From an optimization exercise on the open Yosys and OpenROAD flow, aimed at small area; shortcuts taken in it are not production practice.
The RTL was checked by simulation tests, not by an equivalence proof against the original design.
The series may have gaps, and a smaller design here may also do less where the tests do not look.
The clock port is modelled as an ideal driver; clocking choices that lean on that would not hold on a real chip.
Power and IR drop assume default switching activity.

==> flow/design.v <==
`timescale 1ns / 1ps
module pc(
	output reg [7:0] pc_increment_address,	 
	input wire clk,
	input wire rst
);
always@(posedge clk)begin
	if (rst) begin
		pc_increment_address <= 8'b0000_0000;
	end else begin
		pc_increment_address <= pc_increment_address + 8'b0000_0001;
	end
end
endmodule
`timescale 1ns / 1ps
module ifid(
	output reg [15:0] instruction_ifid_output,
	input wire [15:0] instruction_ifid_input,
	input wire rst,
	input wire clk
);
always@(posedge clk)begin
	if(rst)begin
		instruction_ifid_output <= 16'b0000_0000_0000_0000;
	end else begin
		instruction_ifid_output <= instruction_ifid_input;
	end
end
endmodule
`timescale 1ns / 1ps
module registerfile(
	output wire [7:0] read_data_1,	 
	output wire [7:0] read_data_2,	 
	input wire [2:0] rd,
	input wire [2:0] rs,  
	input wire [2:0] write_address,
	input wire [7:0] write_data,
	input wire regwrite,
	input wire clk,
	input wire rst
);
reg [7:0] register_memory [7:0];
assign read_data_1 = register_memory [rd];
assign read_data_2 = register_memory [rs];
always@(posedge clk)begin
	if(rst)begin
		register_memory[0] <= 8'b0000_0000;
		register_memory[1] <= 8'b0000_0000;
		register_memory[2] <= 8'b0000_0000;
		register_memory[3] <= 8'b0000_0000;
		register_memory[4] <= 8'b0000_0000;
		register_memory[5] <= 8'b0000_0000;
		register_memory[6] <= 8'b0000_0000;
		register_memory[7] <= 8'b0000_0000;
	end else if(regwrite)begin
		register_memory[write_address] <= write_data;
	end else begin
		register_memory[0] <= register_memory[0];
		register_memory[1] <= register_memory[1];
		register_memory[2] <= register_memory[2];
		register_memory[3] <= register_memory[3];
		register_memory[4] <= register_memory[4];
		register_memory[5] <= register_memory[5];
		register_memory[6] <= register_memory[6];
		register_memory[7] <= register_memory[7];
	end
end
endmodule	
`timescale 1ns / 1ps
module control(
	output reg regwrite,
	output reg mem_read,
	output reg mem_write,
	output reg mem_to_reg,
	output reg alu_src,
	input wire [4:0] instruction,
	input wire rst
);
always@(*) begin
	if(rst)begin
		{regwrite,mem_read} <= 2'b00;
		{mem_write,mem_to_reg,alu_src} <= 3'b000;
	end else begin
		case(instruction[4:3])
			2'b00:  
			if(instruction[2:0]==3'b101)begin		 
				{regwrite,mem_read} <= 2'b00;
				{mem_write,mem_to_reg,alu_src} <= 3'b000;
			end else begin
				{regwrite,mem_read} <= 2'b00;
				{mem_write,mem_to_reg,alu_src} <= 3'b001;
			end
			2'b01:  
				if(instruction[2:0]==3'b101)begin		 
					{regwrite,mem_read} <= 2'b11;
					{mem_write,mem_to_reg,alu_src} <= 3'b011;
				end else if(instruction[2:0]==3'b110) begin	 
					{regwrite,mem_read} <= 2'b00;
					{mem_write,mem_to_reg,alu_src} <= 3'b101;
				end else begin
					{regwrite,mem_read} <= 2'b10;
					{mem_write,mem_to_reg,alu_src} <= 3'b001;
				end
			2'b10:  
				begin
					{regwrite,mem_read} <= 2'b10;
					{mem_write,mem_to_reg,alu_src} <= 3'b000;
				end
			2'b11:  
				begin
					{regwrite,mem_read} <= 2'b10;
					{mem_write,mem_to_reg,alu_src} <= 3'b000;
				end
			default:  
				begin
					{regwrite,mem_read} <= 2'b00;
					{mem_write,mem_to_reg,alu_src} <= 3'b000;
				end
		endcase
	end	
end	
endmodule	
`timescale 1ns / 1ps
module idex(
	output reg regwrite_idex_output,
	output reg mem_read_idex_output,
	output reg mem_write_idex_output,
	output reg mem_to_reg_idex_output,
	output reg alu_src_idex_output,
	output reg [7:0] read_data_1_idex_output,
	output reg [7:0] read_data_2_idex_output,
	output reg [15:0] instruction_idex_output,
	input wire regwrite_idex_input,
	input wire mem_read_idex_input,
	input wire mem_write_idex_input,
	input wire mem_to_reg_idex_input,
	input wire alu_src_idex_input,
	input wire [7:0] read_data_1_idex_input,
	input wire [7:0] read_data_2_idex_input,
	input wire [15:0] instruction_idex_input,
	input wire rst,
	input wire clk
);
always@(posedge clk)begin
	if(rst)begin
		regwrite_idex_output <= 1'b0;
		mem_read_idex_output <= 1'b0;
		mem_write_idex_output <= 1'b0;
		mem_to_reg_idex_output <= 1'b0;
		alu_src_idex_output <= 1'b0;
		read_data_1_idex_output <= 8'b0000_0000;
		read_data_2_idex_output <= 8'b0000_0000;
		instruction_idex_output <= 16'b0000_0000_0000_0000;
	end else begin
		regwrite_idex_output <= regwrite_idex_input;
		mem_read_idex_output <= mem_read_idex_input;
		mem_write_idex_output <= mem_write_idex_input;
		mem_to_reg_idex_output <= mem_to_reg_idex_input;
		alu_src_idex_output <= alu_src_idex_input;
		read_data_1_idex_output <= read_data_1_idex_input;
		read_data_2_idex_output <= read_data_2_idex_input;
		instruction_idex_output <= instruction_idex_input;
	end
end
endmodule
`timescale 1ns / 1ps
module id(
	output wire regwrite_out,
	output wire mem_read,
	output wire mem_write,
	output wire mem_to_reg,
	output wire alu_src,
	output wire [7:0] rd_data,
	output wire [7:0] rs_data,
	output wire [15:0] instruction_output,
	input wire [15:0] instruction_input,
	input wire rst,
	input wire rst_registerfile,
	input wire regwrite,
	input wire [7:0] write_data,
	input wire [2:0] write_addr,
	input wire clk
);
wire [15:0] instruction_from_ifid; 
wire [7:0] rd, rs;
wire regwrite_from_control, 
	 mem_read_from_control, 
	 mem_write_from_control, 
	 mem_to_reg_from_control, 
	 alu_src_from_control;
ifid ifid1(instruction_from_ifid, 
		   instruction_input, 
		   rst,
		   clk
);
registerfile registerfile1(rd,
						   rs,
						   instruction_from_ifid [10:8],
						   instruction_from_ifid [7:5],
						   write_addr,	
						   write_data,						
						   regwrite,	
						   clk,					   
						   rst_registerfile
);
control control1(regwrite_from_control,
				 mem_read_from_control,
				 mem_write_from_control,
				 mem_to_reg_from_control,
				 alu_src_from_control,
				 instruction_from_ifid[15:11],
				 rst
);
idex idex1(regwrite_out,
		   mem_read,
		   mem_write,
		   mem_to_reg,
		   alu_src,
		   rd_data,
		   rs_data,
		   instruction_output,
		   regwrite_from_control,
		   mem_read_from_control,
		   mem_write_from_control,
		   mem_to_reg_from_control,
		   alu_src_from_control,
		   rd,
		   rs,
		   instruction_from_ifid,
		   rst,
		   clk
);
endmodule
`timescale 1ns / 1ps
module alu(
	output reg [7:0] alu_result,
	input wire [15:0] instruction,
	input wire alu_src,
	input wire [7:0] read_data_1,
	input wire [7:0] read_data_2,
	input wire rst
);
wire [7:0] alu_2nd_input;
wire [4:0] alu_op;
assign alu_op = instruction[15:11];
assign alu_2nd_input = alu_src ? instruction[7:0] : read_data_2;
parameter JMP = 5'b00000,
		  BRC = 5'b00001,
		  BRZ = 5'b00010,
		  BRV = 5'b00011,
		  JSR = 5'b00100,
		  NOP = 5'b00101,	 
		  ADDI = 5'b01000,	 
		  SUBI = 5'b01001,	 
		  ANDI = 5'b01010,	 
		  ORI = 5'b01011,	 
		  LDI = 5'b01100,	 
		  LDD = 5'b01101,	 
		  STD = 5'b01110,	 
		  ADD = 5'b10000,	 
		  SUB = 5'b10001,	 
		  AND = 5'b10010,	 
		  OR = 5'b10011,	 
		  EOR = 5'b10110,	 
		  NOT = 5'b11100,	 
		  SHL = 5'b11101,	 
		  SHR = 5'b11110;	 
always @(*) begin
	if(rst)begin
		alu_result = 8'b0000_0000;
	end else begin
		casez(alu_op)
			NOP: 
				begin
					alu_result = 8'b0000_0000;
				end
			ADDI: 
				begin	
					alu_result = read_data_1 + alu_2nd_input;
				end
			SUBI: 
				begin
					alu_result = read_data_1 - alu_2nd_input;
				end
			ANDI: 
				begin
					alu_result = read_data_1 & alu_2nd_input;
				end 
			ORI: 
				begin
					alu_result = read_data_1 | alu_2nd_input;
				end 
			LDI: 
				begin
					alu_result = alu_2nd_input;
				end
			LDD: 
				begin
					alu_result = alu_2nd_input;
				end 
			STD:
				begin
					alu_result = alu_2nd_input;
				end
			ADD: 
				begin
					alu_result = read_data_1 + alu_2nd_input;
				end
			SUB: 
				begin
					alu_result = read_data_1 - alu_2nd_input;
				end 
			AND: 
				begin
					alu_result = read_data_1 & alu_2nd_input;
				end 
			OR: 
				begin
					alu_result = read_data_1 | alu_2nd_input;
				end 
			EOR: 
				begin
					alu_result = read_data_1 ^ alu_2nd_input;
				end
			NOT: 
				begin
					alu_result = ~read_data_1;
				end
			SHL: 
				begin
					alu_result = read_data_1 << 1;
				end 
			SHR: 
				begin
					alu_result = read_data_1 >> 1;
				end
			default:	
				begin
					alu_result = 8'b0000_0000;
				end
		endcase
	end
end
endmodule
`timescale 1ns / 1ps
module exmem(
	output reg regwrite_exmem_output,
	output reg memread_exmem_output,
	output reg memwrite_exmem_output,
	output reg mem_to_reg_exmem_output,
	output reg [7:0] alu_result_exmem_output,
	output reg [7:0] write_data_exmem_output,
	output reg [2:0] rd_exmem_output,			 
	input wire regwrite_exmem_input,
	input wire memread_exmem_input,
	input wire memwrite_exmem_input,
	input wire mem_to_reg_exmem_input,
	input wire [7:0] alu_result_exmem_input,
	input wire [7:0] write_data_exmem_input,
	input wire [2:0] rd_exmem_input,			 
	input wire rst,
	input wire clk
);
always@(posedge clk)begin
	if(rst)begin
		alu_result_exmem_output <= 8'b0000_0000;
		rd_exmem_output <= 3'b000;
		write_data_exmem_output <= 8'b0000_0000;
		memwrite_exmem_output <= 1'b0;
		memread_exmem_output <= 1'b0;
		regwrite_exmem_output <= 1'b0;
		mem_to_reg_exmem_output <= 1'b0;
	end else begin
		alu_result_exmem_output <= alu_result_exmem_input;
		rd_exmem_output <= rd_exmem_input;
		write_data_exmem_output <= write_data_exmem_input;
		memwrite_exmem_output <= memwrite_exmem_input;
		memread_exmem_output <= memread_exmem_input;
		regwrite_exmem_output <= regwrite_exmem_input;
		mem_to_reg_exmem_output <= mem_to_reg_exmem_input;
	end
end
endmodule
`timescale 1ns / 1ps
module id_and_ex(
	output wire regwrite_out,
	output wire mem_read_out,
	output wire mem_write_out,
	output wire mem_to_reg_out,
	output wire [7:0] alu_result,
	output wire [7:0] write_data_to_memory,
	output wire [2:0] rd_address,	 
	input wire [15:0] instruction_input,
	input wire rst,
	input wire rst_registerfile,
	input wire regwrite,
	input wire [7:0] write_data,
	input wire [2:0] write_addr,
	input wire clk
);
wire [7:0] alu_result_from_alu;
wire regwrite_from_id;
wire mem_read_from_id;
wire mem_write_from_id;
wire mem_to_reg_from_id;
wire alu_src_from_id;
wire [7:0] rd_data_from_id;	 
wire [7:0] rs_data_from_id;
wire [15:0] instruction_from_id;
id id1(regwrite_from_id,
	   mem_read_from_id,
	   mem_write_from_id,
	   mem_to_reg_from_id,
	   alu_src_from_id,
	   rd_data_from_id,
	   rs_data_from_id,
	   instruction_from_id,
	   instruction_input,
	   rst,
	   rst_registerfile,
	   regwrite,
	   write_data,
	   write_addr,
	   clk
);
alu alu1(alu_result_from_alu,  
		 instruction_from_id, 
		 alu_src_from_id, 
		 rd_data_from_id,
		 rs_data_from_id,
		 rst
);
exmem exmem1(regwrite_out,
		   mem_read_out,
		   mem_write_out,
		   mem_to_reg_out,
		   alu_result,
		   write_data_to_memory,
		   rd_address,
		   regwrite_from_id,
		   mem_read_from_id,
		   mem_write_from_id,
		   mem_to_reg_from_id,
		   alu_result_from_alu,
		   rd_data_from_id,		 
		   instruction_from_id[10:8],
		   rst,
		   clk
);
endmodule
`timescale 1ns / 1ps
module memwb(	
	output reg regwire_memwb_output,
	output reg [2:0] rd_memwb_output,			 
	output wire [7:0] wb_data,		 
	input wire regwire_memwb_input,
	input wire mem_to_reg_memwb_input,
	input wire [7:0] read_ram_data_memwb_input,
	input wire [7:0] alu_result_memwb_input,
	input wire [2:0] rd_memwb_input,			 
	input wire rst,
	input wire clk
);
reg mem_to_reg_memwb_output;
reg [7:0] read_ram_data_memwb_output, alu_result_memwb_output;
assign wb_data =  mem_to_reg_memwb_output ? read_ram_data_memwb_output : alu_result_memwb_output;  
always@(posedge clk)begin
	if(rst)begin
		regwire_memwb_output <= 1'b0;
		read_ram_data_memwb_output <= 8'b0000_0000;
		alu_result_memwb_output <= 8'b0000_0000;
		rd_memwb_output <= 3'b000;
		mem_to_reg_memwb_output <= 1'b0;
	end else begin
		regwire_memwb_output <= regwire_memwb_input;
		read_ram_data_memwb_output <= read_ram_data_memwb_input;
		alu_result_memwb_output <= alu_result_memwb_input;
		rd_memwb_output <= rd_memwb_input;
		mem_to_reg_memwb_output <= mem_to_reg_memwb_input;
	end
end
endmodule
`timescale 1ns / 1ps
module id_to_wb(
	output wire [7:0] data_from_ram, 
	output wire mem_read_from_idandex,
	output wire mem_write_from_idandex,
	output wire [7:0] alu_result_from_idandex,		 
	output wire [7:0] write_data_to_memory,
	input wire [7:0] ram_data,
	input wire [15:0] instruction_input,
	input wire rst,
	input wire rst_registerfile,
	input wire clk
);
assign data_from_ram = ram_data;
wire regwrite_from_idandex;
wire mem_to_reg_from_idandex;
wire [2:0] instruction_from_idandex;
wire  regwrite_from_wb_mux_in;		 
wire  regwrite_from_wb;		 
wire [2:0] wb_address;		 
wire [7:0] wb_data;			 
id_and_ex id_and_ex1(regwrite_from_idandex,
					 mem_read_from_idandex,
					 mem_write_from_idandex,
					 mem_to_reg_from_idandex,
					 alu_result_from_idandex,
					 write_data_to_memory,
					 instruction_from_idandex,
					 instruction_input,
					 rst,
					 rst_registerfile,
					 regwrite_from_wb,		 
					 wb_data,				 
					 wb_address,			 
					 clk
);
memwb memwb1(regwrite_from_wb,
			 wb_address,
			 wb_data,
			 regwrite_from_idandex,
			 mem_to_reg_from_idandex,
			 ram_data,
			 alu_result_from_idandex,
			 instruction_from_idandex,
			 rst,
		     clk
);
endmodule
`timescale 1ns / 1ps
module riscv8bit(
	output wire [7:0] data_from_ram, 
	output wire mem_read_from_idandex,
	output wire mem_write_from_idandex,
	output wire [7:0] alu_result_from_idandex,		 
	output wire [7:0] write_data_to_memory,
	input wire [7:0] ram_data,
	output wire [7:0] pc_increment_address,
	input wire [15:0] instruction_input,
	input wire rst,
	input wire rst_registerfile,
	input wire clk 
);
id_to_wb id_to_wb1(data_from_ram,
				   mem_read_from_idandex,
				   mem_write_from_idandex,
				   alu_result_from_idandex,		
				   write_data_to_memory,
				   ram_data,
				   instruction_input,
				   rst,
				   rst_registerfile,
				   clk
);
pc pc1(pc_increment_address,	 
	   clk,
	   rst
);
endmodule
==> flow/run.sh <==
#!/bin/bash
# synth_recipe.tcl (not shown) runs the flow's synth.tcl, then flattens the netlist and writes it again
# the make line also repeats each setting of config.mk as NAME=value (left out here)
make -C /OpenROAD-flow-scripts/flow DESIGN_CONFIG=/design/flow/config.mk WORK_HOME=/design/flow/orfs CLKGATE_MAP_FILE= SYNTH_SCRIPT=/design/flow/synth_recipe.tcl finish
==> flow/config.mk <==
export PLATFORM = sky130hd
export DESIGN_NAME = riscv8bit
export DESIGN_NICKNAME = riscv8bit
export VERILOG_FILES = /design/flow/design.v
export SDC_FILE = /design/flow/constraint.sdc
export NUM_CORES = 4
export LEC_CHECK = 0
export CAP_MARGIN = 20
export CORE_MARGIN = 2
export CORE_UTILIZATION = 40
export SLEW_MARGIN = 20
==> flow/constraint.sdc <==
create_clock -name core_clock -period 5.0 [get_ports {clk}]
set_input_delay 1.0000 -clock core_clock [delete_from_list [all_inputs] [get_ports {clk}]]
set_output_delay 1.0000 -clock core_clock [all_outputs]
set_load 0.01 [all_outputs]
### The metal 1 layer, run 1

Supply wires on this layer in gray.
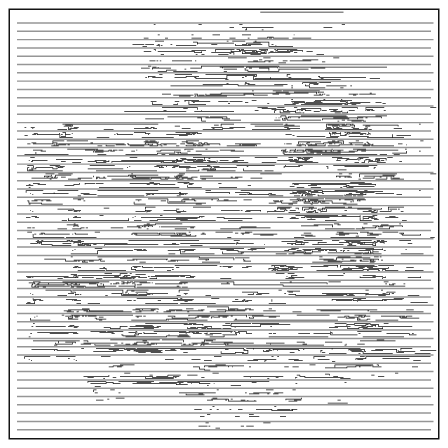
677 nets have wire on it. The layer carries 7200 um of wire. The longest straight run is 40.0 um.

### Met2 routing, run 1

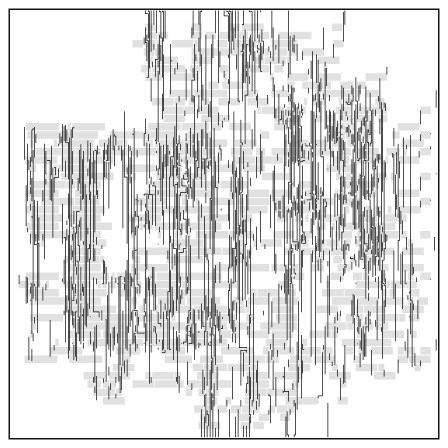
The layer carries 8790 um of wire. The layer holds 50% of the routed length.
routing usage on met2: 31.6%
via count: 4915
Post-Route WL: 17400 um

==> impl_metrics.csv, run 1 <==
group,metric,value,unit
finish,final_common_cell,"nor2_1",
setup_path,crit_type,"reg -> reg",
synthesis,synth_seq_cells,167,
timing,hold_viol,0,
finish,mostFrequentLayoutCells,"107 x nor2_1, 101 x dfxtp_1, 64 x edfxtp_1",
setup_path,cp_data_required_time,5.29,ns
timing,fin_tns_setup,0,ns
clock_tree,clkLatencyLatePin,0.43,ns
finish,fin_nets,726,
finish,syn_to_final_growth,17.4,%
setup_path,startpoint_type,"flop",
synthesis,synth-edff-count,64,
synthesis,synthFlopType,"dfxtp_1",
timing,slew_headroom,29.3,%
synthesis,synth_cell_type_count,56,
finish,diodes,0,
clock_tree,postCtsHoldBufs,0,
setup_path,cp_max_fo,16,
grt,antenna_found_initial,0,
floorplan,row_count,49,
pwr,powerDensity,357,mW/mm2
synthesis,netlist_instances,630,
job,cap_violations,0,
synthesis,synth_area,0.00743,mm2
place,port_buffers,60,
routing,detail-route-antenna-nets,0,
grt,grtUsageTotal,18.5,%
timing,drv_slew,0,
floorplan,dieArea,0.0197,mm2
finish,fillers,1587,
synthesis,ys_seq_area_share,53.6,%
clock_tree,cts_buffer_depth,2,
timing,setup_violations,0,
place,dp_hpwl,12500,um
outcome,status,"complete, no violations",
timing,finalCriticalPeriod,3.28,ns
clock_tree,htree_levels,4,
synthesis,avgSynthCellArea,11.8,um2
routing,drt-pass1-iter-count,5,
setup_path,critPathCaptureType,"flop",
grt,grt_overflow_total,0,
pwr,peakVddDrop,244,uV
timing,tightest_slew,1.03,ns
finish,final_util,48.2,%
floorplan,die_y,140,um
routing,drt_iter0_drc,393,
routing,vias_per_cell,5.38,
clock_tree,cts_resized,0,
place,routabilityCongestion,0.865,
floorplan,start_util,41.1,%
synthesis,synthArstFlopShare,0,%
routing,wl_per_cell,19.1,um
floorplan,coreArea,0.0181,mm2
finish,drive_gt1_share,10.9,%
timing,finalWorstSetupSlack,1.72,ns
timing,maxClockFrequency,305,MHz
floorplan,fp.dieW,140,um
timing,fin_worst_skew,0.00855,ns
grt,first_global_vias,5023,
clock_tree,cts_tree,"built",
timing,rsz0062_at_grt,"false",
grt,grt_max_degree,66,
pwr,p_leak,3.13,nW
clock_tree,ctsRootBufferMaster,"clkbuf_16",
synthesis,yosysWarnings,8,
clock_tree,clock_sinks,167,
clock_tree,post-cts-setup-buffer-count,0,
timing,layout_worst_path_cycle_share,65.6,%
place,post-place-ws,1.85,ns
min_path,hold_path_class,"reg -> reg",
grt,grt_pass1_wl,27500,um
routing,remaining_drc_errors,0,
clock_tree,clkTransAtPathRegs,0.06,ns
floorplan,ioPinCount,61,
setup_path,worstPathArrival,3.57,ns
clock_tree,cts_made_buffers,17,
### Signal wires on met3, run 1

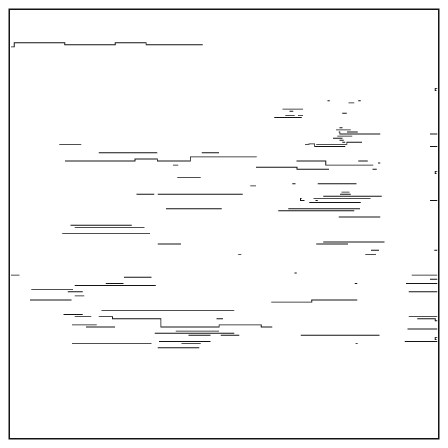
The longest straight run is 43.2 um. 72 nets have wire on it. The layer holds 6.1% of the routed length. The wires run mostly horizontal. The layer carries 1070 um of wire.

-- run 1: worst paths after layout --
kind	to	slack [ns]	cells past startpoint
setup / recovery	flop	1.72	12
hold reg to reg	id_to_wb1.id_and_ex1.exmem1.memwrite_exmem_output$_SDFF_PP0_	0.44	1
hold / removal	id_to_wb1.id_and_ex1.exmem1.memwrite_exmem_output$_SDFF_PP0_	0.44	1
setup reg to reg	flop	1.72	12
-- run 1: cell families after synthesis --
kind of cell             share of synthesized area (%)
adder cells (fa/ha/maj)                           4.65
AND/OR/NAND/NOR                                   16.0
multiplexers                                      14.2
buffers and inverters                             3.44
AO/OA/AOI/OAI                                     5.81
XOR/XNOR                                          2.34
flip-flops                                        53.6
-- run 1: layout make-up --
cell class	instances	area [um2]	area share, %
Timing Repair Buffer	61	603	6.92
Sequential cell	167	3990	45.7
Multi-Input combinational cell	405	3190	36.6
Clock inverter	12	98.8	1.13
Inverter	20	75.1	0.861
Tap cell	229	287	3.29
Clock buffer	20	479	5.49
-- run 1: critical path: stages, from the launching register on --
cell	delay (ns)
dfxtp_1	0.76
mux2i_1	0.49
ha_1	0.31
nand2_1	0.05
o21ai_1	0.11
inv_1	0.09
ha_1	0.22
nor2b_1	0.13
o21ai_0	0.26
o21ai_0	0.19
o31a_1	0.29
a31oi_1	0.16
o41ai_1	0.08
-- run 1: report_power, final --
group / total, mW / switching [mW] / leakage (nW) / internal (mW)
logic: 0.312 / 0.153 / 1.34 / 0.159
registers: 1.52 / 0.0597 / 1.51 / 1.46
clock network: 1.28 / 0.570 / 0.287 / 0.711
-- run 1: flip-flops by register name (all words and copies together) (netlist names), 3 cells and up --
signal / cells
id_to_wb1.id_and_ex1.exmem1.alu_result_exmem_output: 8
id_to_wb1.id_and_ex1.exmem1.rd_exmem_output: 3
id_to_wb1.id_and_ex1.exmem1.write_data_exmem_output: 8
id_to_wb1.id_and_ex1.id1.idex1.instruction_idex_output: 16
id_to_wb1.id_and_ex1.id1.idex1.read_data_1_idex_output: 8
id_to_wb1.id_and_ex1.id1.idex1.read_data_2_idex_output: 8
id_to_wb1.id_and_ex1.id1.ifid1.instruction_ifid_output: 16
id_to_wb1.id_and_ex1.id1.registerfile1.register_memory: 64
id_to_wb1.memwb1.alu_result_memwb_output: 8
id_to_wb1.memwb1.rd_memwb_output: 3
id_to_wb1.memwb1.read_ram_data_memwb_output: 8
pc1.pc_increment_address: 8
-- run 1: through the flow --
stage / power [mW] / hold WS, ns / instances / cell area, um2
6_report: 3.12 / 0.438 / 914 / 8720
5_1_grt: 3.23 / 0.459 / 914 / 8720
4_1_cts: 3.15 / 0.444 / 914 / 8720
3_5_place_dp: 1.86 / 0.425 / 882 / 8140
3_3_place_gp: 1.86 / 0.418 / 882 / 8140
2_1_floorplan: 1.75 / 0.401 / 630 / 7430
-- run 1: routing by layer --
metal	vias to the layer above	share of wire [%]	GRT usage [%]
li1	2301	-	-
met5	-	0	0
met3	27	6.1	4.51
met1	2418	41	22.7
met4	0	2.1	6.80
met2	169	50	31.6
-- run 1: cells in the mapped netlist (all sizes together) (2+ instances only) --
library cell / count / area, um2
a2bb2oi: 2 / 17.5
or3: 3 / 18.8
mux4: 32 / 721
clkbuf: 22 / 82.6
o211ai: 2 / 20.0
ha: 26 / 325
nor2: 107 / 402
xnor2: 12 / 113
nand3b: 2 / 15.0
nor3: 5 / 25.0
dfxtp: 103 / 2060
xor2: 7 / 61.3
inv: 20 / 75.1
a211oi: 2 / 15.0
a221oi: 5 / 43.8
nor2b: 63 / 394
buf: 16 / 97.6
nand2: 19 / 71.3
o22a: 3 / 26.3
a222oi: 2 / 20.0
nand2b: 15 / 93.8
a31oi: 8 / 50.1
nor4: 2 / 18.8
and3: 2 / 12.5
a21oi: 13 / 68.8
nor3b: 4 / 35.0
nand3: 7 / 35.0
mux2i: 33 / 330
edfxtp: 64 / 1920
o22ai: 2 / 12.5
o21ai: 6 / 30.0
o221ai: 2 / 17.5
a21o: 3 / 22.5
o32ai: 2 / 17.5
==> run 2, diff against run 1 <==
--- a/flow/config.mk
+++ b/flow/config.mk
@@ -6,6 +6,9 @@
 export NUM_CORES = 4
 export LEC_CHECK = 0
+export ABC_AREA = 1
 export CAP_MARGIN = 20
 export CORE_MARGIN = 2
 export CORE_UTILIZATION = 40
+export CTS_BUF_LIST = sky130_fd_sc_hd__clkbuf_2 sky130_fd_sc_hd__clkbuf_4 sky130_fd_sc_hd__clkbuf_8
+export CTS_CLUSTER_SIZE = 30
 export SLEW_MARGIN = 20
==> run 2 against run 1 <==
- hold slack got worse by 0.032 ns
- register-to-register slack improved by 0.49 ns
- combinational power grew 15%
- first-iteration DRC count rose by 21%
- fmax is 8.8% higher
- synthesized cell count increased by 50%
- sequential power hardly changed
- global-route usage rose by 1.0 points
- critical path depth decreased by 10
- worst setup slack improved by 0.26 ns
==> impl_metrics.csv, run 2 <==
group,metric,value,unit
finish,mostFrequentLayoutCells,"196 x nor2_1, 128 x inv_1, 112 x nand2_1",
clock_tree,cts_made_buffers,17,
min_path,hold_path_class,"reg -> reg",
setup_path,cp_data_required_time,4.00,ns
finish,diodes,0,
setup_path,startpoint_type,"input pin",
setup_path,cp_common_cell,"clkdlybuf4s50_1",
clock_tree,cts_tree,"built",
outcome,status,"complete, no violations",
grt,antenna_found_initial,0,
timing,fin_worst_skew,0.0184,ns
setup_path,rr_worst_depth,18,
pwr,clockPowerShare,34.5,%
grt,grt_pass1_wl,30300,um
pwr,p_switching,819,uW
job,cap_violations,0,
clock_tree,ctsRootBufferMaster,"clkbuf_8",
finish,largest_register_ffs,64,
finish,final_util,47.1,%
synthesis,yosys-top-cells-count,"196 x nor2_1, 128 x inv_1, 112 x nand2_1, 111 x o21ai_0, 103 x dfxtp_1",
grt,grt_max_degree,61,
floorplan,die_y,143,um
setup_path,cp_top_family,"buffers and inverters",
place,dp_hpwl,13900,um
place,routabilityCongestion,0.921,
timing,slew_headroom,17.7,%
clock_tree,cts_resized,0,
synthesis,avgSynthCellArea,8.17,um2
clock_tree,clkTransAtPathRegs,0.09,ns
routing,wl_met3,945,um
finish,syn_to_final_growth,15.1,%
finish,drive_gt1_share,6.99,%
floorplan,coreArea,0.0188,mm2
setup_path,cp_slowest_stage_delay,0.54,ns
setup_path,cp_slowest_cell,"clkdlybuf4s50_1",
synthesis,ys_seq_area_share,51.7,%
pwr,powerDensity,321,mW/mm2
timing,layout_worst_path_cycle_share,60.4,%
setup_path,cp_cell_sequence,"clkdlybuf4s50_1 > clkdlybuf4s50_1",
routing,top_layer,"met4",
min_path,hold-path-endpoint,"id_to_wb1.id_and_ex1.exmem1.memwrite_exmem_output$_SDFF_PP0_",
grt,grt_overflow_total,0,
floorplan,row_count,50,
grt,grtUsageTotal,19.5,%
pwr,p_int,2.03,mW
synthesis,synth_top_area_share,26.7,%
clock_tree,clkLatencyLatePin,0.47,ns
routing,wl,19100,um
routing,route.layer.met1.wl,9040,um
finish,top_regs,"id_to_wb1.id_and_ex1.id1.registerfile1.register_memory (64), id_to_wb1.id_and_ex1.id1.idex1.instruction_idex_output (16), id_to_wb1.id_and_ex1.id1.ifid1.instruction_ifid_output (16)",
min_path,hold_depth,2,
synthesis,netlist_instances,944,
place,port_buffers,60,
clock_tree,post-cts-setup-buffer-count,0,
floorplan,ioPinCount,61,
floorplan,dieArea,0.0204,mm2
synthesis,synthFlopType,"dfxtp_1",
synthesis,synthTopCellsByArea,"dfxtp_1 27%, edfxtp_1 25%, nor2_1 9.5%",
setup_path,rrSetupSlack,2.21,ns
run 2: cell types whose count changed after synthesis, sizes merged, moves of 6 or more:
cell | before | now
o21ai | 6 | 118
a21oi | 13 | 48
nor2 | 107 | 202
nand3 | 7 | 28
inv | 20 | 134
a31oi | 8 | 2
nand2 | 19 | 125
xnor2 | 12 | 1
nand2b | 15 | 0
mux4 | 32 | 0
clkinv | 0 | 6
mux2i | 33 | 8
nor2b | 63 | 0
run 2: cell families (layout without fill, tap and decap cells):
family,after synthesis,in the layout,share of synthesized area (%)
AO/OA/AOI/OAI,182,182,12.4
AND/OR/NAND/NOR,375,375,20.3
flip-flops,167,167,51.7
multiplexers,8,8,1.04
adder cells (fa/ha/maj),27,27,4.48
XOR/XNOR,6,6,0.682
buffers and inverters,179,236,9.41
run 2: stage by stage:
step           power [mW]  setup slack [ns]  hold WS [ns]  instance area [um2]  cells
2_1_floorplan        1.77              2.65         0.388                 7710    944
3_3_place_gp         1.89              1.99         0.392                 8460   1228
3_5_place_dp         1.89              1.98         0.393                 8460   1228
4_1_cts              2.87              1.98         0.407                 8870   1260
5_1_grt              2.98              1.91         0.418                 8880   1261
6_report             2.85              1.98         0.405                 8880   1261
run 2: worst max path at each step:
| stage | from | end | slack (ns) | cells after the start |
|---|---|---|---|---|
| 6_report | ram_data[5] | data_from_ram[5] | 1.98 | 2 |
| 5_1_grt | flop | flop | 1.91 | 18 |
| 4_1_cts | ram_data[5] | data_from_ram[5] | 1.98 | 2 |
| 3_5_place_dp | ram_data[5] | data_from_ram[5] | 1.98 | 2 |
| 3_3_place_gp | ram_data[5] | data_from_ram[5] | 1.99 | 2 |
| 2_1_floorplan | flop | flop | 2.65 | 19 |
run 2: layout make-up:
cell class / count / area (um2)
Sequential cell: 167 / 3980
Multi-Input combinational cell: 598 / 3010
Timing Repair Buffer: 64 / 623
Tap cell: 260 / 325
Clock buffer: 18 / 248
Fill cell: 1813 / 9950
Clock inverter: 14 / 156
Inverter: 140 / 532
run 2: layer usage:
metal,vias up,global-route usage [%]
met5,-,0
met4,0,5.26
met3,25,3.76
met2,186,31.0
met1,2873,27.2
li1,3110,-
run 2: power by group through the flow:
stage	registers [mW]	clock network, mW	logic, mW
CTS	1.51	1.01	0.358
global route	1.52	1.06	0.405
floorplan	1.52	0	0.248
global placement	1.54	0	0.352
detailed placement	1.54	0	0.355
finish	1.51	0.984	0.358
### Met4 routing, run 2

Supply wires on this layer in gray.
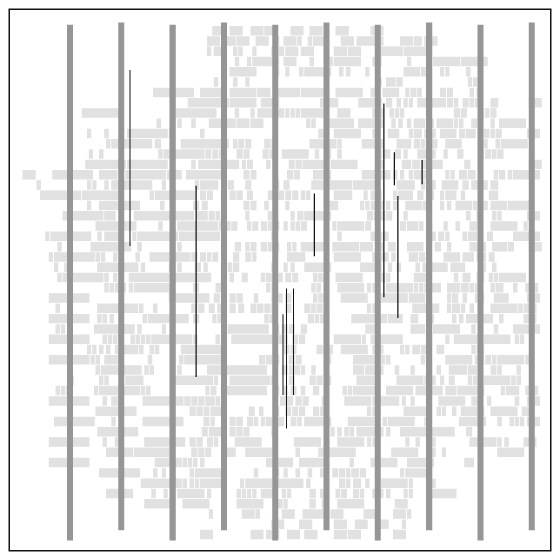
The layer carries 296 um of wire. The wires run mostly vertical.

### Signal wires on met3, run 2

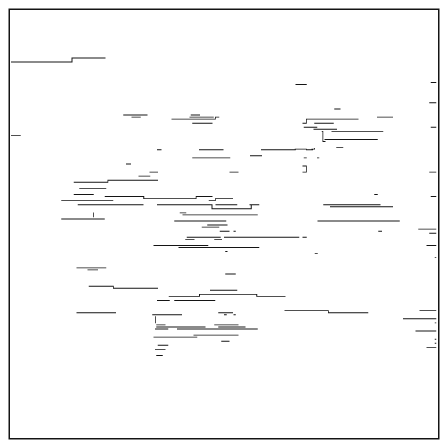
79 nets have wire on it. The longest straight run is 27.1 um. The wires run mostly horizontal.

### Met2 routing, run 2

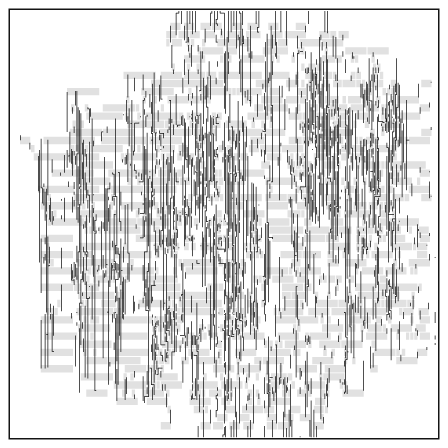
The layer holds 46% of the routed length. The wires run mostly vertical.

==> run 3, diff against run 2 <==
==> flow/design.v (replaced) <==
`timescale 1ns / 1ps
module riscv8bit(
	output wire [7:0] data_from_ram,
	output wire mem_read_from_idandex,
	output wire mem_write_from_idandex,
	output wire [7:0] alu_result_from_idandex,
	output wire [7:0] write_data_to_memory,
	input wire [7:0] ram_data,
	output wire [7:0] pc_increment_address,
	input wire [15:0] instruction_input,
	input wire rst,
	input wire rst_registerfile,
	input wire clk
);
assign data_from_ram = ram_data;
reg [7:0] pc;
always @(posedge clk)
	pc <= rst ? 8'd0 : pc + 8'd1;
assign pc_increment_address = pc;
reg [7:0] s1_res, s1_a;  reg [2:0] s1_rd;  reg s1_we, s1_m;
reg [7:0] s2_res, s2_a;  reg [2:0] s2_rd;  reg s2_we, s2_m;
reg       s2_v;
reg [7:0] s3_res, s3_a;  reg [2:0] s3_rd;  reg s3_we, s3_m;
wire s3_mr = s3_we & s3_m;
wire s3_mw = ~s3_we & s3_m;
reg [63:0] rf;
wire [7:0] wdata = s3_m ? ram_data : s3_res;
wire       wen   = s3_we & ~rst;
genvar gi;
generate
	for (gi = 0; gi < 8; gi = gi + 1) begin : g_rf
		wire sel  = wen & (s3_rd == gi);
		wire hold = ~sel & ~rst_registerfile;
		always @(posedge clk)
			rf[gi*8 +: 8] <= ({8{sel}} & wdata) | ({8{hold}} & rf[gi*8 +: 8]);
	end
endgenerate
wire [4:0] op = {instruction_input[15:14] & {2{~rst}}, instruction_input[13:11]};
wire [2:0] ra = instruction_input[10:8] & {3{~rst}};
wire [2:0] rb = instruction_input[7:5];
wire [7:0] k  = instruction_input[7:0];
reg [7:0] ra_q, rb_q;
integer i;
always @(*) begin
	ra_q = 8'd0;
	rb_q = 8'd0;
	for (i = 0; i < 8; i = i + 1) begin
		ra_q = ra_q | ({8{ra == i}} & rf[i*8 +: 8]);
		rb_q = rb_q | ({8{rb == i}} & rf[i*8 +: 8]);
	end
end
wire [7:0] a = ra_q & {8{~rst_registerfile}};
wire [7:0] b = op[4] ? (rb_q & {8{~rst_registerfile}}) : k;
wire is_i  = ~op[4] &  op[3];
wire is_r2 =  op[4] & ~op[3];
wire is_r1 =  op[4] &  op[3];
wire is_ir = is_i | is_r2;
wire f_arith = is_ir & (op[2:1] == 2'b00);
wire f_and   = is_ir & (op[2:0] == 3'b010);
wire f_or    = is_ir & (op[2:0] == 3'b011);
wire f_xor   = is_r2 & (op[2:0] == 3'b110);
wire f_b     = is_i  & op[2] & ~(op[1] & op[0]);
wire f_not   = is_r1 & (op[2:0] == 3'b100);
wire f_shl   = is_r1 & (op[2:0] == 3'b101);
wire f_shr   = is_r1 & (op[2:0] == 3'b110);
wire sub     = f_arith & op[0];
wire l0 = sub | f_not;                         
wire l1 = (f_arith & ~sub) | f_or | f_xor | f_b | f_not;  
wire l2 = (f_arith & ~sub) | f_or | f_xor;     
wire l3 = sub | f_and | f_or | f_b;            
wire [8:0] c;
wire [7:0] p;
assign c[0] = sub;
genvar gk;
generate
	for (gk = 0; gk < 8; gk = gk + 1) begin : g_alu
		assign p[gk]   = a[gk] ? (b[gk] ? l3 : l2) : (b[gk] ? l1 : l0);
		assign c[gk+1] = f_arith & (p[gk] ? c[gk] : a[gk]);
	end
endgenerate
wire [7:0] res = (p ^ c[7:0])
               | ({8{f_shl}} & {a[6:0], 1'b0})
               | ({8{f_shr}} & {1'b0, a[7:1]});
wire c_m  = is_i & op[2] & (op[1] ^ op[0]);    
wire c_we = (op[4] | op[3]) & ~(is_i & (op[2:0] == 3'b110));
always @(posedge clk) begin
	s1_res <= res;  s1_a <= a;  s1_rd <= ra;
	s1_we  <= c_we; s1_m <= c_m;
	s2_res <= s1_res; s2_a <= s1_a; s2_rd <= s1_rd;
	s2_we  <= s1_we;  s2_m <= s1_m;
	s2_v   <= ~rst;
	s3_rd  <= s2_rd;
	if (rst | ~s2_v) begin
		s3_res <= 8'd0; s3_a <= 8'd0;
		s3_we  <= 1'b0; s3_m <= 1'b0;
	end else begin
		s3_res <= s2_res; s3_a <= s2_a;
		s3_we  <= s2_we;  s3_m <= s2_m;
	end
end
assign alu_result_from_idandex = s3_res;
assign mem_read_from_idandex   = s3_mr;
assign mem_write_from_idandex  = s3_mw;
assign write_data_to_memory    = s3_a;
endmodule
--- a/flow/config.mk
+++ b/flow/config.mk
@@ -10,5 +10,3 @@
 export CORE_MARGIN = 2
 export CORE_UTILIZATION = 40
-export CTS_BUF_LIST = sky130_fd_sc_hd__clkbuf_2 sky130_fd_sc_hd__clkbuf_4 sky130_fd_sc_hd__clkbuf_8
-export CTS_CLUSTER_SIZE = 30
 export SLEW_MARGIN = 20
==> run 3 against run 2 <==
- hold slack got worse by 0.080 ns
- cell count decreased by 20%
- sequential share of layout area decreased by 6.6 points
- fmax decreased by 25%
- synthesized cell count decreased by 20%
- clock-buffer cell count decreased by 1
- die area decreased by 24%
==> impl_metrics.csv, run 3 <==
group,metric,value,unit
setup_path,startpoint_type,"input pin",
synthesis,synthArstFlopShare,0,%
synthesis,synth-edff-count,0,
synthesis,yosysMostFrequentCell,"nand2_1",
setup_path,critPathCaptureType,"flop",
timing,layout_worst_path_cycle_share,81.0,%
place,routabilityCongestion,0.959,
finish,fin_nets,846,
clock_tree,cts_tree,"built",
place,dp_hpwl,12900,um
floorplan,fp.dieW,125,um
clock_tree,clkLatencyLatePin,0.43,ns
timing,maxClockFrequency,247,MHz
finish,drive_gt1_share,8.63,%
timing,fin_tns_setup,0,ns
floorplan,die_y,125,um
timing,slew_headroom,35.0,%
synthesis,synth_cell_type_count,42,
grt,grt_overflow_total,0,
timing,hold_viol,0,
setup_path,crit_type,"in -> reg",
floorplan,dieArea,0.0155,mm2
clock_tree,cts_made_buffers,17,
grt,grt_max_degree,22,
synthesis,synthMuxAreaShare,1.38,%
routing,routed-via-count,5393,
synthesis,post-synth-top-area-cell,"dfxtp_1",
routing,drt_iter0_drc,399,
finish,syn_to_final_growth,22.3,%
setup_path,cp_max_fo,12,
pwr,powerDensity,353,mW/mm2
floorplan,coreArea,0.0144,mm2
synthesis,netlist_instances,753,
timing,drv_slew,0,
routing,detail-route-antenna-nets,0,
synthesis,synth-adder-area-share,1.93,%
routing,vias_per_cell,5.36,
pwr,peakVddDrop,230,uV
synthesis,synth_top_family_by_area,"simple AND/OR/NAND/NOR gates",
grt,grt_pass1_wl,27500,um
timing,setup_violations,0,
synthesis,synth_xor_area_share,0.150,%
clock_tree,cts_resized,0,
clock_tree,clock_sinks,136,
timing,finalCriticalPeriod,4.05,ns
synthesis,yosysWarnings,1,
finish,mostFrequentLayoutCells,"139 x nand2_1, 136 x dfxtp_1, 112 x inv_1",
synthesis,synthFlopType,"dfxtp_1",
clock_tree,clkTransAtPathRegs,0.06,ns
grt,grtUsageTotal,22.6,%
finish,final_common_cell,"nand2_1",
synthesis,avgSynthCellArea,7.73,um2
routing,wl_per_cell,17.1,um
synthesis,yosys-top-cells-count,"139 x nand2_1, 136 x dfxtp_1, 112 x inv_1, 71 x o22ai_1, 63 x nand3_1",
job,cap_violations,0,
timing,tightest_slew,0.948,ns
clock_tree,post-cts-setup-buffer-count,0,
synthesis,ys_seq_area_share,46.8,%
synthesis,synthSimpleGateAreaFrac,23.4,%
synthesis,synth_compound_area_share,16.3,%
pwr,p_leak,2.82,nW
finish,final_util,49.6,%
outcome,status,"complete, no violations",
clock_tree,ctsRootBufferMaster,"clkbuf_16",
grt,first_global_vias,5251,
place,port_buffers,60,
synthesis,synth_area,0.00582,mm2
setup_path,worstPathArrival,4.36,ns
setup_path,cp_data_required_time,5.31,ns
grt,antenna_found_initial,0,
floorplan,start_util,40.5,%
routing,wl,17200,um
timing,rsz0062_at_grt,"false",
synthesis,synthTopCellsByArea,"dfxtp_1 47%, nand2_1 9.0%, o22ai_1 7.6%",
min_path,hold_path_class,"reg -> reg",
synthesis,synth_seq_cells,136,
routing,remaining_drc_errors,0,
clock_tree,htree_levels,4,
run 3: cell types whose count changed after synthesis, moves of 17 or more:
cell      change
a21oi_1      -37
ha_1         -17
o21ai_0      -70
nand3_1      +36
nor2_1      -142
nand2_1      +27
edfxtp_1     -64
dfxtp_1      +33
o22ai_1      +66
run 3: area by class of cell:
cell class / instances / area [um2]
Tap cell: 184 / 230
Clock buffer: 17 / 425
Clock inverter: 15 / 158
Timing Repair Buffer: 63 / 623
Sequential cell: 136 / 2720
Inverter: 119 / 447
Fill cell: 1394 / 7250
Multi-Input combinational cell: 473 / 2510
run 3: worst max-delay path: stages:
cell	delay, ns
clkdlybuf4s50_1	0.43
inv_2	0.18
nand2_2	0.19
ha_1	0.37
nand3_2	0.12
inv_1	0.12
nand2_1	0.16
nand4_1	0.36
nand2_1	0.18
nand3_1	0.12
nand3_2	0.10
nand2_1	0.06
nand2_2	0.07
nand2_1	0.07
nand2_2	0.08
nand2_1	0.06
nand2_2	0.08
nand2_2	0.05
nand2_2	0.07
nand2_2	0.05
nand2_2	0.08
nand3_2	0.07
nand2_1	0.08
nand2_1	0.06
nand2_1	0.07
nand3_1	0.07
run 3: per-stage QoR:
step | area, um2 | setup slack, ns | hold WS [ns] | cells | power (mW)
floorplan | 5820 | 1.46 | 0.310 | 753 | 1.23
global placement | 6540 | 0.663 | 0.311 | 975 | 1.30
detailed placement | 6540 | 0.510 | 0.312 | 975 | 1.30
CTS | 7120 | 0.966 | 0.325 | 1007 | 2.54
global route | 7120 | 0.606 | 0.327 | 1007 | 2.60
finish | 7120 | 0.951 | 0.325 | 1007 | 2.51
run 3: cell families after synthesis:
family,count (synthesis)
simple gates,302
compound gates,153
buf+inv,144
flops,136
fa+ha+maj,9
mux,8
xor+xnor,1
run 3: routing by layer:
layer  track usage (%)  vias up  share of wire (%)
li1                  -     2647                  -
met4              9.58        0                2.4
met5                 0        -                  0
met2              36.6      208                 47
met3              5.80       34                6.5
met1              28.7     2504                 44
run 3: final timing paths:
check	slack, ns	cells past startpoint	from	endpoint
max	0.95	26	rst	s1_res[7]$_DFF_P_
min	0.33	0	s1_res[5]$_DFF_P_	s2_res[5]$_DFF_P_
min reg2reg	0.33	0	s1_res[5]$_DFF_P_	s2_res[5]$_DFF_P_
max reg2reg	2.66	14	rf[14]$_DFF_P_	s1_res[7]$_DFF_P_
run 3: where the power goes:
| group | switching, mW | internal, mW | total [mW] |
|---|---|---|---|
| Sequential | 0.00833 | 1.10 | 1.11 |
| Combinational | 0.105 | 0.0584 | 0.164 |
| Clock | 0.532 | 0.703 | 1.24 |
| Total | 0.645 | 1.87 | 2.51 |
### Full-chip view from the flow's report step, run 3

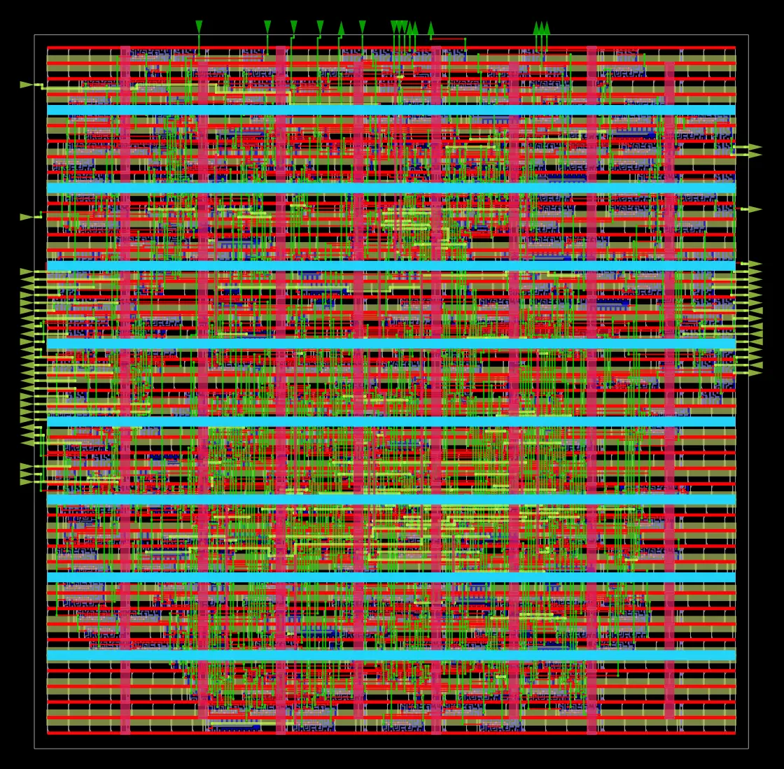
fin cells: 1007
Core Rows: 44

### Met2 routing, run 3

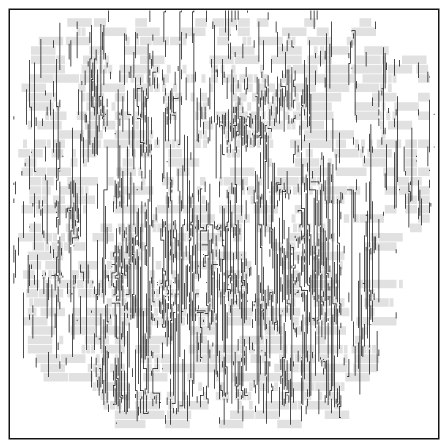
706 nets have wire on it. The longest straight run is 64.6 um.

### Signal wires on met3, run 3

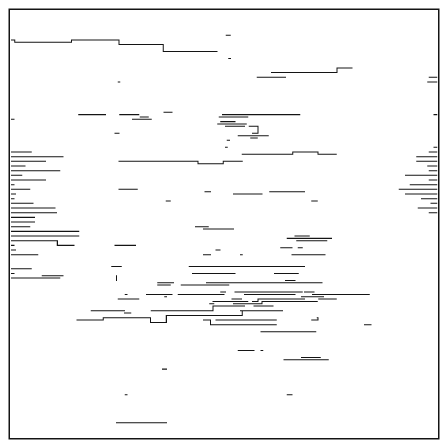
The layer holds 6.5% of the routed length. The layer carries 1110 um of wire.

==> run 4, diff against run 3 <==
==> flow/flow/run.sh (new file) <==
#!/bin/bash
set -euo pipefail
W=$(pwd)
F=$W/flow

{
  echo 'proc abc {args} {'
  echo '  set i [lsearch $args -script]'
  echo "  if {\$i >= 0} { lset args [expr {\$i+1}] $F/area.abc }"
  echo '  yosys abc {*}$args'
  echo '}'
  cat "$W/synth_recipe.tcl"
} > "$W/own_synth.tcl"

export BUFFER_PORTS_ARGS="-buffer_cell sky130_fd_sc_hd__buf_1"
export CTS_ARGS="-sink_clustering_enable -repair_clock_nets -dont_use_dummy_load -buf_list {sky130_fd_sc_hd__clkbuf_2 sky130_fd_sc_hd__clkbuf_4 sky130_fd_sc_hd__clkbuf_8}"

make -C "$FLOW_HOME" DESIGN_CONFIG="$W/config.mk" WORK_HOME="$W/orfs" CLKGATE_MAP_FILE= \
  SYNTH_SCRIPT="$W/own_synth.tcl" finish > "$W/make.log" 2>&1

R=$W/orfs/results/sky130hd/riscv8bit/base
: # left out here: write the final layout as DEF
==> flow/flow/area.abc (new file) <==
strash
&get -n
&st
&dch
&nf -R 1000
&put
==> flow/standard.sh (new file) <==
#!/bin/bash
# synth_recipe.tcl (not shown) runs the flow's synth.tcl, then flattens the netlist and writes it again
# the make line also repeats each setting of config.mk as NAME=value (left out here)
make -C /OpenROAD-flow-scripts/flow DESIGN_CONFIG=/design/flow/config.mk WORK_HOME=/design/flow/orfs CLKGATE_MAP_FILE= SYNTH_SCRIPT=/design/flow/synth_recipe.tcl "${@:-finish}"
--- a/flow/config.mk
+++ b/flow/config.mk
@@ -10,3 +10,4 @@
 export CORE_MARGIN = 2
 export CORE_UTILIZATION = 40
+export GPL_TIMING_DRIVEN = 0
 export SLEW_MARGIN = 20
removed: flow/run.sh
### The metal 1 layer, run 4

Supply wires on this layer in gray.
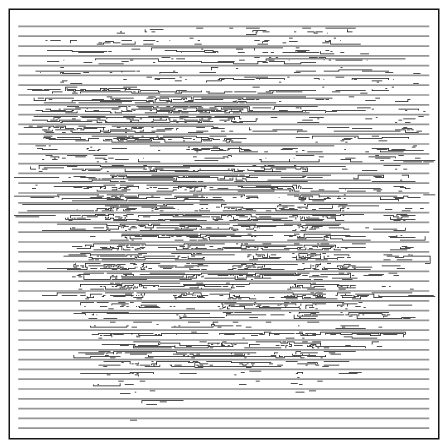
621 nets have wire on it. The wires run mostly horizontal. The layer holds 44% of the routed length. The longest straight run is 68.1 um. The layer carries 6670 um of wire.
Post-Route WL: 15000 um
met1 Track Usage GR: 28.9%
via count: 4714

### Full-chip view from the flow's report step, run 4

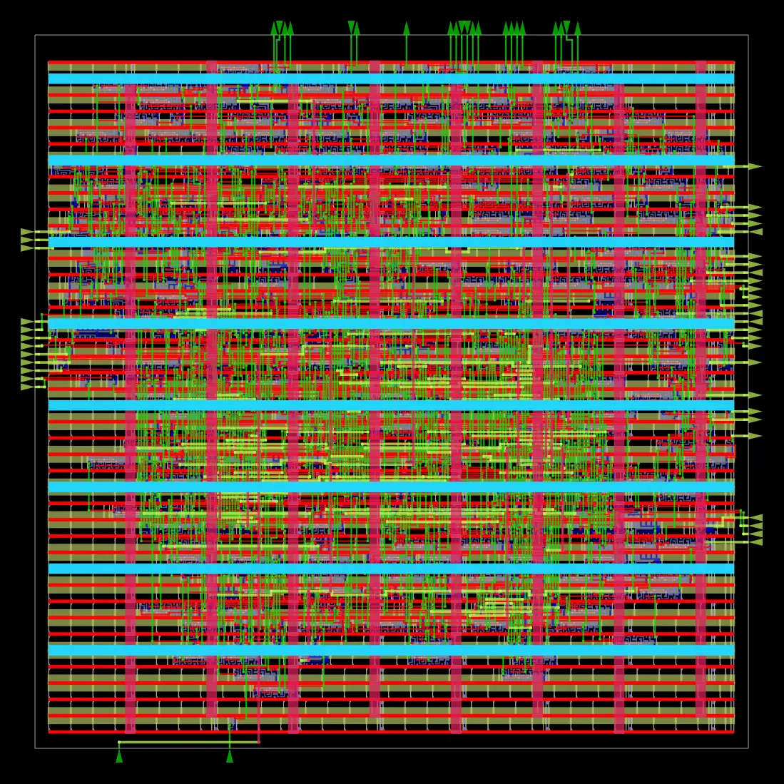
post-route cell area: 0.00614 mm2
fin cells: 818
Die Y: 119 um

### Met4 routing, run 4

Supply wires on this layer in gray.
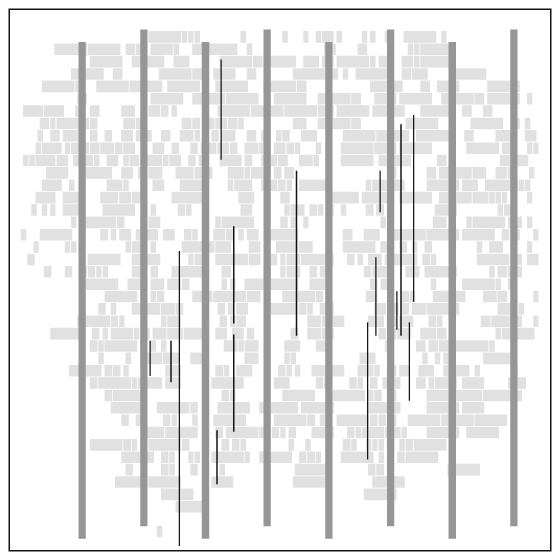
The wires run mostly vertical. The layer holds 2.4% of the routed length. 11 nets have wire on it. The longest straight run is 64.6 um. The layer carries 360 um of wire.

==> run 4 against run 3 <==
- highest routed layer unchanged
- cell count shrank 19%
- critical path depth down 7
- still clean on timing, DRC and antenna
- core utilization fell by 1.3 points
- flip-flop and latch count did not move
==> impl_metrics.csv, run 4 <==
group,metric,value,unit
floorplan,row_count,41,
pwr,power_frac_seq,58.4,%
synthesis,synth_seq_cells,136,
floorplan,start_util,41.4,%
timing,fin_worst_skew,0.0289,ns
setup_path,cp_slowest_cell,"or3_1",
place,dp_hpwl,10900,um
setup_path,worstPathArrival,5.05,ns
job,cap_violations,0,
setup_path,cp_data_required_time,5.34,ns
pwr,peakVddDrop,135,uV
timing,layout_worst_path_cycle_share,94.2,%
finish,drive_gt1_share,9.44,%
timing,finalCriticalPeriod,4.71,ns
grt,grtUsageTotal,21.5,%
finish,mostFrequentLayoutCells,"136 x dfxtp_1, 99 x nand2_1, 71 x o21ai_0",
outcome,status,"complete, no violations",
setup_path,cp_slowest_stage_delay,0.36,ns
synthesis,yosys-top-cells-count,"136 x dfxtp_1, 103 x nand2_1, 72 x o21ai_0, 21 x and2_0",
pwr,p_int,1.45,mW
synthesis,post-synth-top-area-cell,"dfxtp_1",
floorplan,ioPinCount,61,
finish,final_common_cell,"dfxtp_1",
grt,antenna_found_initial,0,
setup_path,crit_type,"in -> reg",
pwr,p_switching,455,uW
routing,vias_per_cell,5.76,
grt,grt_overflow_total,0,
routing,wl_per_cell,18.4,um
clock_tree,clkLatencyLatePin,0.45,ns
synthesis,synthFlopType,"dfxtp_1",
setup_path,cp_num_buf_inv,1,
floorplan,coreArea,0.0127,mm2
grt,first_global_vias,4527,
finish,diodes,0,
setup_path,critPathCaptureType,"flop",
clock_tree,ctsRootBufferMaster,"clkbuf_8",
clock_tree,clock_sinks,136,
routing,detail-route-antenna-nets,0,
setup_path,cp_max_fo,7,
synthesis,avgSynthCellArea,9.36,um2
grt,grt_max_degree,19,
routing,drt-pass1-iter-count,5,
timing,tightest_slew,1.13,ns
synthesis,synth_top_area_share,51.6,%
clock_tree,htree_levels,4,
setup_path,cp_cell_sequence,"buf_1 > nor2b_4 > nor3_4 > a22o_1 > a221o_1 > a221oi_2 > a31o_1 > o211ai_1 > o21ai_1 > o211ai_1 > a21o_1 > o21a_1 > o31a_1 > nor3_2 > nor2b_1 > o31a_1 > or3_1 > xor2_1 > a221o_1",
setup_path,startpoint_type,"input pin",
synthesis,netlist_instances,563,
clock_tree,clkTransAtPathRegs,0.07,ns
synthesis,synth-edff-count,0,
routing,remaining_drc_errors,0,
timing,hold_viol,0,
synthesis,yosysWarnings,1,
synthesis,synth_area,0.00527,mm2
place,dpl-instance-area,0.00573,mm2
floorplan,fp.dieW,119,um
synthesis,synthArstFlopShare,0,%
routing,drt_iter0_drc,587,
synthesis,ys_seq_area_share,51.6,%
clock_tree,postCtsHoldBufs,0,
pwr,swShare,23.9,%
setup_path,cp_top_family,"compound AO/OA/AOI/OAI gates",
synthesis,synth_cell_type_count,37,
pwr,power_frac_comb,7.8,%
pwr,p_leak,2.17,nW
grt,grt_pass1_wl,23300,um
synthesis,synthTopCellsByArea,"dfxtp_1 52%, nand2_1 7.3%, o21ai_0 6.8%",
floorplan,dieArea,0.0141,mm2
pwr,clockPowerShare,33.8,%
finish,syn_to_final_growth,16.6,%
timing,maxClockFrequency,212,MHz
timing,drv_slew,0,
clock_tree,cts_made_buffers,17,
clock_tree,cts_buffer_depth,2,
place,port_buffers,60,
finish,largest_register,"rf",
place,routabilityCongestion,0.931,
pwr,powerDensity,310,mW/mm2
place,place_inst,795,
finish,largest_register_ffs,64,
synthesis,yosysMostFrequentCell,"dfxtp_1",
finish,fin_nets,684,
timing,slew_headroom,24.5,%
timing,rsz0062_at_grt,"false",
timing,whs,0.324,ns
timing,setup_violations,0,
clock_tree,cts_tree,"built",
min_path,hold_path_class,"reg -> reg",
[run 4: cell count changes after synthesis, sizes merged, moves of 10 or more]
cell	previous run	this run
nor2	60	19
o21ai	44	72
a22oi	2	13
nor2b	0	13
o22ai	71	2
and2	3	21
inv	119	0
nand3	67	16
nand2	152	103
clkinv	0	10
a221oi	5	15
a22o	0	13
a222oi	0	14
[run 4: final timing paths]
check                        from           endpoint  slack [ns]  depth (start not counted)
min reg2reg       s1_a[2]$_DFF_P_    s2_a[2]$_DFF_P_        0.32                          0
max          instruction_input[9]  s1_res[6]$_DFF_P_        0.29                         19
min               s1_a[2]$_DFF_P_    s2_a[2]$_DFF_P_        0.32                          0
max reg2reg         rf[0]$_DFF_P_  s1_res[6]$_DFF_P_        0.95                         16
[run 4: final cells by class]
type | instances | area, um2
inverter | 10 | 42.5
multi-input combinational | 409 | 2590
timing repair buffer | 66 | 282
fill | 1269 | 6580
clock buffer | 17 | 234
sequential | 136 | 2720
tap | 172 | 215
buffer | 8 | 60.1
[run 4: logic make-up after synthesis]
family / Yosys count / share of synthesized area [%]
XOR/XNOR: 11 / 1.83
buffers and inverters: 18 / 1.85
AO/OA/AOI/OAI: 171 / 21.4
flip-flops: 136 / 51.6
multiplexers: 18 / 3.54
adder cells (fa/ha/maj): 9 / 2.14
AND/OR/NAND/NOR: 200 / 17.6
[run 4: power groups by stage]
stage | Clock (mW) | Combinational [mW] | Sequential (mW)
3_3_place_gp | 0 | 0.127 | 1.14
5_1_grt | 0.702 | 0.161 | 1.12
4_1_cts | 0.661 | 0.136 | 1.11
6_report | 0.644 | 0.149 | 1.11
2_1_floorplan | 0 | 0.0771 | 1.14
3_5_place_dp | 0 | 0.130 | 1.14
[run 4: what timing repair did]
item                                    4_1_cts  5_1_grt
endpoints found under the setup margin        4        2
resized for setup                            15       22
pin swaps                                     0        4
setup buffers                                 1        5
[run 4: metrics by stage]
stage                     util, %  setup WS (ns)  setup TNS (ns)  total power, mW
after floorplan                 -         0.0217               0             1.21
after global placement       45.0          -1.51           -5.22             1.26
after detailed placement     45.0          -1.60           -5.72             1.27
after CTS                    47.4         0.0625               0             1.91
after global routing         48.3         0.0164               0             1.98
final                        48.3          0.291               0             1.91
[run 4: metal layers]
layer,track usage [%],up-vias,routed length (um)
li1,-,2219,-
met1,28.9,2245,6670
met2,32.6,218,6750
met3,5.50,32,1250
met4,9.38,0,360
met5,0,-,0
==> run 5, diff against run 4 <==
--- a/flow/config.mk
+++ b/flow/config.mk
@@ -10,4 +10,3 @@
 export CORE_MARGIN = 2
 export CORE_UTILIZATION = 40
-export GPL_TIMING_DRIVEN = 0
 export SLEW_MARGIN = 20
### Met2 routing, run 5

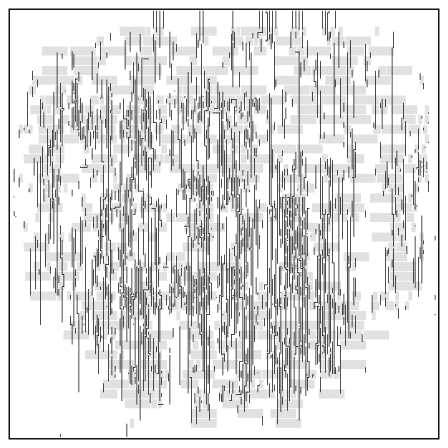
The longest straight run is 46.6 um. 621 nets have wire on it.
routing usage on met2: 34.6%
Post-Route WL: 15800 um
via count: 4903

### Full-chip view from the flow's report step, run 5

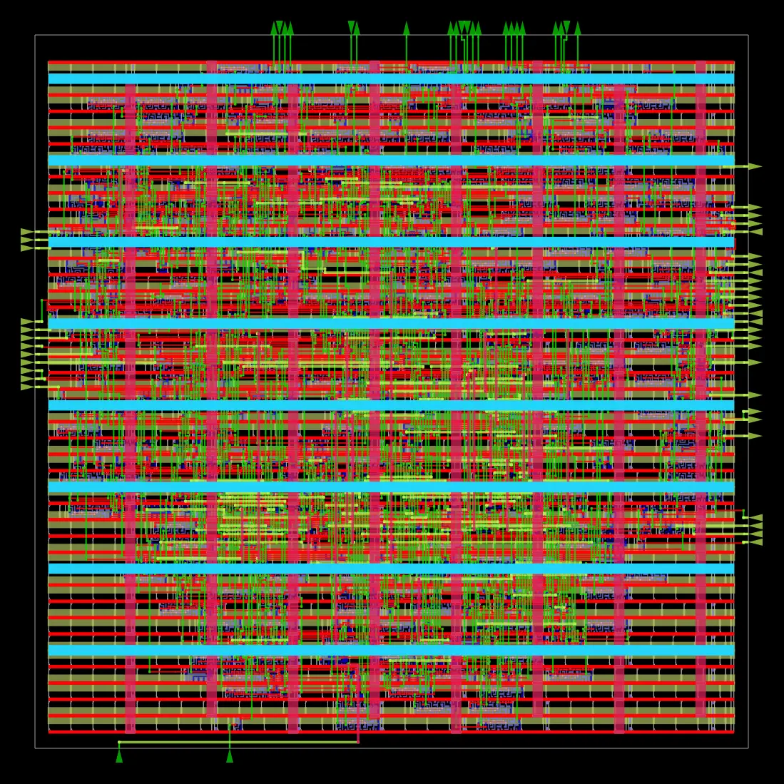
final core utilization: 49.6%
post-route cell area: 0.00631 mm2

==> run 5 against run 4 <==
- first-iteration DRC count shrank 18%
- clock power is essentially flat
- power grew 0.59%
- design area grew 2.7%
- core utilization grew 1.3 points
- global-route usage grew 1.7 points
- clock skew grew 0.0057 ns
- worst setup slack lost 0.0021 ns
- largest cell class unchanged
- largest power group unchanged
==> impl_metrics.csv, run 5 <==
group,metric,value,unit
outcome,status,"complete, no violations",
timing,finalCriticalPeriod,4.71,ns
synthesis,synthTopCellsByArea,"dfxtp_1 52%, nand2_1 7.3%, o21ai_0 6.8%",
setup_path,cp_slowest_cell,"or3_1",
synthesis,yosysWarnings,1,
synthesis,synthArstFlopShare,0,%
synthesis,synthFlopType,"dfxtp_1",
routing,drt_iter0_drc,483,
routing,remaining_drc_errors,0,
setup_path,r2r-start,"rf[0]$_DFF_P_",
synthesis,netlist_instances,563,
min_path,hold_depth,0,
synthesis,yosys-top-cells-count,"136 x dfxtp_1, 103 x nand2_1, 72 x o21ai_0, 21 x and2_0",
timing,whs,0.316,ns
timing,tightest_slew,1.13,ns
timing,slew_headroom,24.6,%
timing,hold_viol,0,
routing,detail-route-antenna-nets,0,
clock_tree,htree_levels,4,
floorplan,coreArea,0.0127,mm2
grt,first_global_vias,4632,
finish,largest_register,"rf",
finish,fin_nets,724,
setup_path,worstPathArrival,5.07,ns
min_path,hold_path_class,"reg -> reg",
finish,mostFrequentLayoutCells,"136 x dfxtp_1, 102 x nand2_1, 71 x o21ai_0",
clock_tree,post-cts-setup-buffer-count,0,
job,cap_violations,0,
finish,largest_register_ffs,64,
min_path,hold-path-endpoint,"s2_a[2]$_DFF_P_",
pwr,p_switching,455,uW
setup_path,rr_worst_depth,17,
clock_tree,postCtsHoldBufs,0,
clock_tree,cts_tree,"built",
pwr,swShare,23.7,%
routing,vias_per_cell,5.71,
clock_tree,clkLatencyLatePin,0.46,ns
floorplan,die_y,119,um
setup_path,cp_max_fo,7,
pwr,power_frac_comb,8.3,%
pwr,clockPowerShare,33.6,%
finish,syn_to_final_growth,19.7,%
clock_tree,cts_buffer_depth,2,
grt,grt_overflow_total,0,
grt,grt_pass1_wl,24800,um
synthesis,synth-edff-count,0,
place,routabilityCongestion,1.01,
timing,setup_violations,0,
grt,grtUsageTotal,23.3,%
pwr,power_frac_seq,58.1,%
floorplan,row_count,41,
setup_path,cp_slowest_stage_delay,0.34,ns
pwr,powerDensity,304,mW/mm2
place,port_buffers,60,
setup_path,cp_cell_sequence,"buf_1 > clkinv_1 > buf_4 > nand2_1 > ha_1 > nor2b_2 > nand2_1 > o21ai_0 > a31oi_2 > and3_1 > buf_4 > o21ai_0 > a21oi_1 > a21oi_1 > a21o_1 > o21a_1 > o31a_1 > nor3_1 > nor2b_1 > o31a_1 > or3_1 > xor2_1 > a221o_1",
synthesis,avgSynthCellArea,9.36,um2
synthesis,post-synth-top-area-cell,"dfxtp_1",
finish,fillers,1286,
grt,grt_max_degree,19,
finish,drive_gt1_share,11.1,%
setup_path,cp_data_required_time,5.36,ns
clock_tree,cts_resized,0,
pwr,total_power,1.92,mW
clock_tree,cts_made_buffers,17,
finish,multi_input_area,0.00247,mm2
timing,fin_worst_skew,0.0346,ns
pwr,peakVddDrop,122,uV
setup_path,regToRegEndpoint,"s1_res[6]$_DFF_P_",
timing,drv_slew,0,
grt,gr-usage-met1,31.9,%
setup_path,crit_type,"in -> reg",
place,dpl-instance-area,0.00607,mm2
pwr,p_int,1.46,mW
timing,fin_tns_setup,0,ns
synthesis,synth_cell_type_count,37,
synthesis,ys_seq_area_share,51.6,%
finish,final_common_cell,"dfxtp_1",
timing,layout_worst_path_cycle_share,94.2,%
clock_tree,clkTransAtPathRegs,0.08,ns
setup_path,critPathCaptureType,"flop",
floorplan,dieArea,0.0141,mm2
floorplan,start_util,41.4,%
synthesis,synth_seq_cells,136,
min_path,hold_start,"s1_a[2]$_DFF_P_",
setup_path,startpoint_type,"input pin",
setup_path,rrSetupSlack,1.08,ns
grt,use_met3,5.45,%
### Signal wires on met3, run 5

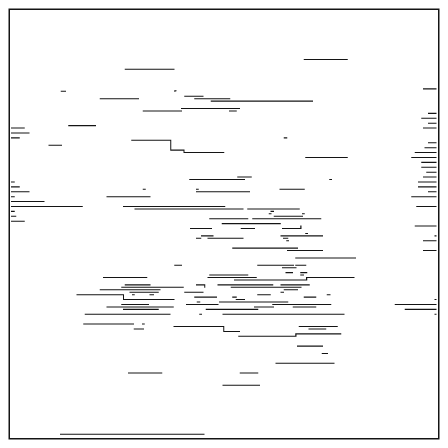
The layer holds 7.3% of the routed length. The layer carries 1150 um of wire.

-- run 5: per-stage QoR --
step	setup WS, ns	std cells
after floorplan	0.0217	563
after global placement	-0.0497	841
after detailed placement	-0.104	841
after CTS	0.375	858
after global routing	-0.0174	858
final	0.289	858
-- run 5: power by group through the flow --
| stage | combinational [mW] | clock [mW] | sequential [mW] |
|---|---|---|---|
| 2_1_floorplan | 0.0771 | 0 | 1.14 |
| 3_3_place_gp | 0.154 | 0 | 1.14 |
| 3_5_place_dp | 0.156 | 0 | 1.14 |
| 4_1_cts | 0.157 | 0.662 | 1.11 |
| 5_1_grt | 0.174 | 0.706 | 1.12 |
| 6_report | 0.160 | 0.644 | 1.11 |
-- run 5: cells by family (layout without fill, tap and decap cells) --
logic type / count (synthesis) / in the layout / share of synthesized area (%)
multiplexers: 18 / 18 / 3.54
buffers and inverters: 18 / 141 / 1.85
AO/OA/AOI/OAI: 171 / 171 / 21.4
XOR/XNOR: 11 / 11 / 1.83
adder cells (fa/ha/maj): 9 / 9 / 2.14
AND/OR/NAND/NOR: 200 / 200 / 17.6
flip-flops: 136 / 136 / 51.6
-- run 5: worst max-delay path by stage --
stage	cells past startpoint	to	startpoint	slack, ns
after global routing	25	s1_res[7]$_DFF_P_	rst	-0.02
after floorplan	20	s1_res[6]$_DFF_P_	rst	0.02
final	23	s1_res[6]$_DFF_P_	rst	0.29
after CTS	20	s1_res[6]$_DFF_P_	rst	0.37
after global placement	22	s1_res[7]$_DFF_P_	rst	-0.05
after detailed placement	20	s1_res[6]$_DFF_P_	rst	-0.10
-- run 5: area by class of cell --
class / instances / area share (%)
Clock buffer: 17 / 3.71
Inverter: 10 / 0.595
Multi-Input combinational cell: 409 / 39.2
Sequential cell: 136 / 43.1
Tap cell: 172 / 3.41
Timing Repair Buffer: 114 / 9.99
-- run 5: layer usage --
metal / vias to the layer above / routed length, um
met5: - / 0
met4: 0 / 420
met3: 39 / 1150
met2: 228 / 6960
met1: 2341 / 7290
li1: 2295 / -
-- run 5: worst max-delay path, delay by kind of cell --
kind	cells	cell delay, ns
AO/OA/AOI/OAI	10	1.74
XOR/XNOR	1	0.17
buffers and inverters	4	0.65
adder cells (fa/ha/maj)	1	0.24
AND/OR/NAND/NOR	7	1.24
==> run 6, diff against run 5 <==
--- a/flow/design.v
+++ b/flow/design.v
@@ -18,6 +18,6 @@
 	pc <= rst ? 8'd0 : pc + 8'd1;
 assign pc_increment_address = pc;
-reg [7:0] s1_res, s1_a;  reg [2:0] s1_rd;  reg s1_we, s1_m;
-reg [7:0] s2_res, s2_a;  reg [2:0] s2_rd;  reg s2_we, s2_m;
+reg [7:0] s1_res_n, s1_a_n;  reg [2:0] s1_rd;  reg s1_we, s1_m;
+reg [7:0] s2_res_n, s2_a_n;  reg [2:0] s2_rd;  reg s2_we, s2_m;
 reg       s2_v;
 reg [7:0] s3_res, s3_a;  reg [2:0] s3_rd;  reg s3_we, s3_m;
@@ -76,5 +76,5 @@
 	for (gk = 0; gk < 8; gk = gk + 1) begin : g_alu
 		assign p[gk]   = a[gk] ? (b[gk] ? l3 : l2) : (b[gk] ? l1 : l0);
-		assign c[gk+1] = f_arith & (p[gk] ? c[gk] : a[gk]);
+		assign c[gk+1] = p[gk] ? c[gk] : (a[gk] & f_arith);
 	end
 endgenerate
@@ -85,7 +85,7 @@
 wire c_we = (op[4] | op[3]) & ~(is_i & (op[2:0] == 3'b110));
 always @(posedge clk) begin
-	s1_res <= res;  s1_a <= a;  s1_rd <= ra;
+	s1_res_n <= ~res;  s1_a_n <= ~a;  s1_rd <= ra;
 	s1_we  <= c_we; s1_m <= c_m;
-	s2_res <= s1_res; s2_a <= s1_a; s2_rd <= s1_rd;
+	s2_res_n <= s1_res_n; s2_a_n <= s1_a_n; s2_rd <= s1_rd;
 	s2_we  <= s1_we;  s2_m <= s1_m;
 	s2_v   <= ~rst;
@@ -95,5 +95,5 @@
 		s3_we  <= 1'b0; s3_m <= 1'b0;
 	end else begin
-		s3_res <= s2_res; s3_a <= s2_a;
+		s3_res <= ~s2_res_n; s3_a <= ~s2_a_n;
 		s3_we  <= s2_we;  s3_m <= s2_m;
 	end
--- a/flow/flow/run.sh
+++ b/flow/flow/run.sh
@@ -14,5 +14,5 @@
 
 export BUFFER_PORTS_ARGS="-buffer_cell sky130_fd_sc_hd__buf_1"
-export CTS_ARGS="-sink_clustering_enable -repair_clock_nets -dont_use_dummy_load -buf_list {sky130_fd_sc_hd__clkbuf_2 sky130_fd_sc_hd__clkbuf_4 sky130_fd_sc_hd__clkbuf_8}"
+export CTS_ARGS="-sink_clustering_enable -repair_clock_nets -dont_use_dummy_load -buf_list {sky130_fd_sc_hd__clkbuf_4}"
 
 make -C "$FLOW_HOME" DESIGN_CONFIG="$W/config.mk" WORK_HOME="$W/orfs" CLKGATE_MAP_FILE= \
--- a/flow/config.mk
+++ b/flow/config.mk
@@ -10,3 +10,4 @@
 export CORE_MARGIN = 2
 export CORE_UTILIZATION = 40
+export GPL_TIMING_DRIVEN = 0
 export SLEW_MARGIN = 20
### Full-chip view from the flow's report step, run 6

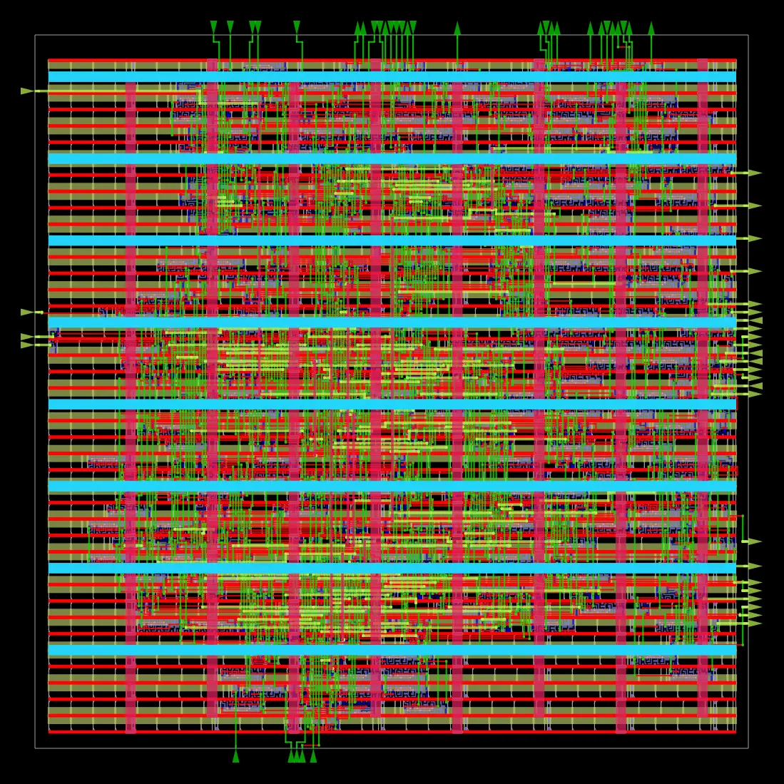
I/O Pins: 61
Post-Route WL: 14900 um
Core Rows: 41
final core utilization: 46.3%

### The metal 1 layer, run 6

Supply wires on this layer in gray.
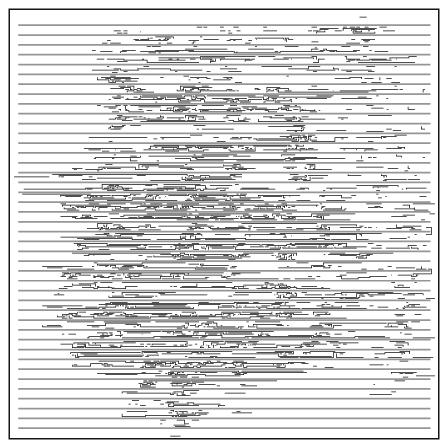
The wires run mostly horizontal. 630 nets have wire on it. The longest straight run is 42.3 um. The layer holds 44% of the routed length. The layer carries 6600 um of wire.
met1 Track Usage GR: 29.4%
via count: 4604

==> run 6 against run 5 <==
- sequential share of layout area is 3.1 points higher
- sequential power is essentially flat
- flip-flop and latch count stayed put
- register-to-register slack better by 0.08 ns
- largest cell class unchanged
- first-iteration DRC count rose by 19%
- power shrank 8.5%
- largest power group unchanged
- design area is 6.7% lower
- core utilization down 3.3 points
- die area decreased by 0.57%
==> impl_metrics.csv, run 6 <==
group,metric,value,unit
setup_path,crit_type,"in -> reg",
clock_tree,clock_sinks,136,
finish,diodes,0,
timing,setup_violations,0,
finish,largest_register_ffs,64,
finish,largest_register,"rf",
clock_tree,cts_made_buffers,17,
setup_path,cp_slowest_cell,"nor3_2",
floorplan,coreArea,0.0127,mm2
finish,mostFrequentLayoutCells,"136 x dfxtp_1, 92 x nand2_1, 74 x o21ai_0",
synthesis,synthFlopType,"dfxtp_1",
clock_tree,clkLatencyLatePin,0.55,ns
timing,slew_headroom,27.1,%
grt,antenna_found_initial,0,
synthesis,synth_seq_cells,136,
timing,maxClockFrequency,217,MHz
grt,grt_max_degree,18,
grt,grtUsageTotal,21.7,%
finish,drive_gt1_share,6.60,%
outcome,status,"complete, no violations",
floorplan,fp.dieW,118,um
setup_path,critPathCaptureType,"flop",
pwr,total_power,1.75,mW
synthesis,post-synth-top-area-cell,"dfxtp_1",
clock_tree,htree_levels,4,
place,place_inst,790,
clock_tree,clkTransAtPathRegs,0.11,ns
synthesis,synth_cell_type_count,32,
timing,drv_slew,0,
synthesis,avgSynthCellArea,9.39,um2
setup_path,cp_data_required_time,5.50,ns
place,port_buffers,60,
routing,drt-pass1-iter-count,6,
clock_tree,cts_buffer_depth,2,
setup_path,cp_common_cell,"nand2_1",
synthesis,yosys-top-cells-count,"136 x dfxtp_1, 94 x nand2_1, 75 x o21ai_0, 44 x nor2_1, 24 x mux2i_1",
floorplan,dieArea,0.0140,mm2
setup_path,cp_slowest_stage_delay,0.63,ns
setup_path,worstPathArrival,5.11,ns
pwr,p_leak,2.12,nW
routing,wl_per_cell,18.4,um
place,dp_hpwl,11000,um
timing,layout_worst_path_cycle_share,92.2,%
floorplan,start_util,41.2,%
synthesis,synthTopCellsByArea,"dfxtp_1 52%, o21ai_0 7.2%, nand2_1 6.7%",
synthesis,synth_area,0.00524,mm2
grt,grt_overflow_total,0,
clock_tree,ctsRootBufferMaster,"clkbuf_4",
setup_path,startpoint_type,"input pin",
timing,fin_worst_skew,0.0326,ns
finish,fin_nets,674,
clock_tree,postCtsHoldBufs,0,
synthesis,yosysWarnings,1,
setup_path,cp_max_fo,11,
synthesis,netlist_instances,558,
place,routabilityCongestion,0.852,
pwr,powerDensity,298,mW/mm2
grt,grt_pass1_wl,23300,um
grt,first_global_vias,4220,
clock_tree,cts_tree,"built",
min_path,hold_path_class,"reg -> reg",
synthesis,yosysMostFrequentCell,"dfxtp_1",
timing,hold_viol,0,
synthesis,synth_top_area_share,52.0,%
synthesis,synth-edff-count,0,
floorplan,die_y,118,um
synthesis,synthArstFlopShare,0,%
finish,syn_to_final_growth,12.3,%
job,cap_violations,0,
### Signal wires on met3, run 6

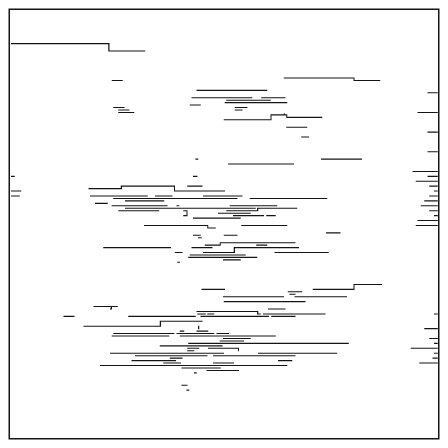
The layer holds 9.0% of the routed length. The longest straight run is 51.5 um. 103 nets have wire on it. The wires run mostly horizontal. The layer carries 1330 um of wire.

-- run 6: worst paths after layout --
check / cells past startpoint / slack, ns / end / start
max: 24 / 0.39 / s1_res_n[7]$_DFF_P_ / rst
min: 0 / 0.32 / s2_we$_DFF_P_ / s1_we$_DFF_P_
max reg2reg: 21 / 1.16 / s1_res_n[7]$_DFF_P_ / rf[16]$_DFF_P_
min reg2reg: 0 / 0.32 / s2_we$_DFF_P_ / s1_we$_DFF_P_
-- run 6: area by class of cell --
| type | instances | area, um2 |
|---|---|---|
| multi-input cells | 407 | 2500 |
| well taps | 172 | 215 |
| clock buffers | 17 | 128 |
| inverters | 7 | 28.8 |
| repair buffers | 61 | 235 |
| plain buffers | 8 | 60.1 |
| flip-flops and latches | 136 | 2720 |
| fillers | 1273 | 6840 |
-- run 6: stage by stage --
stage               instance area [um2]  util (%)  TNS, ns  hold slack (ns)
global placement                   5680      44.6    -3.05            0.310
CTS                                5830      45.8        0            0.324
floorplan                          5240         -        0            0.310
finish                             5890      46.3        0            0.319
detailed placement                 5690      44.7    -4.04            0.312
global route                       5890      46.3        0            0.322
-- run 6: cell families (layout without fill, tap and decap cells) --
kind of cell	count (synthesis)	in the layout	share of synthesized area (%)
adders and majority gates	9	9	2.15
muxes	24	24	4.58
buffers and inverters	15	93	1.65
AOI/OAI and AO/OA	168	168	21.5
DFF	136	136	52.0
and+or+nand+nor	195	195	16.3
xor gates and xnor gates	11	11	1.84
-- run 6: critical path, delay by kind of cell --
kind | cells | cell delay [ns]
AOI/OAI and AO/OA | 9 | 1.57
xor gates and xnor gates | 1 | 0.15
buffers and inverters | 3 | 0.59
and+or+nand+nor | 11 | 1.79
-- run 6: power by group --
group / internal [mW] / total (mW) / switching [mW]
sequential: 1.11 / 1.12 / 0.0116
clock: 0.155 / 0.481 / 0.326
combinational: 0.0481 / 0.151 / 0.103
total: 1.31 / 1.75 / 0.441
-- run 6: layer usage --
| metal | wire (um) | vias to the layer above | global-route usage (%) |
|---|---|---|---|
| met1 | 6600 | 2143 | 29.4 |
| met2 | 6670 | 239 | 31.8 |
| met5 | 0 | - | 0 |
| met3 | 1330 | 23 | 6.76 |
| met4 | 263 | 0 | 9.08 |
| li1 | - | 2199 | - |
-- run 6: repair_timing --
action                                  4_1_cts  5_1_grt
endpoints found under the setup margin        3        3
gates cloned                                  0        0
setup buffers                                 0        1
gates resized for setup                       4       12
### Met4 routing, run 6

Supply wires on this layer in gray.
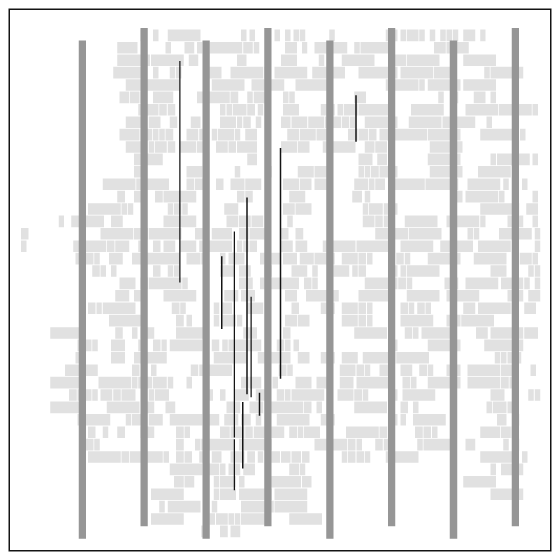

==> run 7, diff against run 6 <==
--- a/flow/flow/run.sh
+++ b/flow/flow/run.sh
@@ -13,4 +13,5 @@
 } > "$W/own_synth.tcl"
 
+export REMOVE_ABC_BUFFERS=1
 export BUFFER_PORTS_ARGS="-buffer_cell sky130_fd_sc_hd__buf_1"
 export CTS_ARGS="-sink_clustering_enable -repair_clock_nets -dont_use_dummy_load -buf_list {sky130_fd_sc_hd__clkbuf_4}"
--- a/flow/config.mk
+++ b/flow/config.mk
@@ -9,5 +9,5 @@
 export CAP_MARGIN = 20
 export CORE_MARGIN = 2
-export CORE_UTILIZATION = 40
+export CORE_UTILIZATION = 65
 export GPL_TIMING_DRIVEN = 0
 export SLEW_MARGIN = 20
### Met4 routing, run 7

Supply wires on this layer in gray.
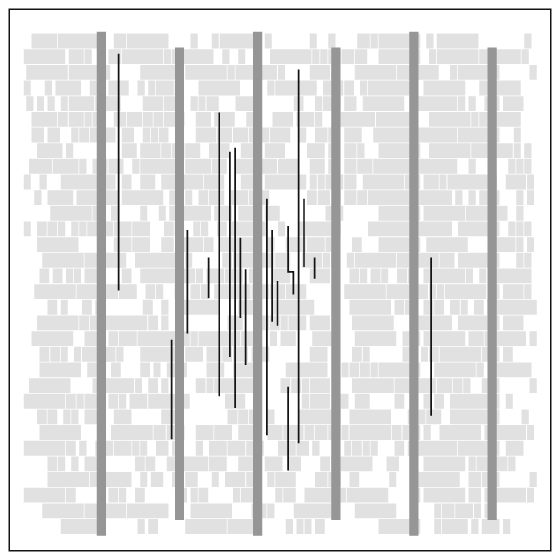
The wires run mostly vertical. 17 nets have wire on it.

### The metal 1 layer, run 7

Supply wires on this layer in gray.
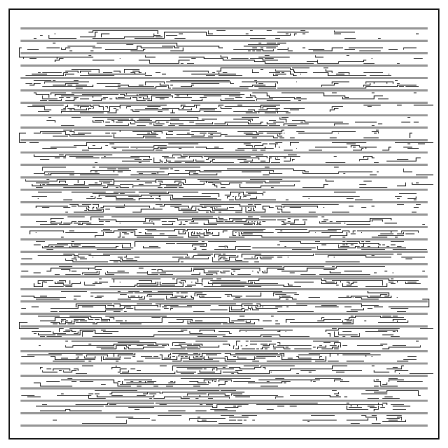
The longest straight run is 42.3 um. The layer carries 5990 um of wire.
Post-Route WL: 14200 um
via count: 4727
met1 Track Usage GR: 45.8%

==> run 7 against run 6 <==
- fmax decreased by 3.4%
- clock-buffer cell count unchanged
- worst setup slack got worse by 0.16 ns
- flip-flop and latch count unchanged
- synthesized area unchanged
- power decreased by 0.57%
- cell count decreased by 9.7%
- routed wire length decreased by 4.1%
- via count increased by 2.7%
- non-clock buffer count decreased by 8
- register-to-register slack got worse by 0.18 ns
- sequential power about the same
- critical endpoint unchanged
- highest routed layer unchanged
==> impl_metrics.csv, run 7 <==
group,metric,value,unit
grt,antenna_found_initial,0,
synthesis,post-synth-top-area-cell,"dfxtp_1",
finish,largest_register,"rf",
synthesis,synth-edff-count,0,
setup_path,cp_max_fo,9,
setup_path,crit_type,"in -> reg",
clock_tree,clkLatencyLatePin,0.52,ns
synthesis,synthTopCellsByArea,"dfxtp_1 52%, o21ai_0 7.2%, nand2_1 6.7%",
finish,fin_cells,730,
clock_tree,clkTransAtPathRegs,0.12,ns
place,post-place-ws,-1.26,ns
finish,final_common_cell,"dfxtp_1",
routing,remaining_drc_errors,0,
pwr,peakVddDrop,240,uV
synthesis,synth_xor_area_share,1.84,%
synthesis,synth-adder-area-share,2.15,%
finish,final_util,73.9,%
timing,fin_tns_setup,0,ns
finish,syn_to_final_growth,9.50,%
finish,diodes,0,
clock_tree,cts_buffer_depth,2,
place,place_inst,712,
timing,drv_slew,0,
pwr,powerDensity,304,mW/mm2
floorplan,coreArea,0.00777,mm2
pwr,clockPowerShare,27.3,%
synthesis,synth_cell_type_count,32,
synthesis,synthArstFlopShare,0,%
synthesis,synth_area,0.00524,mm2
grt,grtUsageTotal,33.1,%
timing,hold_viol,0,
timing,maxClockFrequency,209,MHz
pwr,p_int,1.31,mW
setup_path,regToRegEndpoint,"s1_res_n[7]$_DFF_P_",
place,port_buffers,60,
pwr,p_switching,434,uW
floorplan,ioPinCount,61,
synthesis,synthSimpleGateAreaFrac,16.3,%
grt,use_met3,8.35,%
timing,layout_worst_path_cycle_share,95.5,%
routing,wl_per_cell,19.5,um
floorplan,dieArea,0.00880,mm2
grt,first_global_vias,4208,
floorplan,fp.dieW,93.8,um
pwr,p_leak,2.08,nW
synthesis,yosysWarnings,1,
pwr,power_frac_comb,8.3,%
setup_path,rr_worst_depth,21,
setup_path,rrSetupSlack,0.98,ns
finish,fin_nets,666,
place,dp_hpwl,10300,um
timing,fin_worst_skew,0.0468,ns
grt,grt_use_met2,49.9,%
timing,slew_headroom,29.6,%
grt,grt_overflow_total,0,
finish,mostFrequentLayoutCells,"136 x dfxtp_1, 92 x nand2_1, 74 x o21ai_0",
clock_tree,htree_levels,4,
setup_path,startpoint_type,"input pin",
routing,vias_per_cell,6.48,
clock_tree,postCtsHoldBufs,0,
synthesis,ys_seq_area_share,52.0,%
timing,setup_violations,0,
synthesis,synthFlopType,"dfxtp_1",
synthesis,yosys-top-cells-count,"136 x dfxtp_1, 94 x nand2_1, 75 x o21ai_0, 44 x nor2_1, 24 x mux2i_1",
routing,detail-route-antenna-nets,0,
synthesis,synthMuxAreaShare,4.58,%
pwr,swShare,24.8,%
setup_path,worstPathArrival,5.16,ns
synthesis,synth_top_family_by_area,"compound AO/OA/AOI/OAI gates",
pwr,power_frac_seq,64.4,%
grt,grt_pass1_wl,21900,um
floorplan,start_util,67.5,%
setup_path,crit_end,"s1_res_n[7]$_DFF_P_",
job,cap_violations,0,
clock_tree,cts_tree,"built",
floorplan,die_y,93.8,um
outcome,status,"complete, no violations",
routing,drt_iter0_drc,689,
floorplan,row_count,32,
synthesis,avgSynthCellArea,9.39,um2
min_path,hold_path_class,"reg -> reg",
setup_path,cp_data_required_time,5.39,ns
setup_path,critPathCaptureType,"flop",
finish,drive_gt1_share,5.41,%
synthesis,synth_seq_cells,136,
timing,finalCriticalPeriod,4.77,ns
clock_tree,clock_sinks,136,
clock_tree,cts_made_buffers,17,
### Met2 routing, run 7

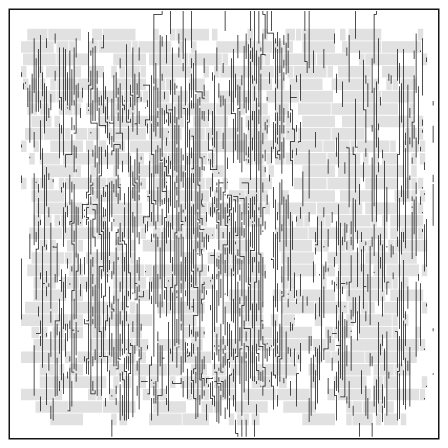
The longest straight run is 41.8 um. The wires run mostly vertical. The layer carries 6210 um of wire. The layer holds 44% of the routed length. 556 nets have wire on it.

[run 7: changes by cell type in the layout (fill, tap and decap cells not counted), sizes merged]
cell and change:
buf -7, clkbuf -1, clkinv -1, inv +1
[run 7: layer usage]
metal	vias to the layer above	wire, um
met3	44	1610
met4	0	438
met2	313	6210
li1	2179	-
met1	2191	5990
met5	-	0
[run 7: worst max-delay path, cell delays in order]
cell and delay (ns):
buf_1 0.20, nor3_1 0.89, a222oi_1 0.17, nand4_1 0.18, a221o_1 0.14, a22oi_1 0.11
mux2i_1 0.19, o22ai_2 0.23, nand2_1 0.10, o21ai_1 0.15, nor2_1 0.08, nor2_2 0.19
nand2_1 0.08, o21ai_0 0.13, nand2b_1 0.18, o31a_1 0.19, nand2_1 0.06, o21ai_0 0.11
nand2b_1 0.16, o31a_1 0.16, nand2_1 0.08, o21a_1 0.14, xor2_1 0.19, nor2_1 0.06
[run 7: how the worst min path moves through the flow]
stage	start	end	slack, ns	cells past startpoint
after floorplan	s1_a_n[0]$_DFF_P_	s2_a_n[0]$_DFF_P_	0.31	0
after global placement	s1_we$_DFF_P_	s2_we$_DFF_P_	0.31	0
after detailed placement	s1_a_n[3]$_DFF_P_	s2_a_n[3]$_DFF_P_	0.31	0
after CTS	s1_a_n[5]$_DFF_P_	s2_a_n[5]$_DFF_P_	0.30	0
after global routing	s1_a_n[5]$_DFF_P_	s2_a_n[5]$_DFF_P_	0.30	0
final	s1_a_n[5]$_DFF_P_	s2_a_n[5]$_DFF_P_	0.30	0
[run 7: through the flow]
step                power (mW)  cell area, um2
global placement          1.28            5530
detailed placement        1.28            5530
CTS                       1.74            5680
finish                    1.74            5740
floorplan                 1.23            5180
global route              1.81            5740
[run 7: area by class of cell]
type	count	area [um2]
tap	102	128
fill	603	2030
inverter	7	28.8
sequential	136	2720
multi-input combinational	407	2500
clock buffer	17	128
timing repair buffer	61	234
[run 7: power by group through the flow]
stage / clock (mW) / sequential (mW) / combinational [mW]
2_1_floorplan: 0 / 1.15 / 0.0788
3_5_place_dp: 0 / 1.15 / 0.134
6_report: 0.476 / 1.12 / 0.145
5_1_grt: 0.523 / 1.13 / 0.158
3_3_place_gp: 0 / 1.15 / 0.129
4_1_cts: 0.479 / 1.12 / 0.136
[run 7: cell families after synthesis]
family,after synthesis
flops,136
buf+inv,15
simple gates,195
compound gates,168
fa+ha+maj,9
mux,24
xor+xnor,11
[run 7: what timing repair did]
| action | in CTS | in global routing |
|---|---|---|
| setup buffers | 1 | 0 |
| pin swaps | 0 | 0 |
| endpoints found under the setup margin | 3 | 2 |
| resized for setup | 4 | 16 |
| hold endpoints to repair | 0 | 0 |
==> run 8, diff against run 7 <==
--- a/flow/flow/run.sh
+++ b/flow/flow/run.sh
@@ -15,4 +15,5 @@
 export REMOVE_ABC_BUFFERS=1
 export BUFFER_PORTS_ARGS="-buffer_cell sky130_fd_sc_hd__buf_1"
+export POST_CTS_TCL="$F/post_cts.tcl"
 export CTS_ARGS="-sink_clustering_enable -repair_clock_nets -dont_use_dummy_load -buf_list {sky130_fd_sc_hd__clkbuf_4}"
 
==> flow/flow/area.abc (replaced) <==
strash
dc2
&get -n
&st
&dch -f
&nf -R 1000
&put
==> flow/flow/post_cts.tcl (new file) <==
set target [expr {[info exists ::env(MY_CLK_SLEW_TARGET)] ? $::env(MY_CLK_SLEW_TARGET) : 0.105}]
set_propagated_clock [all_clocks]
estimate_parasitics -placement
set changed 0
foreach inst [get_cells clkbuf_*] {
  set cell [get_name [get_lib_cells -of_objects $inst]]
  set bigger [dict create sky130_fd_sc_hd__clkbuf_1 sky130_fd_sc_hd__clkbuf_2 sky130_fd_sc_hd__clkbuf_2 sky130_fd_sc_hd__clkbuf_4 sky130_fd_sc_hd__clkbuf_4 sky130_fd_sc_hd__clkbuf_8 sky130_fd_sc_hd__clkbuf_8 sky130_fd_sc_hd__clkbuf_16]
  if {![dict exists $bigger $cell]} { continue }
  set worst 0
  foreach out [get_pins -of_objects $inst -filter "direction==output"] {
    foreach p [get_pins -of_objects [get_nets -of_objects $out] -filter "direction==input"] {
      set s [get_property $p slew_max]
      if {$s > $worst} { set worst $s }
    }
  }
  if {$worst > $target} {
    puts "clock buffer [get_name $inst]: load slew $worst > $target, $cell -> [dict get $bigger $cell]"
    replace_cell $inst [dict get $bigger $cell]
    incr changed
  }
}
if {$changed > 0} {
  detailed_placement
  estimate_parasitics -placement
}
--- a/flow/config.mk
+++ b/flow/config.mk
@@ -9,5 +9,5 @@
 export CAP_MARGIN = 20
 export CORE_MARGIN = 2
-export CORE_UTILIZATION = 65
+export CORE_UTILIZATION = 40
 export GPL_TIMING_DRIVEN = 0
 export SLEW_MARGIN = 20
### Signal wires on met3, run 8

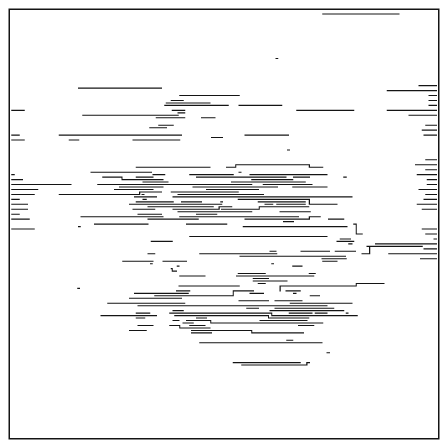
The layer holds 12% of the routed length. 129 nets have wire on it.

### Full-chip view from the flow's report step, run 8

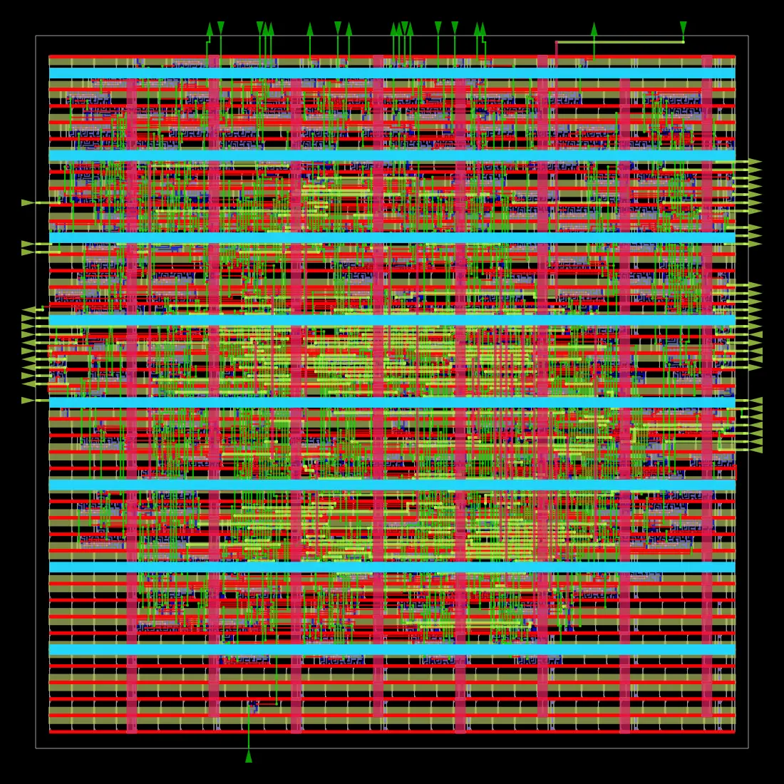
final core utilization: 47.8%
Die Y: 118 um
post-route cell area: 0.00604 mm2
Die X: 118 um
fin cells: 815

==> run 8 against run 7 <==
- still clean on timing, DRC and antenna
- sequential power is essentially flat
- cell count grew 12%
- first-iteration DRC count grew 18%
- clock power grew 3%
- clock-buffer cell count is the same
- design area grew 5.2%
- synthesized cell count shrank 0.18%
- global-route usage shrank 9.2 points
- clock skew shrank 0.014 ns
- critical path depth shrank 2
- combinational power grew about 10%
- largest cell class unchanged
==> impl_metrics.csv, run 8 <==
group,metric,value,unit
routing,vias_per_cell,6.01,
pwr,powerDensity,293,mW/mm2
pwr,peakVddDrop,150,uV
finish,syn_to_final_growth,16.7,%
pwr,p_int,1.33,mW
setup_path,startpoint_type,"input pin",
timing,maxClockFrequency,215,MHz
grt,grt-busiest-layer,"met2",
synthesis,synthArstFlopShare,0,%
synthesis,synth_cell_type_count,34,
clock_tree,clkTransAtPathRegs,0.10,ns
clock_tree,clkLatencyLatePin,0.42,ns
setup_path,cp_data_required_time,5.34,ns
pwr,total_power,1.77,mW
synthesis,avgSynthCellArea,9.28,um2
synthesis,post-synth-top-area-cell,"dfxtp_1",
synthesis,netlist_instances,557,
finish,largest_register,"rf",
synthesis,synth-edff-count,0,
finish,fillers,1275,
timing,tightest_slew,1.22,ns
grt,grt_max_degree,18,
grt,first_global_vias,4467,
pwr,power_frac_seq,63.1,%
grt,use_met3,7.46,%
timing,layout_worst_path_cycle_share,92.9,%
place,post-place-ws,-1.66,ns
floorplan,ioPinCount,61,
synthesis,synthTopCellsByArea,"dfxtp_1 53%, o21ai_0 7.5%, nand2_1 7.3%",
place,routabilityCongestion,0.913,
pwr,swShare,24.9,%
setup_path,crit_type,"in -> reg",
timing,rsz0062_at_grt,"false",
pwr,p_switching,440,uW
setup_path,cp_max_fo,13,
grt,grtUsageTotal,23.9,%
clock_tree,cts_tree,"built",
grt,grt_overflow_total,0,
synthesis,yosys-top-cells-count,"136 x dfxtp_1, 101 x nand2_1, 78 x o21ai_0, 30 x a21oi_1, 30 x nor2_1",
finish,fin_nets,681,
synthesis,synthFlopType,"dfxtp_1",
setup_path,worstPathArrival,4.98,ns
setup_path,critPathCaptureType,"flop",
min_path,hold_path_class,"reg -> reg",
synthesis,synth_top_area_share,52.6,%
routing,remaining_drc_errors,0,
place,dp_hpwl,10900,um
setup_path,rr_worst_depth,18,
finish,mostFrequentLayoutCells,"136 x dfxtp_1, 99 x nand2_1, 77 x o21ai_0",
floorplan,coreArea,0.0126,mm2
grt,antenna_found_initial,0,
synthesis,yosysMostFrequentCell,"dfxtp_1",
routing,drt-pass1-iter-count,6,
pwr,power_frac_comb,9.0,%
synthesis,ys_seq_area_share,52.6,%
outcome,status,"complete, no violations",
synthesis,synth_area,0.00517,mm2
place,port_buffers,60,
timing,setup_violations,0,
finish,largest_register_ffs,64,
timing,slew_headroom,18.5,%
timing,finalCriticalPeriod,4.64,ns
routing,wl_per_cell,20.3,um
routing,detail-route-antenna-nets,0,
floorplan,dieArea,0.0139,mm2
### The metal 1 layer, run 8

Supply wires on this layer in gray.
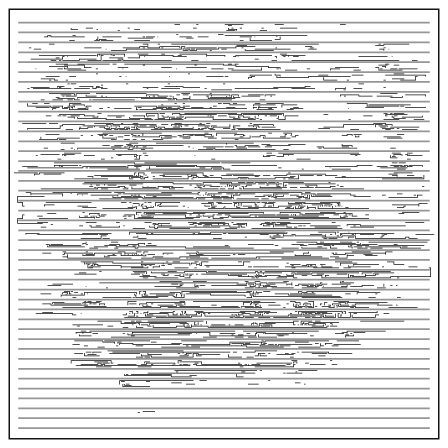
The longest straight run is 40.5 um. The wires run mostly horizontal. The layer carries 6890 um of wire. 622 nets have wire on it. The layer holds 42% of the routed length.
Post-Route WL: 16500 um
via count: 4901
met1 Track Usage GR: 33.0%

-- run 8: cell types whose count changed after synthesis, moves of 7 or more --
cell | before | now
a21oi_1 | 7 | 30
nor2_1 | 44 | 30
mux2i_1 | 24 | 11
nand3_1 | 18 | 5
a222oi_1 | 13 | 25
a31oi_1 | 6 | 18
a22o_1 | 17 | 6
nand2_1 | 94 | 101
-- run 8: metal layers --
| metal | share of wire (%) | up-vias |
|---|---|---|
| li1 | - | 2234 |
| met1 | 42 | 2280 |
| met2 | 42 | 332 |
| met3 | 12 | 55 |
| met4 | 3.9 | 0 |
| met5 | 0 | - |
-- run 8: through the flow --
step	utilization [%]	cell area (um2)	hold slack [ns]	setup TNS [ns]
2_1_floorplan	-	5110	0.310	0
3_3_place_gp	44.0	5550	0.311	-7.06
3_5_place_dp	44.3	5590	0.312	-7.50
5_1_grt	47.8	6040	0.295	0
6_report	47.8	6040	0.299	0
-- run 8: final cells by class --
type,instances,area (um2),area share (%)
repair buffers,77,363,6.01
well taps,172,215,3.57
inverters,13,51.3,0.850
flip-flops and latches,136,2720,45.1
clock buffers,17,140,2.32
multi-input cells,400,2540,42.1
-- run 8: logic make-up (layout without fill, tap and decap cells) --
family          after synthesis  count (layout)  synth area share, %
simple gates                181             181                 15.8
fa+ha+maj                     9               9                 2.18
flops                       136             136                 52.6
xor+xnor                      8               8                 1.36
buf+inv                      21             107                 2.11
mux                          12              12                 2.35
compound gates              190             190                 23.6
-- run 8: worst paths after layout --
path	startpoint	slack (ns)	to
hold reg to reg	s1_res_n[4]$_DFF_P_	0.30	s2_res_n[4]$_DFF_P_
setup reg to reg	rf[16]$_DFF_P_	1.24	s1_res_n[7]$_DFF_P_
hold / removal	s1_res_n[4]$_DFF_P_	0.30	s2_res_n[4]$_DFF_P_
setup / recovery	rst	0.36	s1_res_n[7]$_DFF_P_
-- run 8: power groups by stage --
stage	combinational, mW	clock, mW	sequential, mW
after floorplan	0.0671	0	1.14
after global placement	0.126	0	1.14
after detailed placement	0.130	0	1.14
after global routing	0.170	0.557	1.12
final	0.160	0.492	1.12
-- run 8: worst max-delay path, cell delays in order --
cell      delay [ns]
clkbuf_4        0.23
inv_4           0.10
nand2_4         0.18
clkinv_1        0.13
ha_1            0.36
nor2_1          0.11
o21ai_0         0.15
nand3_1         0.21
mux2_1          0.36
a21oi_2         0.21
nor2_1          0.06
a31oi_1         0.22
nor2b_1         0.08
a21o_1          0.18
a22oi_1         0.24
o22ai_1         0.16
a22o_1          0.24
nor2b_1         0.14
a31oi_2         0.20
mux2i_1         0.12
xor2_1          0.17
a21oi_1         0.11
==> run 9, diff against run 8 <==
==> flow/flow/area.abc (replaced) <==
strash
&get -n
&st
&dch
&nf -R 1000
&put
--- a/flow/flow/post_cts.tcl
+++ b/flow/flow/post_cts.tcl
@@ -1,3 +1,3 @@
-set target [expr {[info exists ::env(MY_CLK_SLEW_TARGET)] ? $::env(MY_CLK_SLEW_TARGET) : 0.105}]
+set target [expr {[info exists ::env(MY_CLK_SLEW_TARGET)] ? $::env(MY_CLK_SLEW_TARGET) : 0.115}]
 set_propagated_clock [all_clocks]
 estimate_parasitics -placement
--- a/flow/config.mk
+++ b/flow/config.mk
@@ -9,5 +9,5 @@
 export CAP_MARGIN = 20
 export CORE_MARGIN = 2
-export CORE_UTILIZATION = 40
+export CORE_UTILIZATION = 55
 export GPL_TIMING_DRIVEN = 0
 export SLEW_MARGIN = 20
### Met4 routing, run 9

Supply wires on this layer in gray.
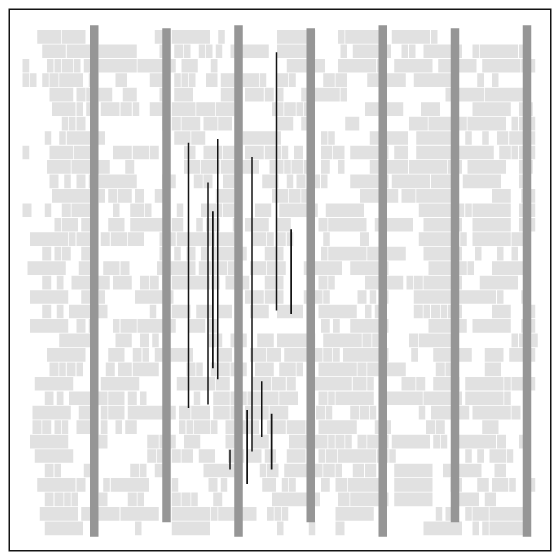
The layer holds 2.3% of the routed length. The wires run mostly vertical. The layer carries 322 um of wire. 10 nets have wire on it. The longest straight run is 55.1 um.
via count: 4599
Post-Route WL: 14100 um

### Full-chip view from the flow's report step, run 9

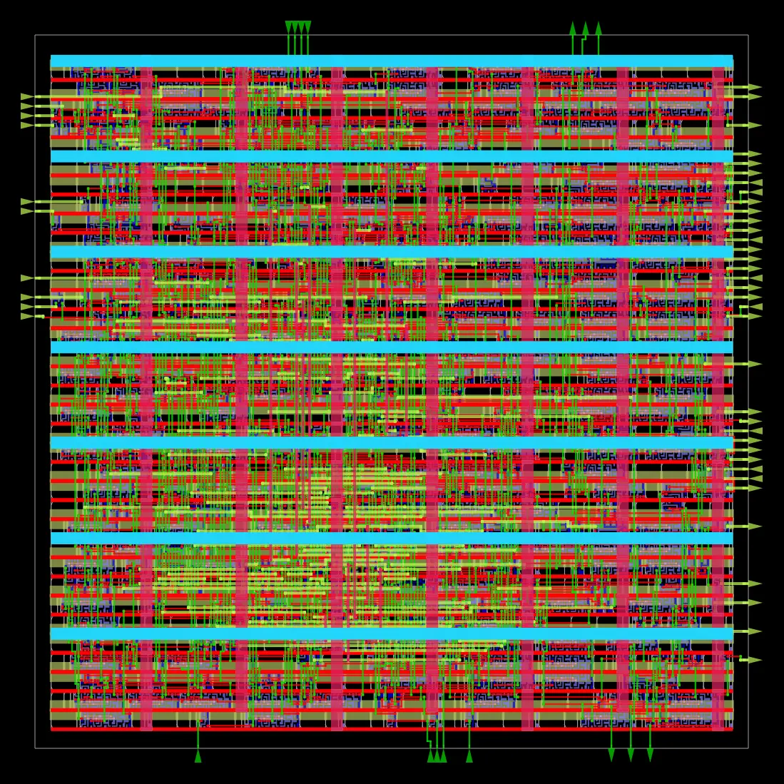
fin cells: 757
Die X: 102 um
final core utilization: 62.9%
post-route cell area: 0.00581 mm2

==> run 9 against run 8 <==
- sequential power about the same
- critical path depth increased by 1
- highest routed layer unchanged
- clock power increased by 4.9%
- largest power group unchanged
- cell count shrank 7.1%
- largest cell class unchanged
- clock skew up 0.0037 ns
- critical path type unchanged
- flip-flop and latch count stayed put
- die area fell by 25%
- register-to-register slack got worse by 0.10 ns
==> impl_metrics.csv, run 9 <==
group,metric,value,unit
timing,maxClockFrequency,212,MHz
setup_path,cp_data_required_time,5.28,ns
routing,remaining_drc_errors,0,
routing,route.layer.met1.wl,6230,um
floorplan,ioPinCount,61,
pwr,peakVddDrop,183,uV
routing,vias_per_cell,6.08,
synthesis,yosys-top-cells-count,"136 x dfxtp_1, 94 x nand2_1, 75 x o21ai_0, 44 x nor2_1, 24 x mux2i_1",
timing,drv_slew,0,
finish,final_common_cell,"dfxtp_1",
clock_tree,cts_tree,"built",
floorplan,row_count,35,
routing,wl_per_cell,18.6,um
setup_path,startpoint_type,"input pin",
min_path,hold_start,"s1_a_n[5]$_DFF_P_",
finish,largest_register_ffs,64,
clock_tree,clock_sinks,136,
synthesis,post-synth-top-area-cell,"dfxtp_1",
setup_path,cp_slowest_cell,"a222oi_1",
synthesis,synth_seq_cells,136,
grt,grtUsageTotal,28.4,%
setup_path,rr_worst_depth,21,
timing,tightest_slew,1.05,ns
setup_path,cp_num_buf_inv,1,
pwr,p_leak,2.09,nW
place,port_buffers,60,
setup_path,cp_cell_sequence,"buf_1 > nor3b_2 > a222oi_1 > nand4_1 > a221o_1 > a22oi_1 > mux2i_1 > o22ai_2 > o21ai_1 > nor2_1 > nor2_1 > nand2_1 > o21ai_0 > nand2b_1 > o31a_1 > nand2_1 > o21ai_0 > nand2b_1 > o31a_1 > nand2_1 > o21a_1 > xor2_1 > nor2_1",
timing,layout_worst_path_cycle_share,94.2,%
setup_path,critPathCaptureType,"flop",
synthesis,synthFlopType,"dfxtp_1",
timing,whs,0.296,ns
outcome,status,"complete, no violations",
routing,wl_met3,1580,um
setup_path,rrSetupSlack,1.14,ns
finish,fillers,847,
finish,syn_to_final_growth,10.8,%
setup_path,crit_type,"in -> reg",
routing,top_layer,"met4",
synthesis,netlist_instances,558,
timing,setup_violations,0,
### Met2 routing, run 9

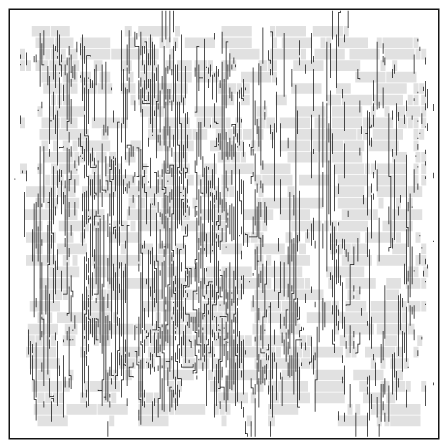
The layer carries 5980 um of wire. The wires run mostly vertical. The layer holds 42% of the routed length. 543 nets have wire on it.
routing usage on met2: 41.5%

[run 9: cell types whose count changed in the layout (fill, tap and decap cells not counted), sizes merged, moves of 11 or more]
cell,before,now
a222oi,25,13
a31oi,18,6
nand3,5,18
mux2i,11,24
a21oi,30,7
nor2,30,44
a22o,6,17
buf,71,60
[run 9: worst max-delay path by stage]
stage,startpoint,end,depth (start not counted)
floorplan,rst,s1_res_n[7]$_DFF_P_,25
global placement,rst,s1_res_n[7]$_DFF_P_,26
detailed placement,rst,s1_res_n[7]$_DFF_P_,26
global route,instruction_input[5],s1_res_n[7]$_DFF_P_,23
finish,instruction_input[5],s1_res_n[7]$_DFF_P_,23
[run 9: metal layers]
layer  up-vias  track usage, %
li1       2181               -
met1      2127            39.4
met2       269            41.5
met3        22            9.80
met4         0            9.36
met5         -               0
[run 9: cells by family after synthesis]
kind of cell | after synthesis | share of synthesized area [%]
fa+ha+maj | 9 | 2.15
simple gates | 195 | 16.3
flops | 136 | 52.0
compound gates | 168 | 21.5
mux | 24 | 4.58
xor+xnor | 11 | 1.84
buf+inv | 15 | 1.65
[run 9: worst reg2reg max path: stages (launching register included)]
cell	delay [ns]
dfxtp_1	0.35
a222oi_1	0.37
nand4_1	0.13
a221o_1	0.32
a22oi_1	0.29
mux2i_1	0.26
o22ai_2	0.12
o21ai_1	0.21
nor2_1	0.06
nor2_1	0.19
nand2_1	0.07
o21ai_0	0.10
nand2b_1	0.15
o31a_1	0.17
nand2_1	0.06
o21ai_0	0.10
nand2b_1	0.17
o31a_1	0.16
nand2_1	0.07
o21a_1	0.14
xor2_1	0.17
nor2_1	0.06
[run 9: stage by stage]
step	cell area (um2)	setup TNS, ns	setup slack (ns)	instances
2_1_floorplan	5180	0	0.358	550
3_3_place_gp	5570	-2.91	-1.04	739
3_5_place_dp	5570	-3.43	-1.15	739
5_1_grt	5810	-0.0269	-0.0269	757
6_report	5810	0	0.291	757
[run 9: power breakdown]
group,internal (mW),total [mW],switching [mW]
sequential,1.11,1.12,0.0123
combinational,0.0446,0.145,0.101
clock,0.192,0.516,0.324
total,1.35,1.79,0.437
[run 9: cell type report]
cell class	instances	area (um2)	area share (%)
Timing Repair Buffer	61	235	4.05
Sequential cell	136	2720	46.9
Clock buffer	17	153	2.63
Tap cell	129	161	2.78
Multi-Input combinational cell	407	2510	43.2
Inverter	7	28.8	0.495
### The metal 1 layer, run 9

Supply wires on this layer in gray.
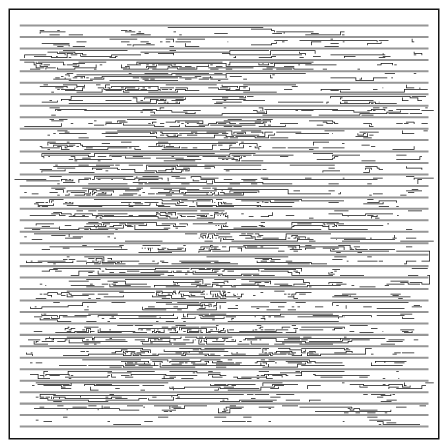

==> run 10, diff against run 9 <==
--- a/flow/design.v
+++ b/flow/design.v
@@ -18,5 +18,5 @@
 	pc <= rst ? 8'd0 : pc + 8'd1;
 assign pc_increment_address = pc;
-reg [7:0] s1_res_n, s1_a_n;  reg [2:0] s1_rd;  reg s1_we, s1_m;
+reg [7:0] s1_p, s1_a_n;  reg s1_c1, s1_ar;  reg [2:0] s1_rd;  reg s1_we, s1_m;
 reg [7:0] s2_res_n, s2_a_n;  reg [2:0] s2_rd;  reg s2_we, s2_m;
 reg       s2_v;
@@ -69,23 +69,30 @@
 wire l2 = (f_arith & ~sub) | f_or | f_xor;     
 wire l3 = sub | f_and | f_or | f_b;            
-wire [8:0] c;
 wire [7:0] p;
-assign c[0] = sub;
 genvar gk;
 generate
 	for (gk = 0; gk < 8; gk = gk + 1) begin : g_alu
-		assign p[gk]   = a[gk] ? (b[gk] ? l3 : l2) : (b[gk] ? l1 : l0);
-		assign c[gk+1] = p[gk] ? c[gk] : (a[gk] & f_arith);
+		assign p[gk] = a[gk] ? (b[gk] ? l3 : l2) : (b[gk] ? l1 : l0);
 	end
 endgenerate
-wire [7:0] res = (p ^ c[7:0])
-               | ({8{f_shl}} & {a[6:0], 1'b0})
-               | ({8{f_shr}} & {1'b0, a[7:1]});
+wire [7:0] pp = p | ({8{f_shl}} & {a[6:0], 1'b0})
+                  | ({8{f_shr}} & {1'b0, a[7:1]});
+wire       c1 = p[0] ? sub : (a[0] & f_arith);
+wire [7:0] s1_a = ~s1_a_n;
+wire [8:1] c;
+assign c[1] = s1_c1;
+generate
+	for (gk = 1; gk < 8; gk = gk + 1) begin : g_carry
+		assign c[gk+1] = s1_p[gk] ? c[gk] : (s1_a[gk] & s1_ar);
+	end
+endgenerate
+wire [7:0] res = {s1_p[7:1] ^ c[7:1], s1_p[0]};
 wire c_m  = is_i & op[2] & (op[1] ^ op[0]);    
 wire c_we = (op[4] | op[3]) & ~(is_i & (op[2:0] == 3'b110));
 always @(posedge clk) begin
-	s1_res_n <= ~res;  s1_a_n <= ~a;  s1_rd <= ra;
+	s1_p <= {pp[7:1], pp[0] ^ sub};  s1_c1 <= c1;  s1_ar <= f_arith;
+	s1_a_n <= ~a;  s1_rd <= ra;
 	s1_we  <= c_we; s1_m <= c_m;
-	s2_res_n <= s1_res_n; s2_a_n <= s1_a_n; s2_rd <= s1_rd;
+	s2_res_n <= ~res; s2_a_n <= s1_a_n; s2_rd <= s1_rd;
 	s2_we  <= s1_we;  s2_m <= s1_m;
 	s2_v   <= ~rst;
--- a/flow/flow/post_cts.tcl
+++ b/flow/flow/post_cts.tcl
@@ -1,3 +1,3 @@
-set target [expr {[info exists ::env(MY_CLK_SLEW_TARGET)] ? $::env(MY_CLK_SLEW_TARGET) : 0.115}]
+set target [expr {[info exists ::env(MY_CLK_SLEW_TARGET)] ? $::env(MY_CLK_SLEW_TARGET) : 0.105}]
 set_propagated_clock [all_clocks]
 estimate_parasitics -placement
--- a/flow/config.mk
+++ b/flow/config.mk
@@ -9,5 +9,5 @@
 export CAP_MARGIN = 20
 export CORE_MARGIN = 2
-export CORE_UTILIZATION = 55
+export CORE_UTILIZATION = 65
 export GPL_TIMING_DRIVEN = 0
 export SLEW_MARGIN = 20
### The metal 1 layer, run 10

Supply wires on this layer in gray.
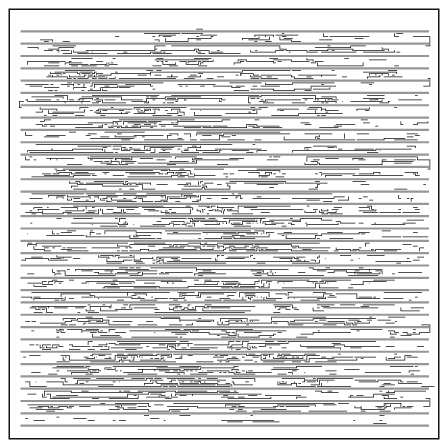
The layer holds 40% of the routed length. The longest straight run is 43.2 um. The wires run mostly horizontal. The layer carries 5810 um of wire.

### Met2 routing, run 10

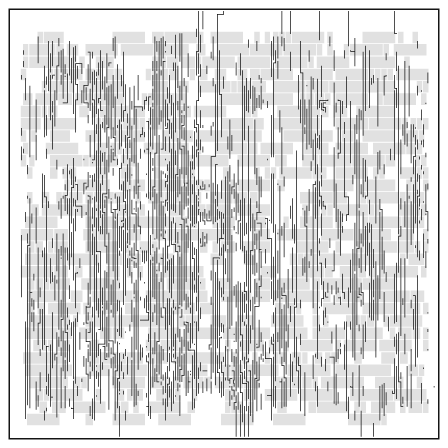
The layer holds 44% of the routed length. The layer carries 6350 um of wire. 581 nets have wire on it. The longest straight run is 50.3 um.

==> run 10 against run 9 <==
- critical path type unchanged
- combinational power is 14% lower
- highest routed layer unchanged
- non-clock buffer count is 1 lower
- die area is 14% lower
- flip-flop and latch count is 2 higher
- sequential power hardly changed
- cell count is 2.2% lower
==> impl_metrics.csv, run 10 <==
group,metric,value,unit
place,place_inst,723,
min_path,hold_start,"s1_a_n[2]$_DFF_P_",
synthesis,synth_top_area_share,51.9,%
timing,slew_headroom,19.8,%
synthesis,post-synth-top-area-cell,"dfxtp_1",
finish,final_util,73.6,%
pwr,total_power,1.79,mW
grt,grt_pass1_wl,22500,um
min_path,hold_depth,0,
timing,layout_worst_path_cycle_share,94.9,%
grt,antenna_found_initial,0,
setup_path,cp-startpoint,"rst",
setup_path,cp_slowest_cell,"a311oi_1",
timing,setup_violations,0,
synthesis,netlist_instances,569,
routing,drt-pass1-iter-count,6,
floorplan,coreArea,0.00785,mm2
floorplan,start_util,67.8,%
synthesis,ys_seq_area_share,51.9,%
setup_path,crit_type,"in -> reg",
synthesis,synthFlopType,"dfxtp_1",
synthesis,yosysMostFrequentCell,"dfxtp_1",
finish,mostFrequentLayoutCells,"138 x dfxtp_1, 97 x nand2_1, 76 x o21ai_0",
grt,grtUsageTotal,34.1,%
setup_path,crit_cells,13,
routing,vias_per_cell,6.47,
finish,fillers,626,
setup_path,startpoint_type,"input pin",
synthesis,synth_seq_cells,138,
finish,fin_cells,740,
timing,drv_slew,0,
synthesis,synthTopCellsByArea,"dfxtp_1 52%, o21ai_0 7.1%, nand2_1 6.8%",
timing,fin_tns_setup,0,ns
routing,detail-route-antenna-nets,0,
floorplan,row_count,32,
setup_path,cp_top_family,"compound AO/OA/AOI/OAI gates",
synthesis,synth_cell_type_count,35,
finish,multi_input_area,0.00246,mm2
timing,hold_viol,0,
setup_path,critPathCaptureType,"flop",
place,port_buffers,60,
floorplan,ioPinCount,61,
floorplan,die_y,94.5,um
pwr,powerDensity,309,mW/mm2
finish,syn_to_final_growth,8.56,%
pwr,peakVddDrop,186,uV
finish,diodes,0,
setup_path,cp_max_fo,12,
setup_path,cp_slowest_stage_delay,1.00,ns
finish,largest_register_ffs,64,
synthesis,yosys-top-cells-count,"138 x dfxtp_1, 97 x nand2_1, 76 x o21ai_0, 36 x nor2_1",
synthesis,avgSynthCellArea,9.35,um2
grt,grt_overflow_total,0,
timing,tightest_slew,1.20,ns
routing,wl_per_cell,19.6,um
finish,fin_nets,676,
finish,drive_gt1_share,2.98,%
setup_path,worstPathArrival,5.07,ns
setup_path,r2r-start,"rf[16]$_DFF_P_",
job,cap_violations,0,
clock_tree,cts_tree,"built",
finish,final_common_cell,"dfxtp_1",
setup_path,cp_data_required_time,5.32,ns
setup_path,rr_worst_depth,9,
place,dp_hpwl,10300,um
synthesis,synthArstFlopShare,0,%
routing,remaining_drc_errors,0,
grt,first_global_vias,4351,
pwr,p_leak,2.02,nW
setup_path,cp_cell_sequence,"buf_1 > clkinv_1 > nand2_1 > ha_1 > nor2b_1 > and2_0 > clkinv_1 > o21ai_0 > a311oi_1 > mux2_1 > a21oi_1 > a21oi_1 > xnor2_1",
place,routabilityCongestion,0.964,
finish,regArea,0.00276,mm2
floorplan,fp.dieW,94.5,um
grt,grt_max_degree,18,
synthesis,yosysWarnings,1,
floorplan,dieArea,0.00892,mm2
timing,rsz0062_at_grt,"false",
clock_tree,clkLatencyLatePin,0.42,ns
clock_tree,clkTransAtPathRegs,0.10,ns
synthesis,synth_area,0.00532,mm2
setup_path,cp_num_buf_inv,3,
synthesis,synth-edff-count,0,
timing,maxClockFrequency,211,MHz
finish,largest_register,"rf",
outcome,status,"complete, no violations",
timing,fin_worst_skew,0.0315,ns
min_path,hold_path_class,"reg -> reg",
timing,finalCriticalPeriod,4.75,ns
routing,drt_iter0_drc,647,
clock_tree,clock_sinks,138,
### Signal wires on met3, run 10

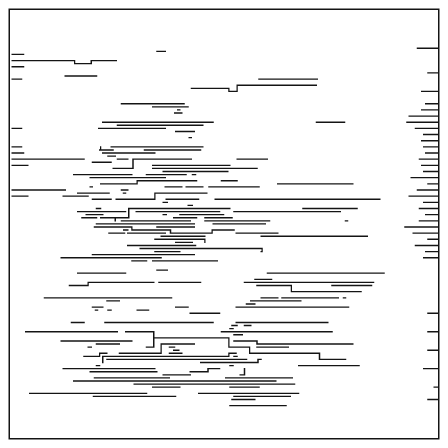
The wires run mostly horizontal. The layer carries 1900 um of wire.
Post-Route WL: 14500 um
via count: 4789
grt met3 use: 8.86%

## run 10: report_power, final
part / switching (mW) / leakage (nW) / internal [mW] / total [mW]
Sequential: 0.0135 / 1.12 / 1.12 / 1.13
Combinational: 0.0879 / 0.810 / 0.0369 / 0.125
Clock: 0.336 / 0.0886 / 0.192 / 0.527
## run 10: stage by stage
step                hold WS (ns)  setup WS (ns)  instance area [um2]
floorplan                  0.310           1.47                 5260
global placement           0.310          0.175                 5610
detailed placement         0.313        -0.0407                 5610
global route               0.314         0.0672                 5780
finish                     0.312          0.254                 5780
## run 10: area by class of cell
| cell class | count | share of cell area (%) |
|---|---|---|
| flip-flops and latches | 138 | 47.8 |
| well taps | 102 | 2.21 |
| repair buffers | 60 | 3.90 |
| multi-input cells | 410 | 42.6 |
| inverters | 13 | 0.845 |
| clock buffers | 17 | 2.64 |
## run 10: cell families (layout without fill, tap and decap cells)
group                      Yosys count  in the layout  share of synthesized area (%)
and+or+nand+nor                    192            192                           16.1
AOI/OAI and AO/OA                  172            172                           21.1
DFF                                138            138                           51.9
muxes                               23             23                           4.40
buffers and inverters               21             90                           2.05
xor gates and xnor gates            14             14                           2.30
adders and majority gates            9              9                           2.12
## run 10: layer usage
| layer | routed length, um | part of all wire, % | up-vias | track usage (%) |
|---|---|---|---|---|
| li1 | - | - | 2209 | - |
| met3 | 1900 | 13 | 40 | 8.86 |
| met5 | 0 | 0 | - | 0 |
| met2 | 6350 | 44 | 333 | 52.0 |
| met1 | 5810 | 40 | 2207 | 46.9 |
| met4 | 423 | 2.9 | 0 | 12.3 |
## run 10: worst register-to-register path, cell delays in order (launching register included)
cell and delay, ns:
dfxtp_1 0.34, a222oi_1 0.45, nand4_1 0.17, a221o_1 0.31, a22oi_1 0.28, mux2_1 0.37
nor2_1 0.09, a21oi_1 0.04, a21oi_1 0.19, xnor2_1 0.14
## run 10: worst paths after layout
path | endpoint | slack, ns
worst max-delay path | s1_p[0]$_DFF_P_ | 0.25
worst min-delay path | s2_a_n[2]$_DFF_P_ | 0.31
worst max register to register | s1_p[0]$_DFF_P_ | 2.51
worst min register to register | s2_a_n[2]$_DFF_P_ | 0.31

==> layout pictures side by side <==
Signal wires on met3.
panel A
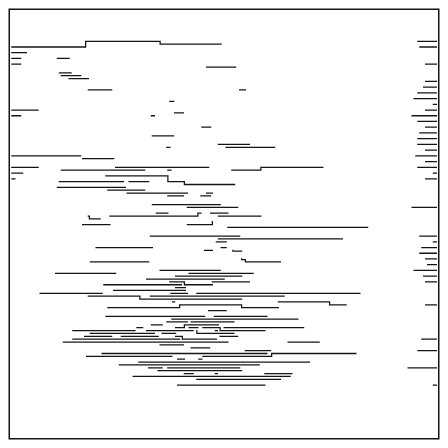
panel B
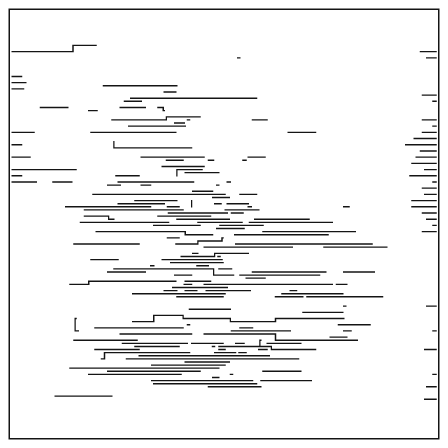
panel C
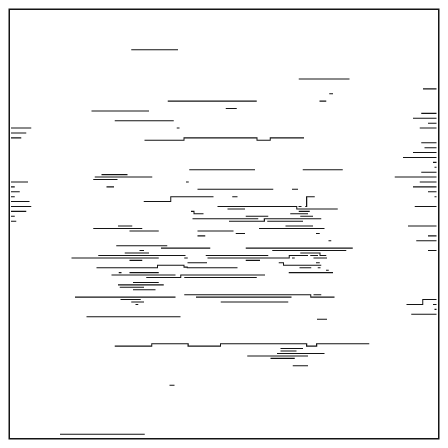
Panel B is run 7.
Panel A is run 9.
Panel C is run 4.


==> notes/layouts.md <==
Pictures saved along the way, in no particular order.

Met4 routing.
Supply wires on this layer in gray.
image #1
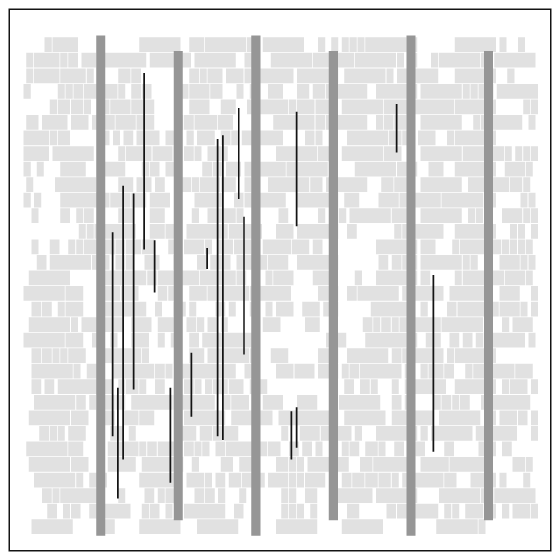
image #2
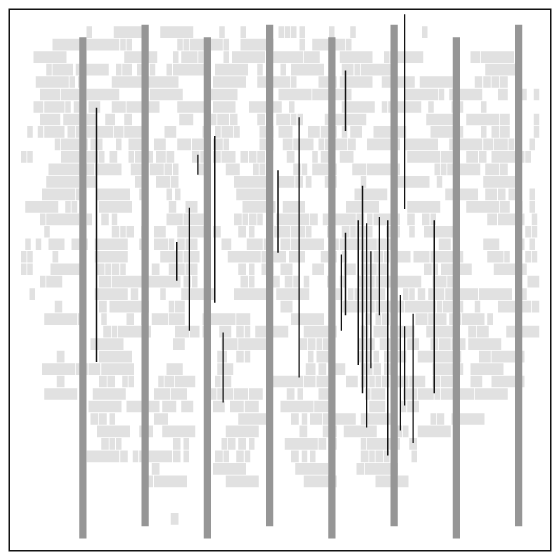
For run 10, see image #1.
For run 8, see image #2.

Key to image #2:
The longest straight run is 56.4 um. The layer carries 637 um of wire.

[static timing again, ports no longer ideal]
The flow's constraints put no driver on any port. The routed layouts listed below were extracted and timed again, unchanged, in two steps. Step 1: set_driving_cell puts a clkbuf_16 on clk and a buf_2 on each other input, an assumption about the parent block. Step 2 also shifts input and output timing later by t, the mid clock arrival at the registers, as if the neighbouring blocks saw the same clock. a / b / c = ideal ports / drivers / drivers and shift; a / b = the first two.
run	t, ns	slack for setup (ns)	slew at the worst register clock pin (ns)	worst slew at a driven data input, ns
run 1	0.465	1.718 / 1.718 / 1.718	0.07 / 0.07	0.04
run 2	0.500	1.982 / 1.959 / 1.959	0.10 / 0.10	0.03
run 3	0.470	0.951 / 0.972 / 0.503	0.07 / 0.07	0.04
run 4	0.475	0.291 / 0.303 / -0.172	0.08 / 0.08	0.04
run 5	0.481	0.289 / 0.298 / -0.183	0.08 / 0.08	0.04
run 6	0.570	0.388 / 0.404 / -0.166	0.11 / 0.11	0.04
run 7	0.526	0.226 / 0.238 / -0.289	0.12 / 0.12	0.03
run 8	0.438	0.356 / 0.364 / -0.074	0.10 / 0.10	0.04
run 9	0.425	0.291 / 0.302 / -0.123	0.11 / 0.11	0.03
run 10	0.439	0.254 / 0.262 / -0.177	0.10 / 0.10	0.05
With both steps, setup timing fails in 7 of these runs, where it was met with ideal ports. The setup slack of run 6, which loses most, moves by +0.016 ns with the drivers and by -0.554 ns with both steps.
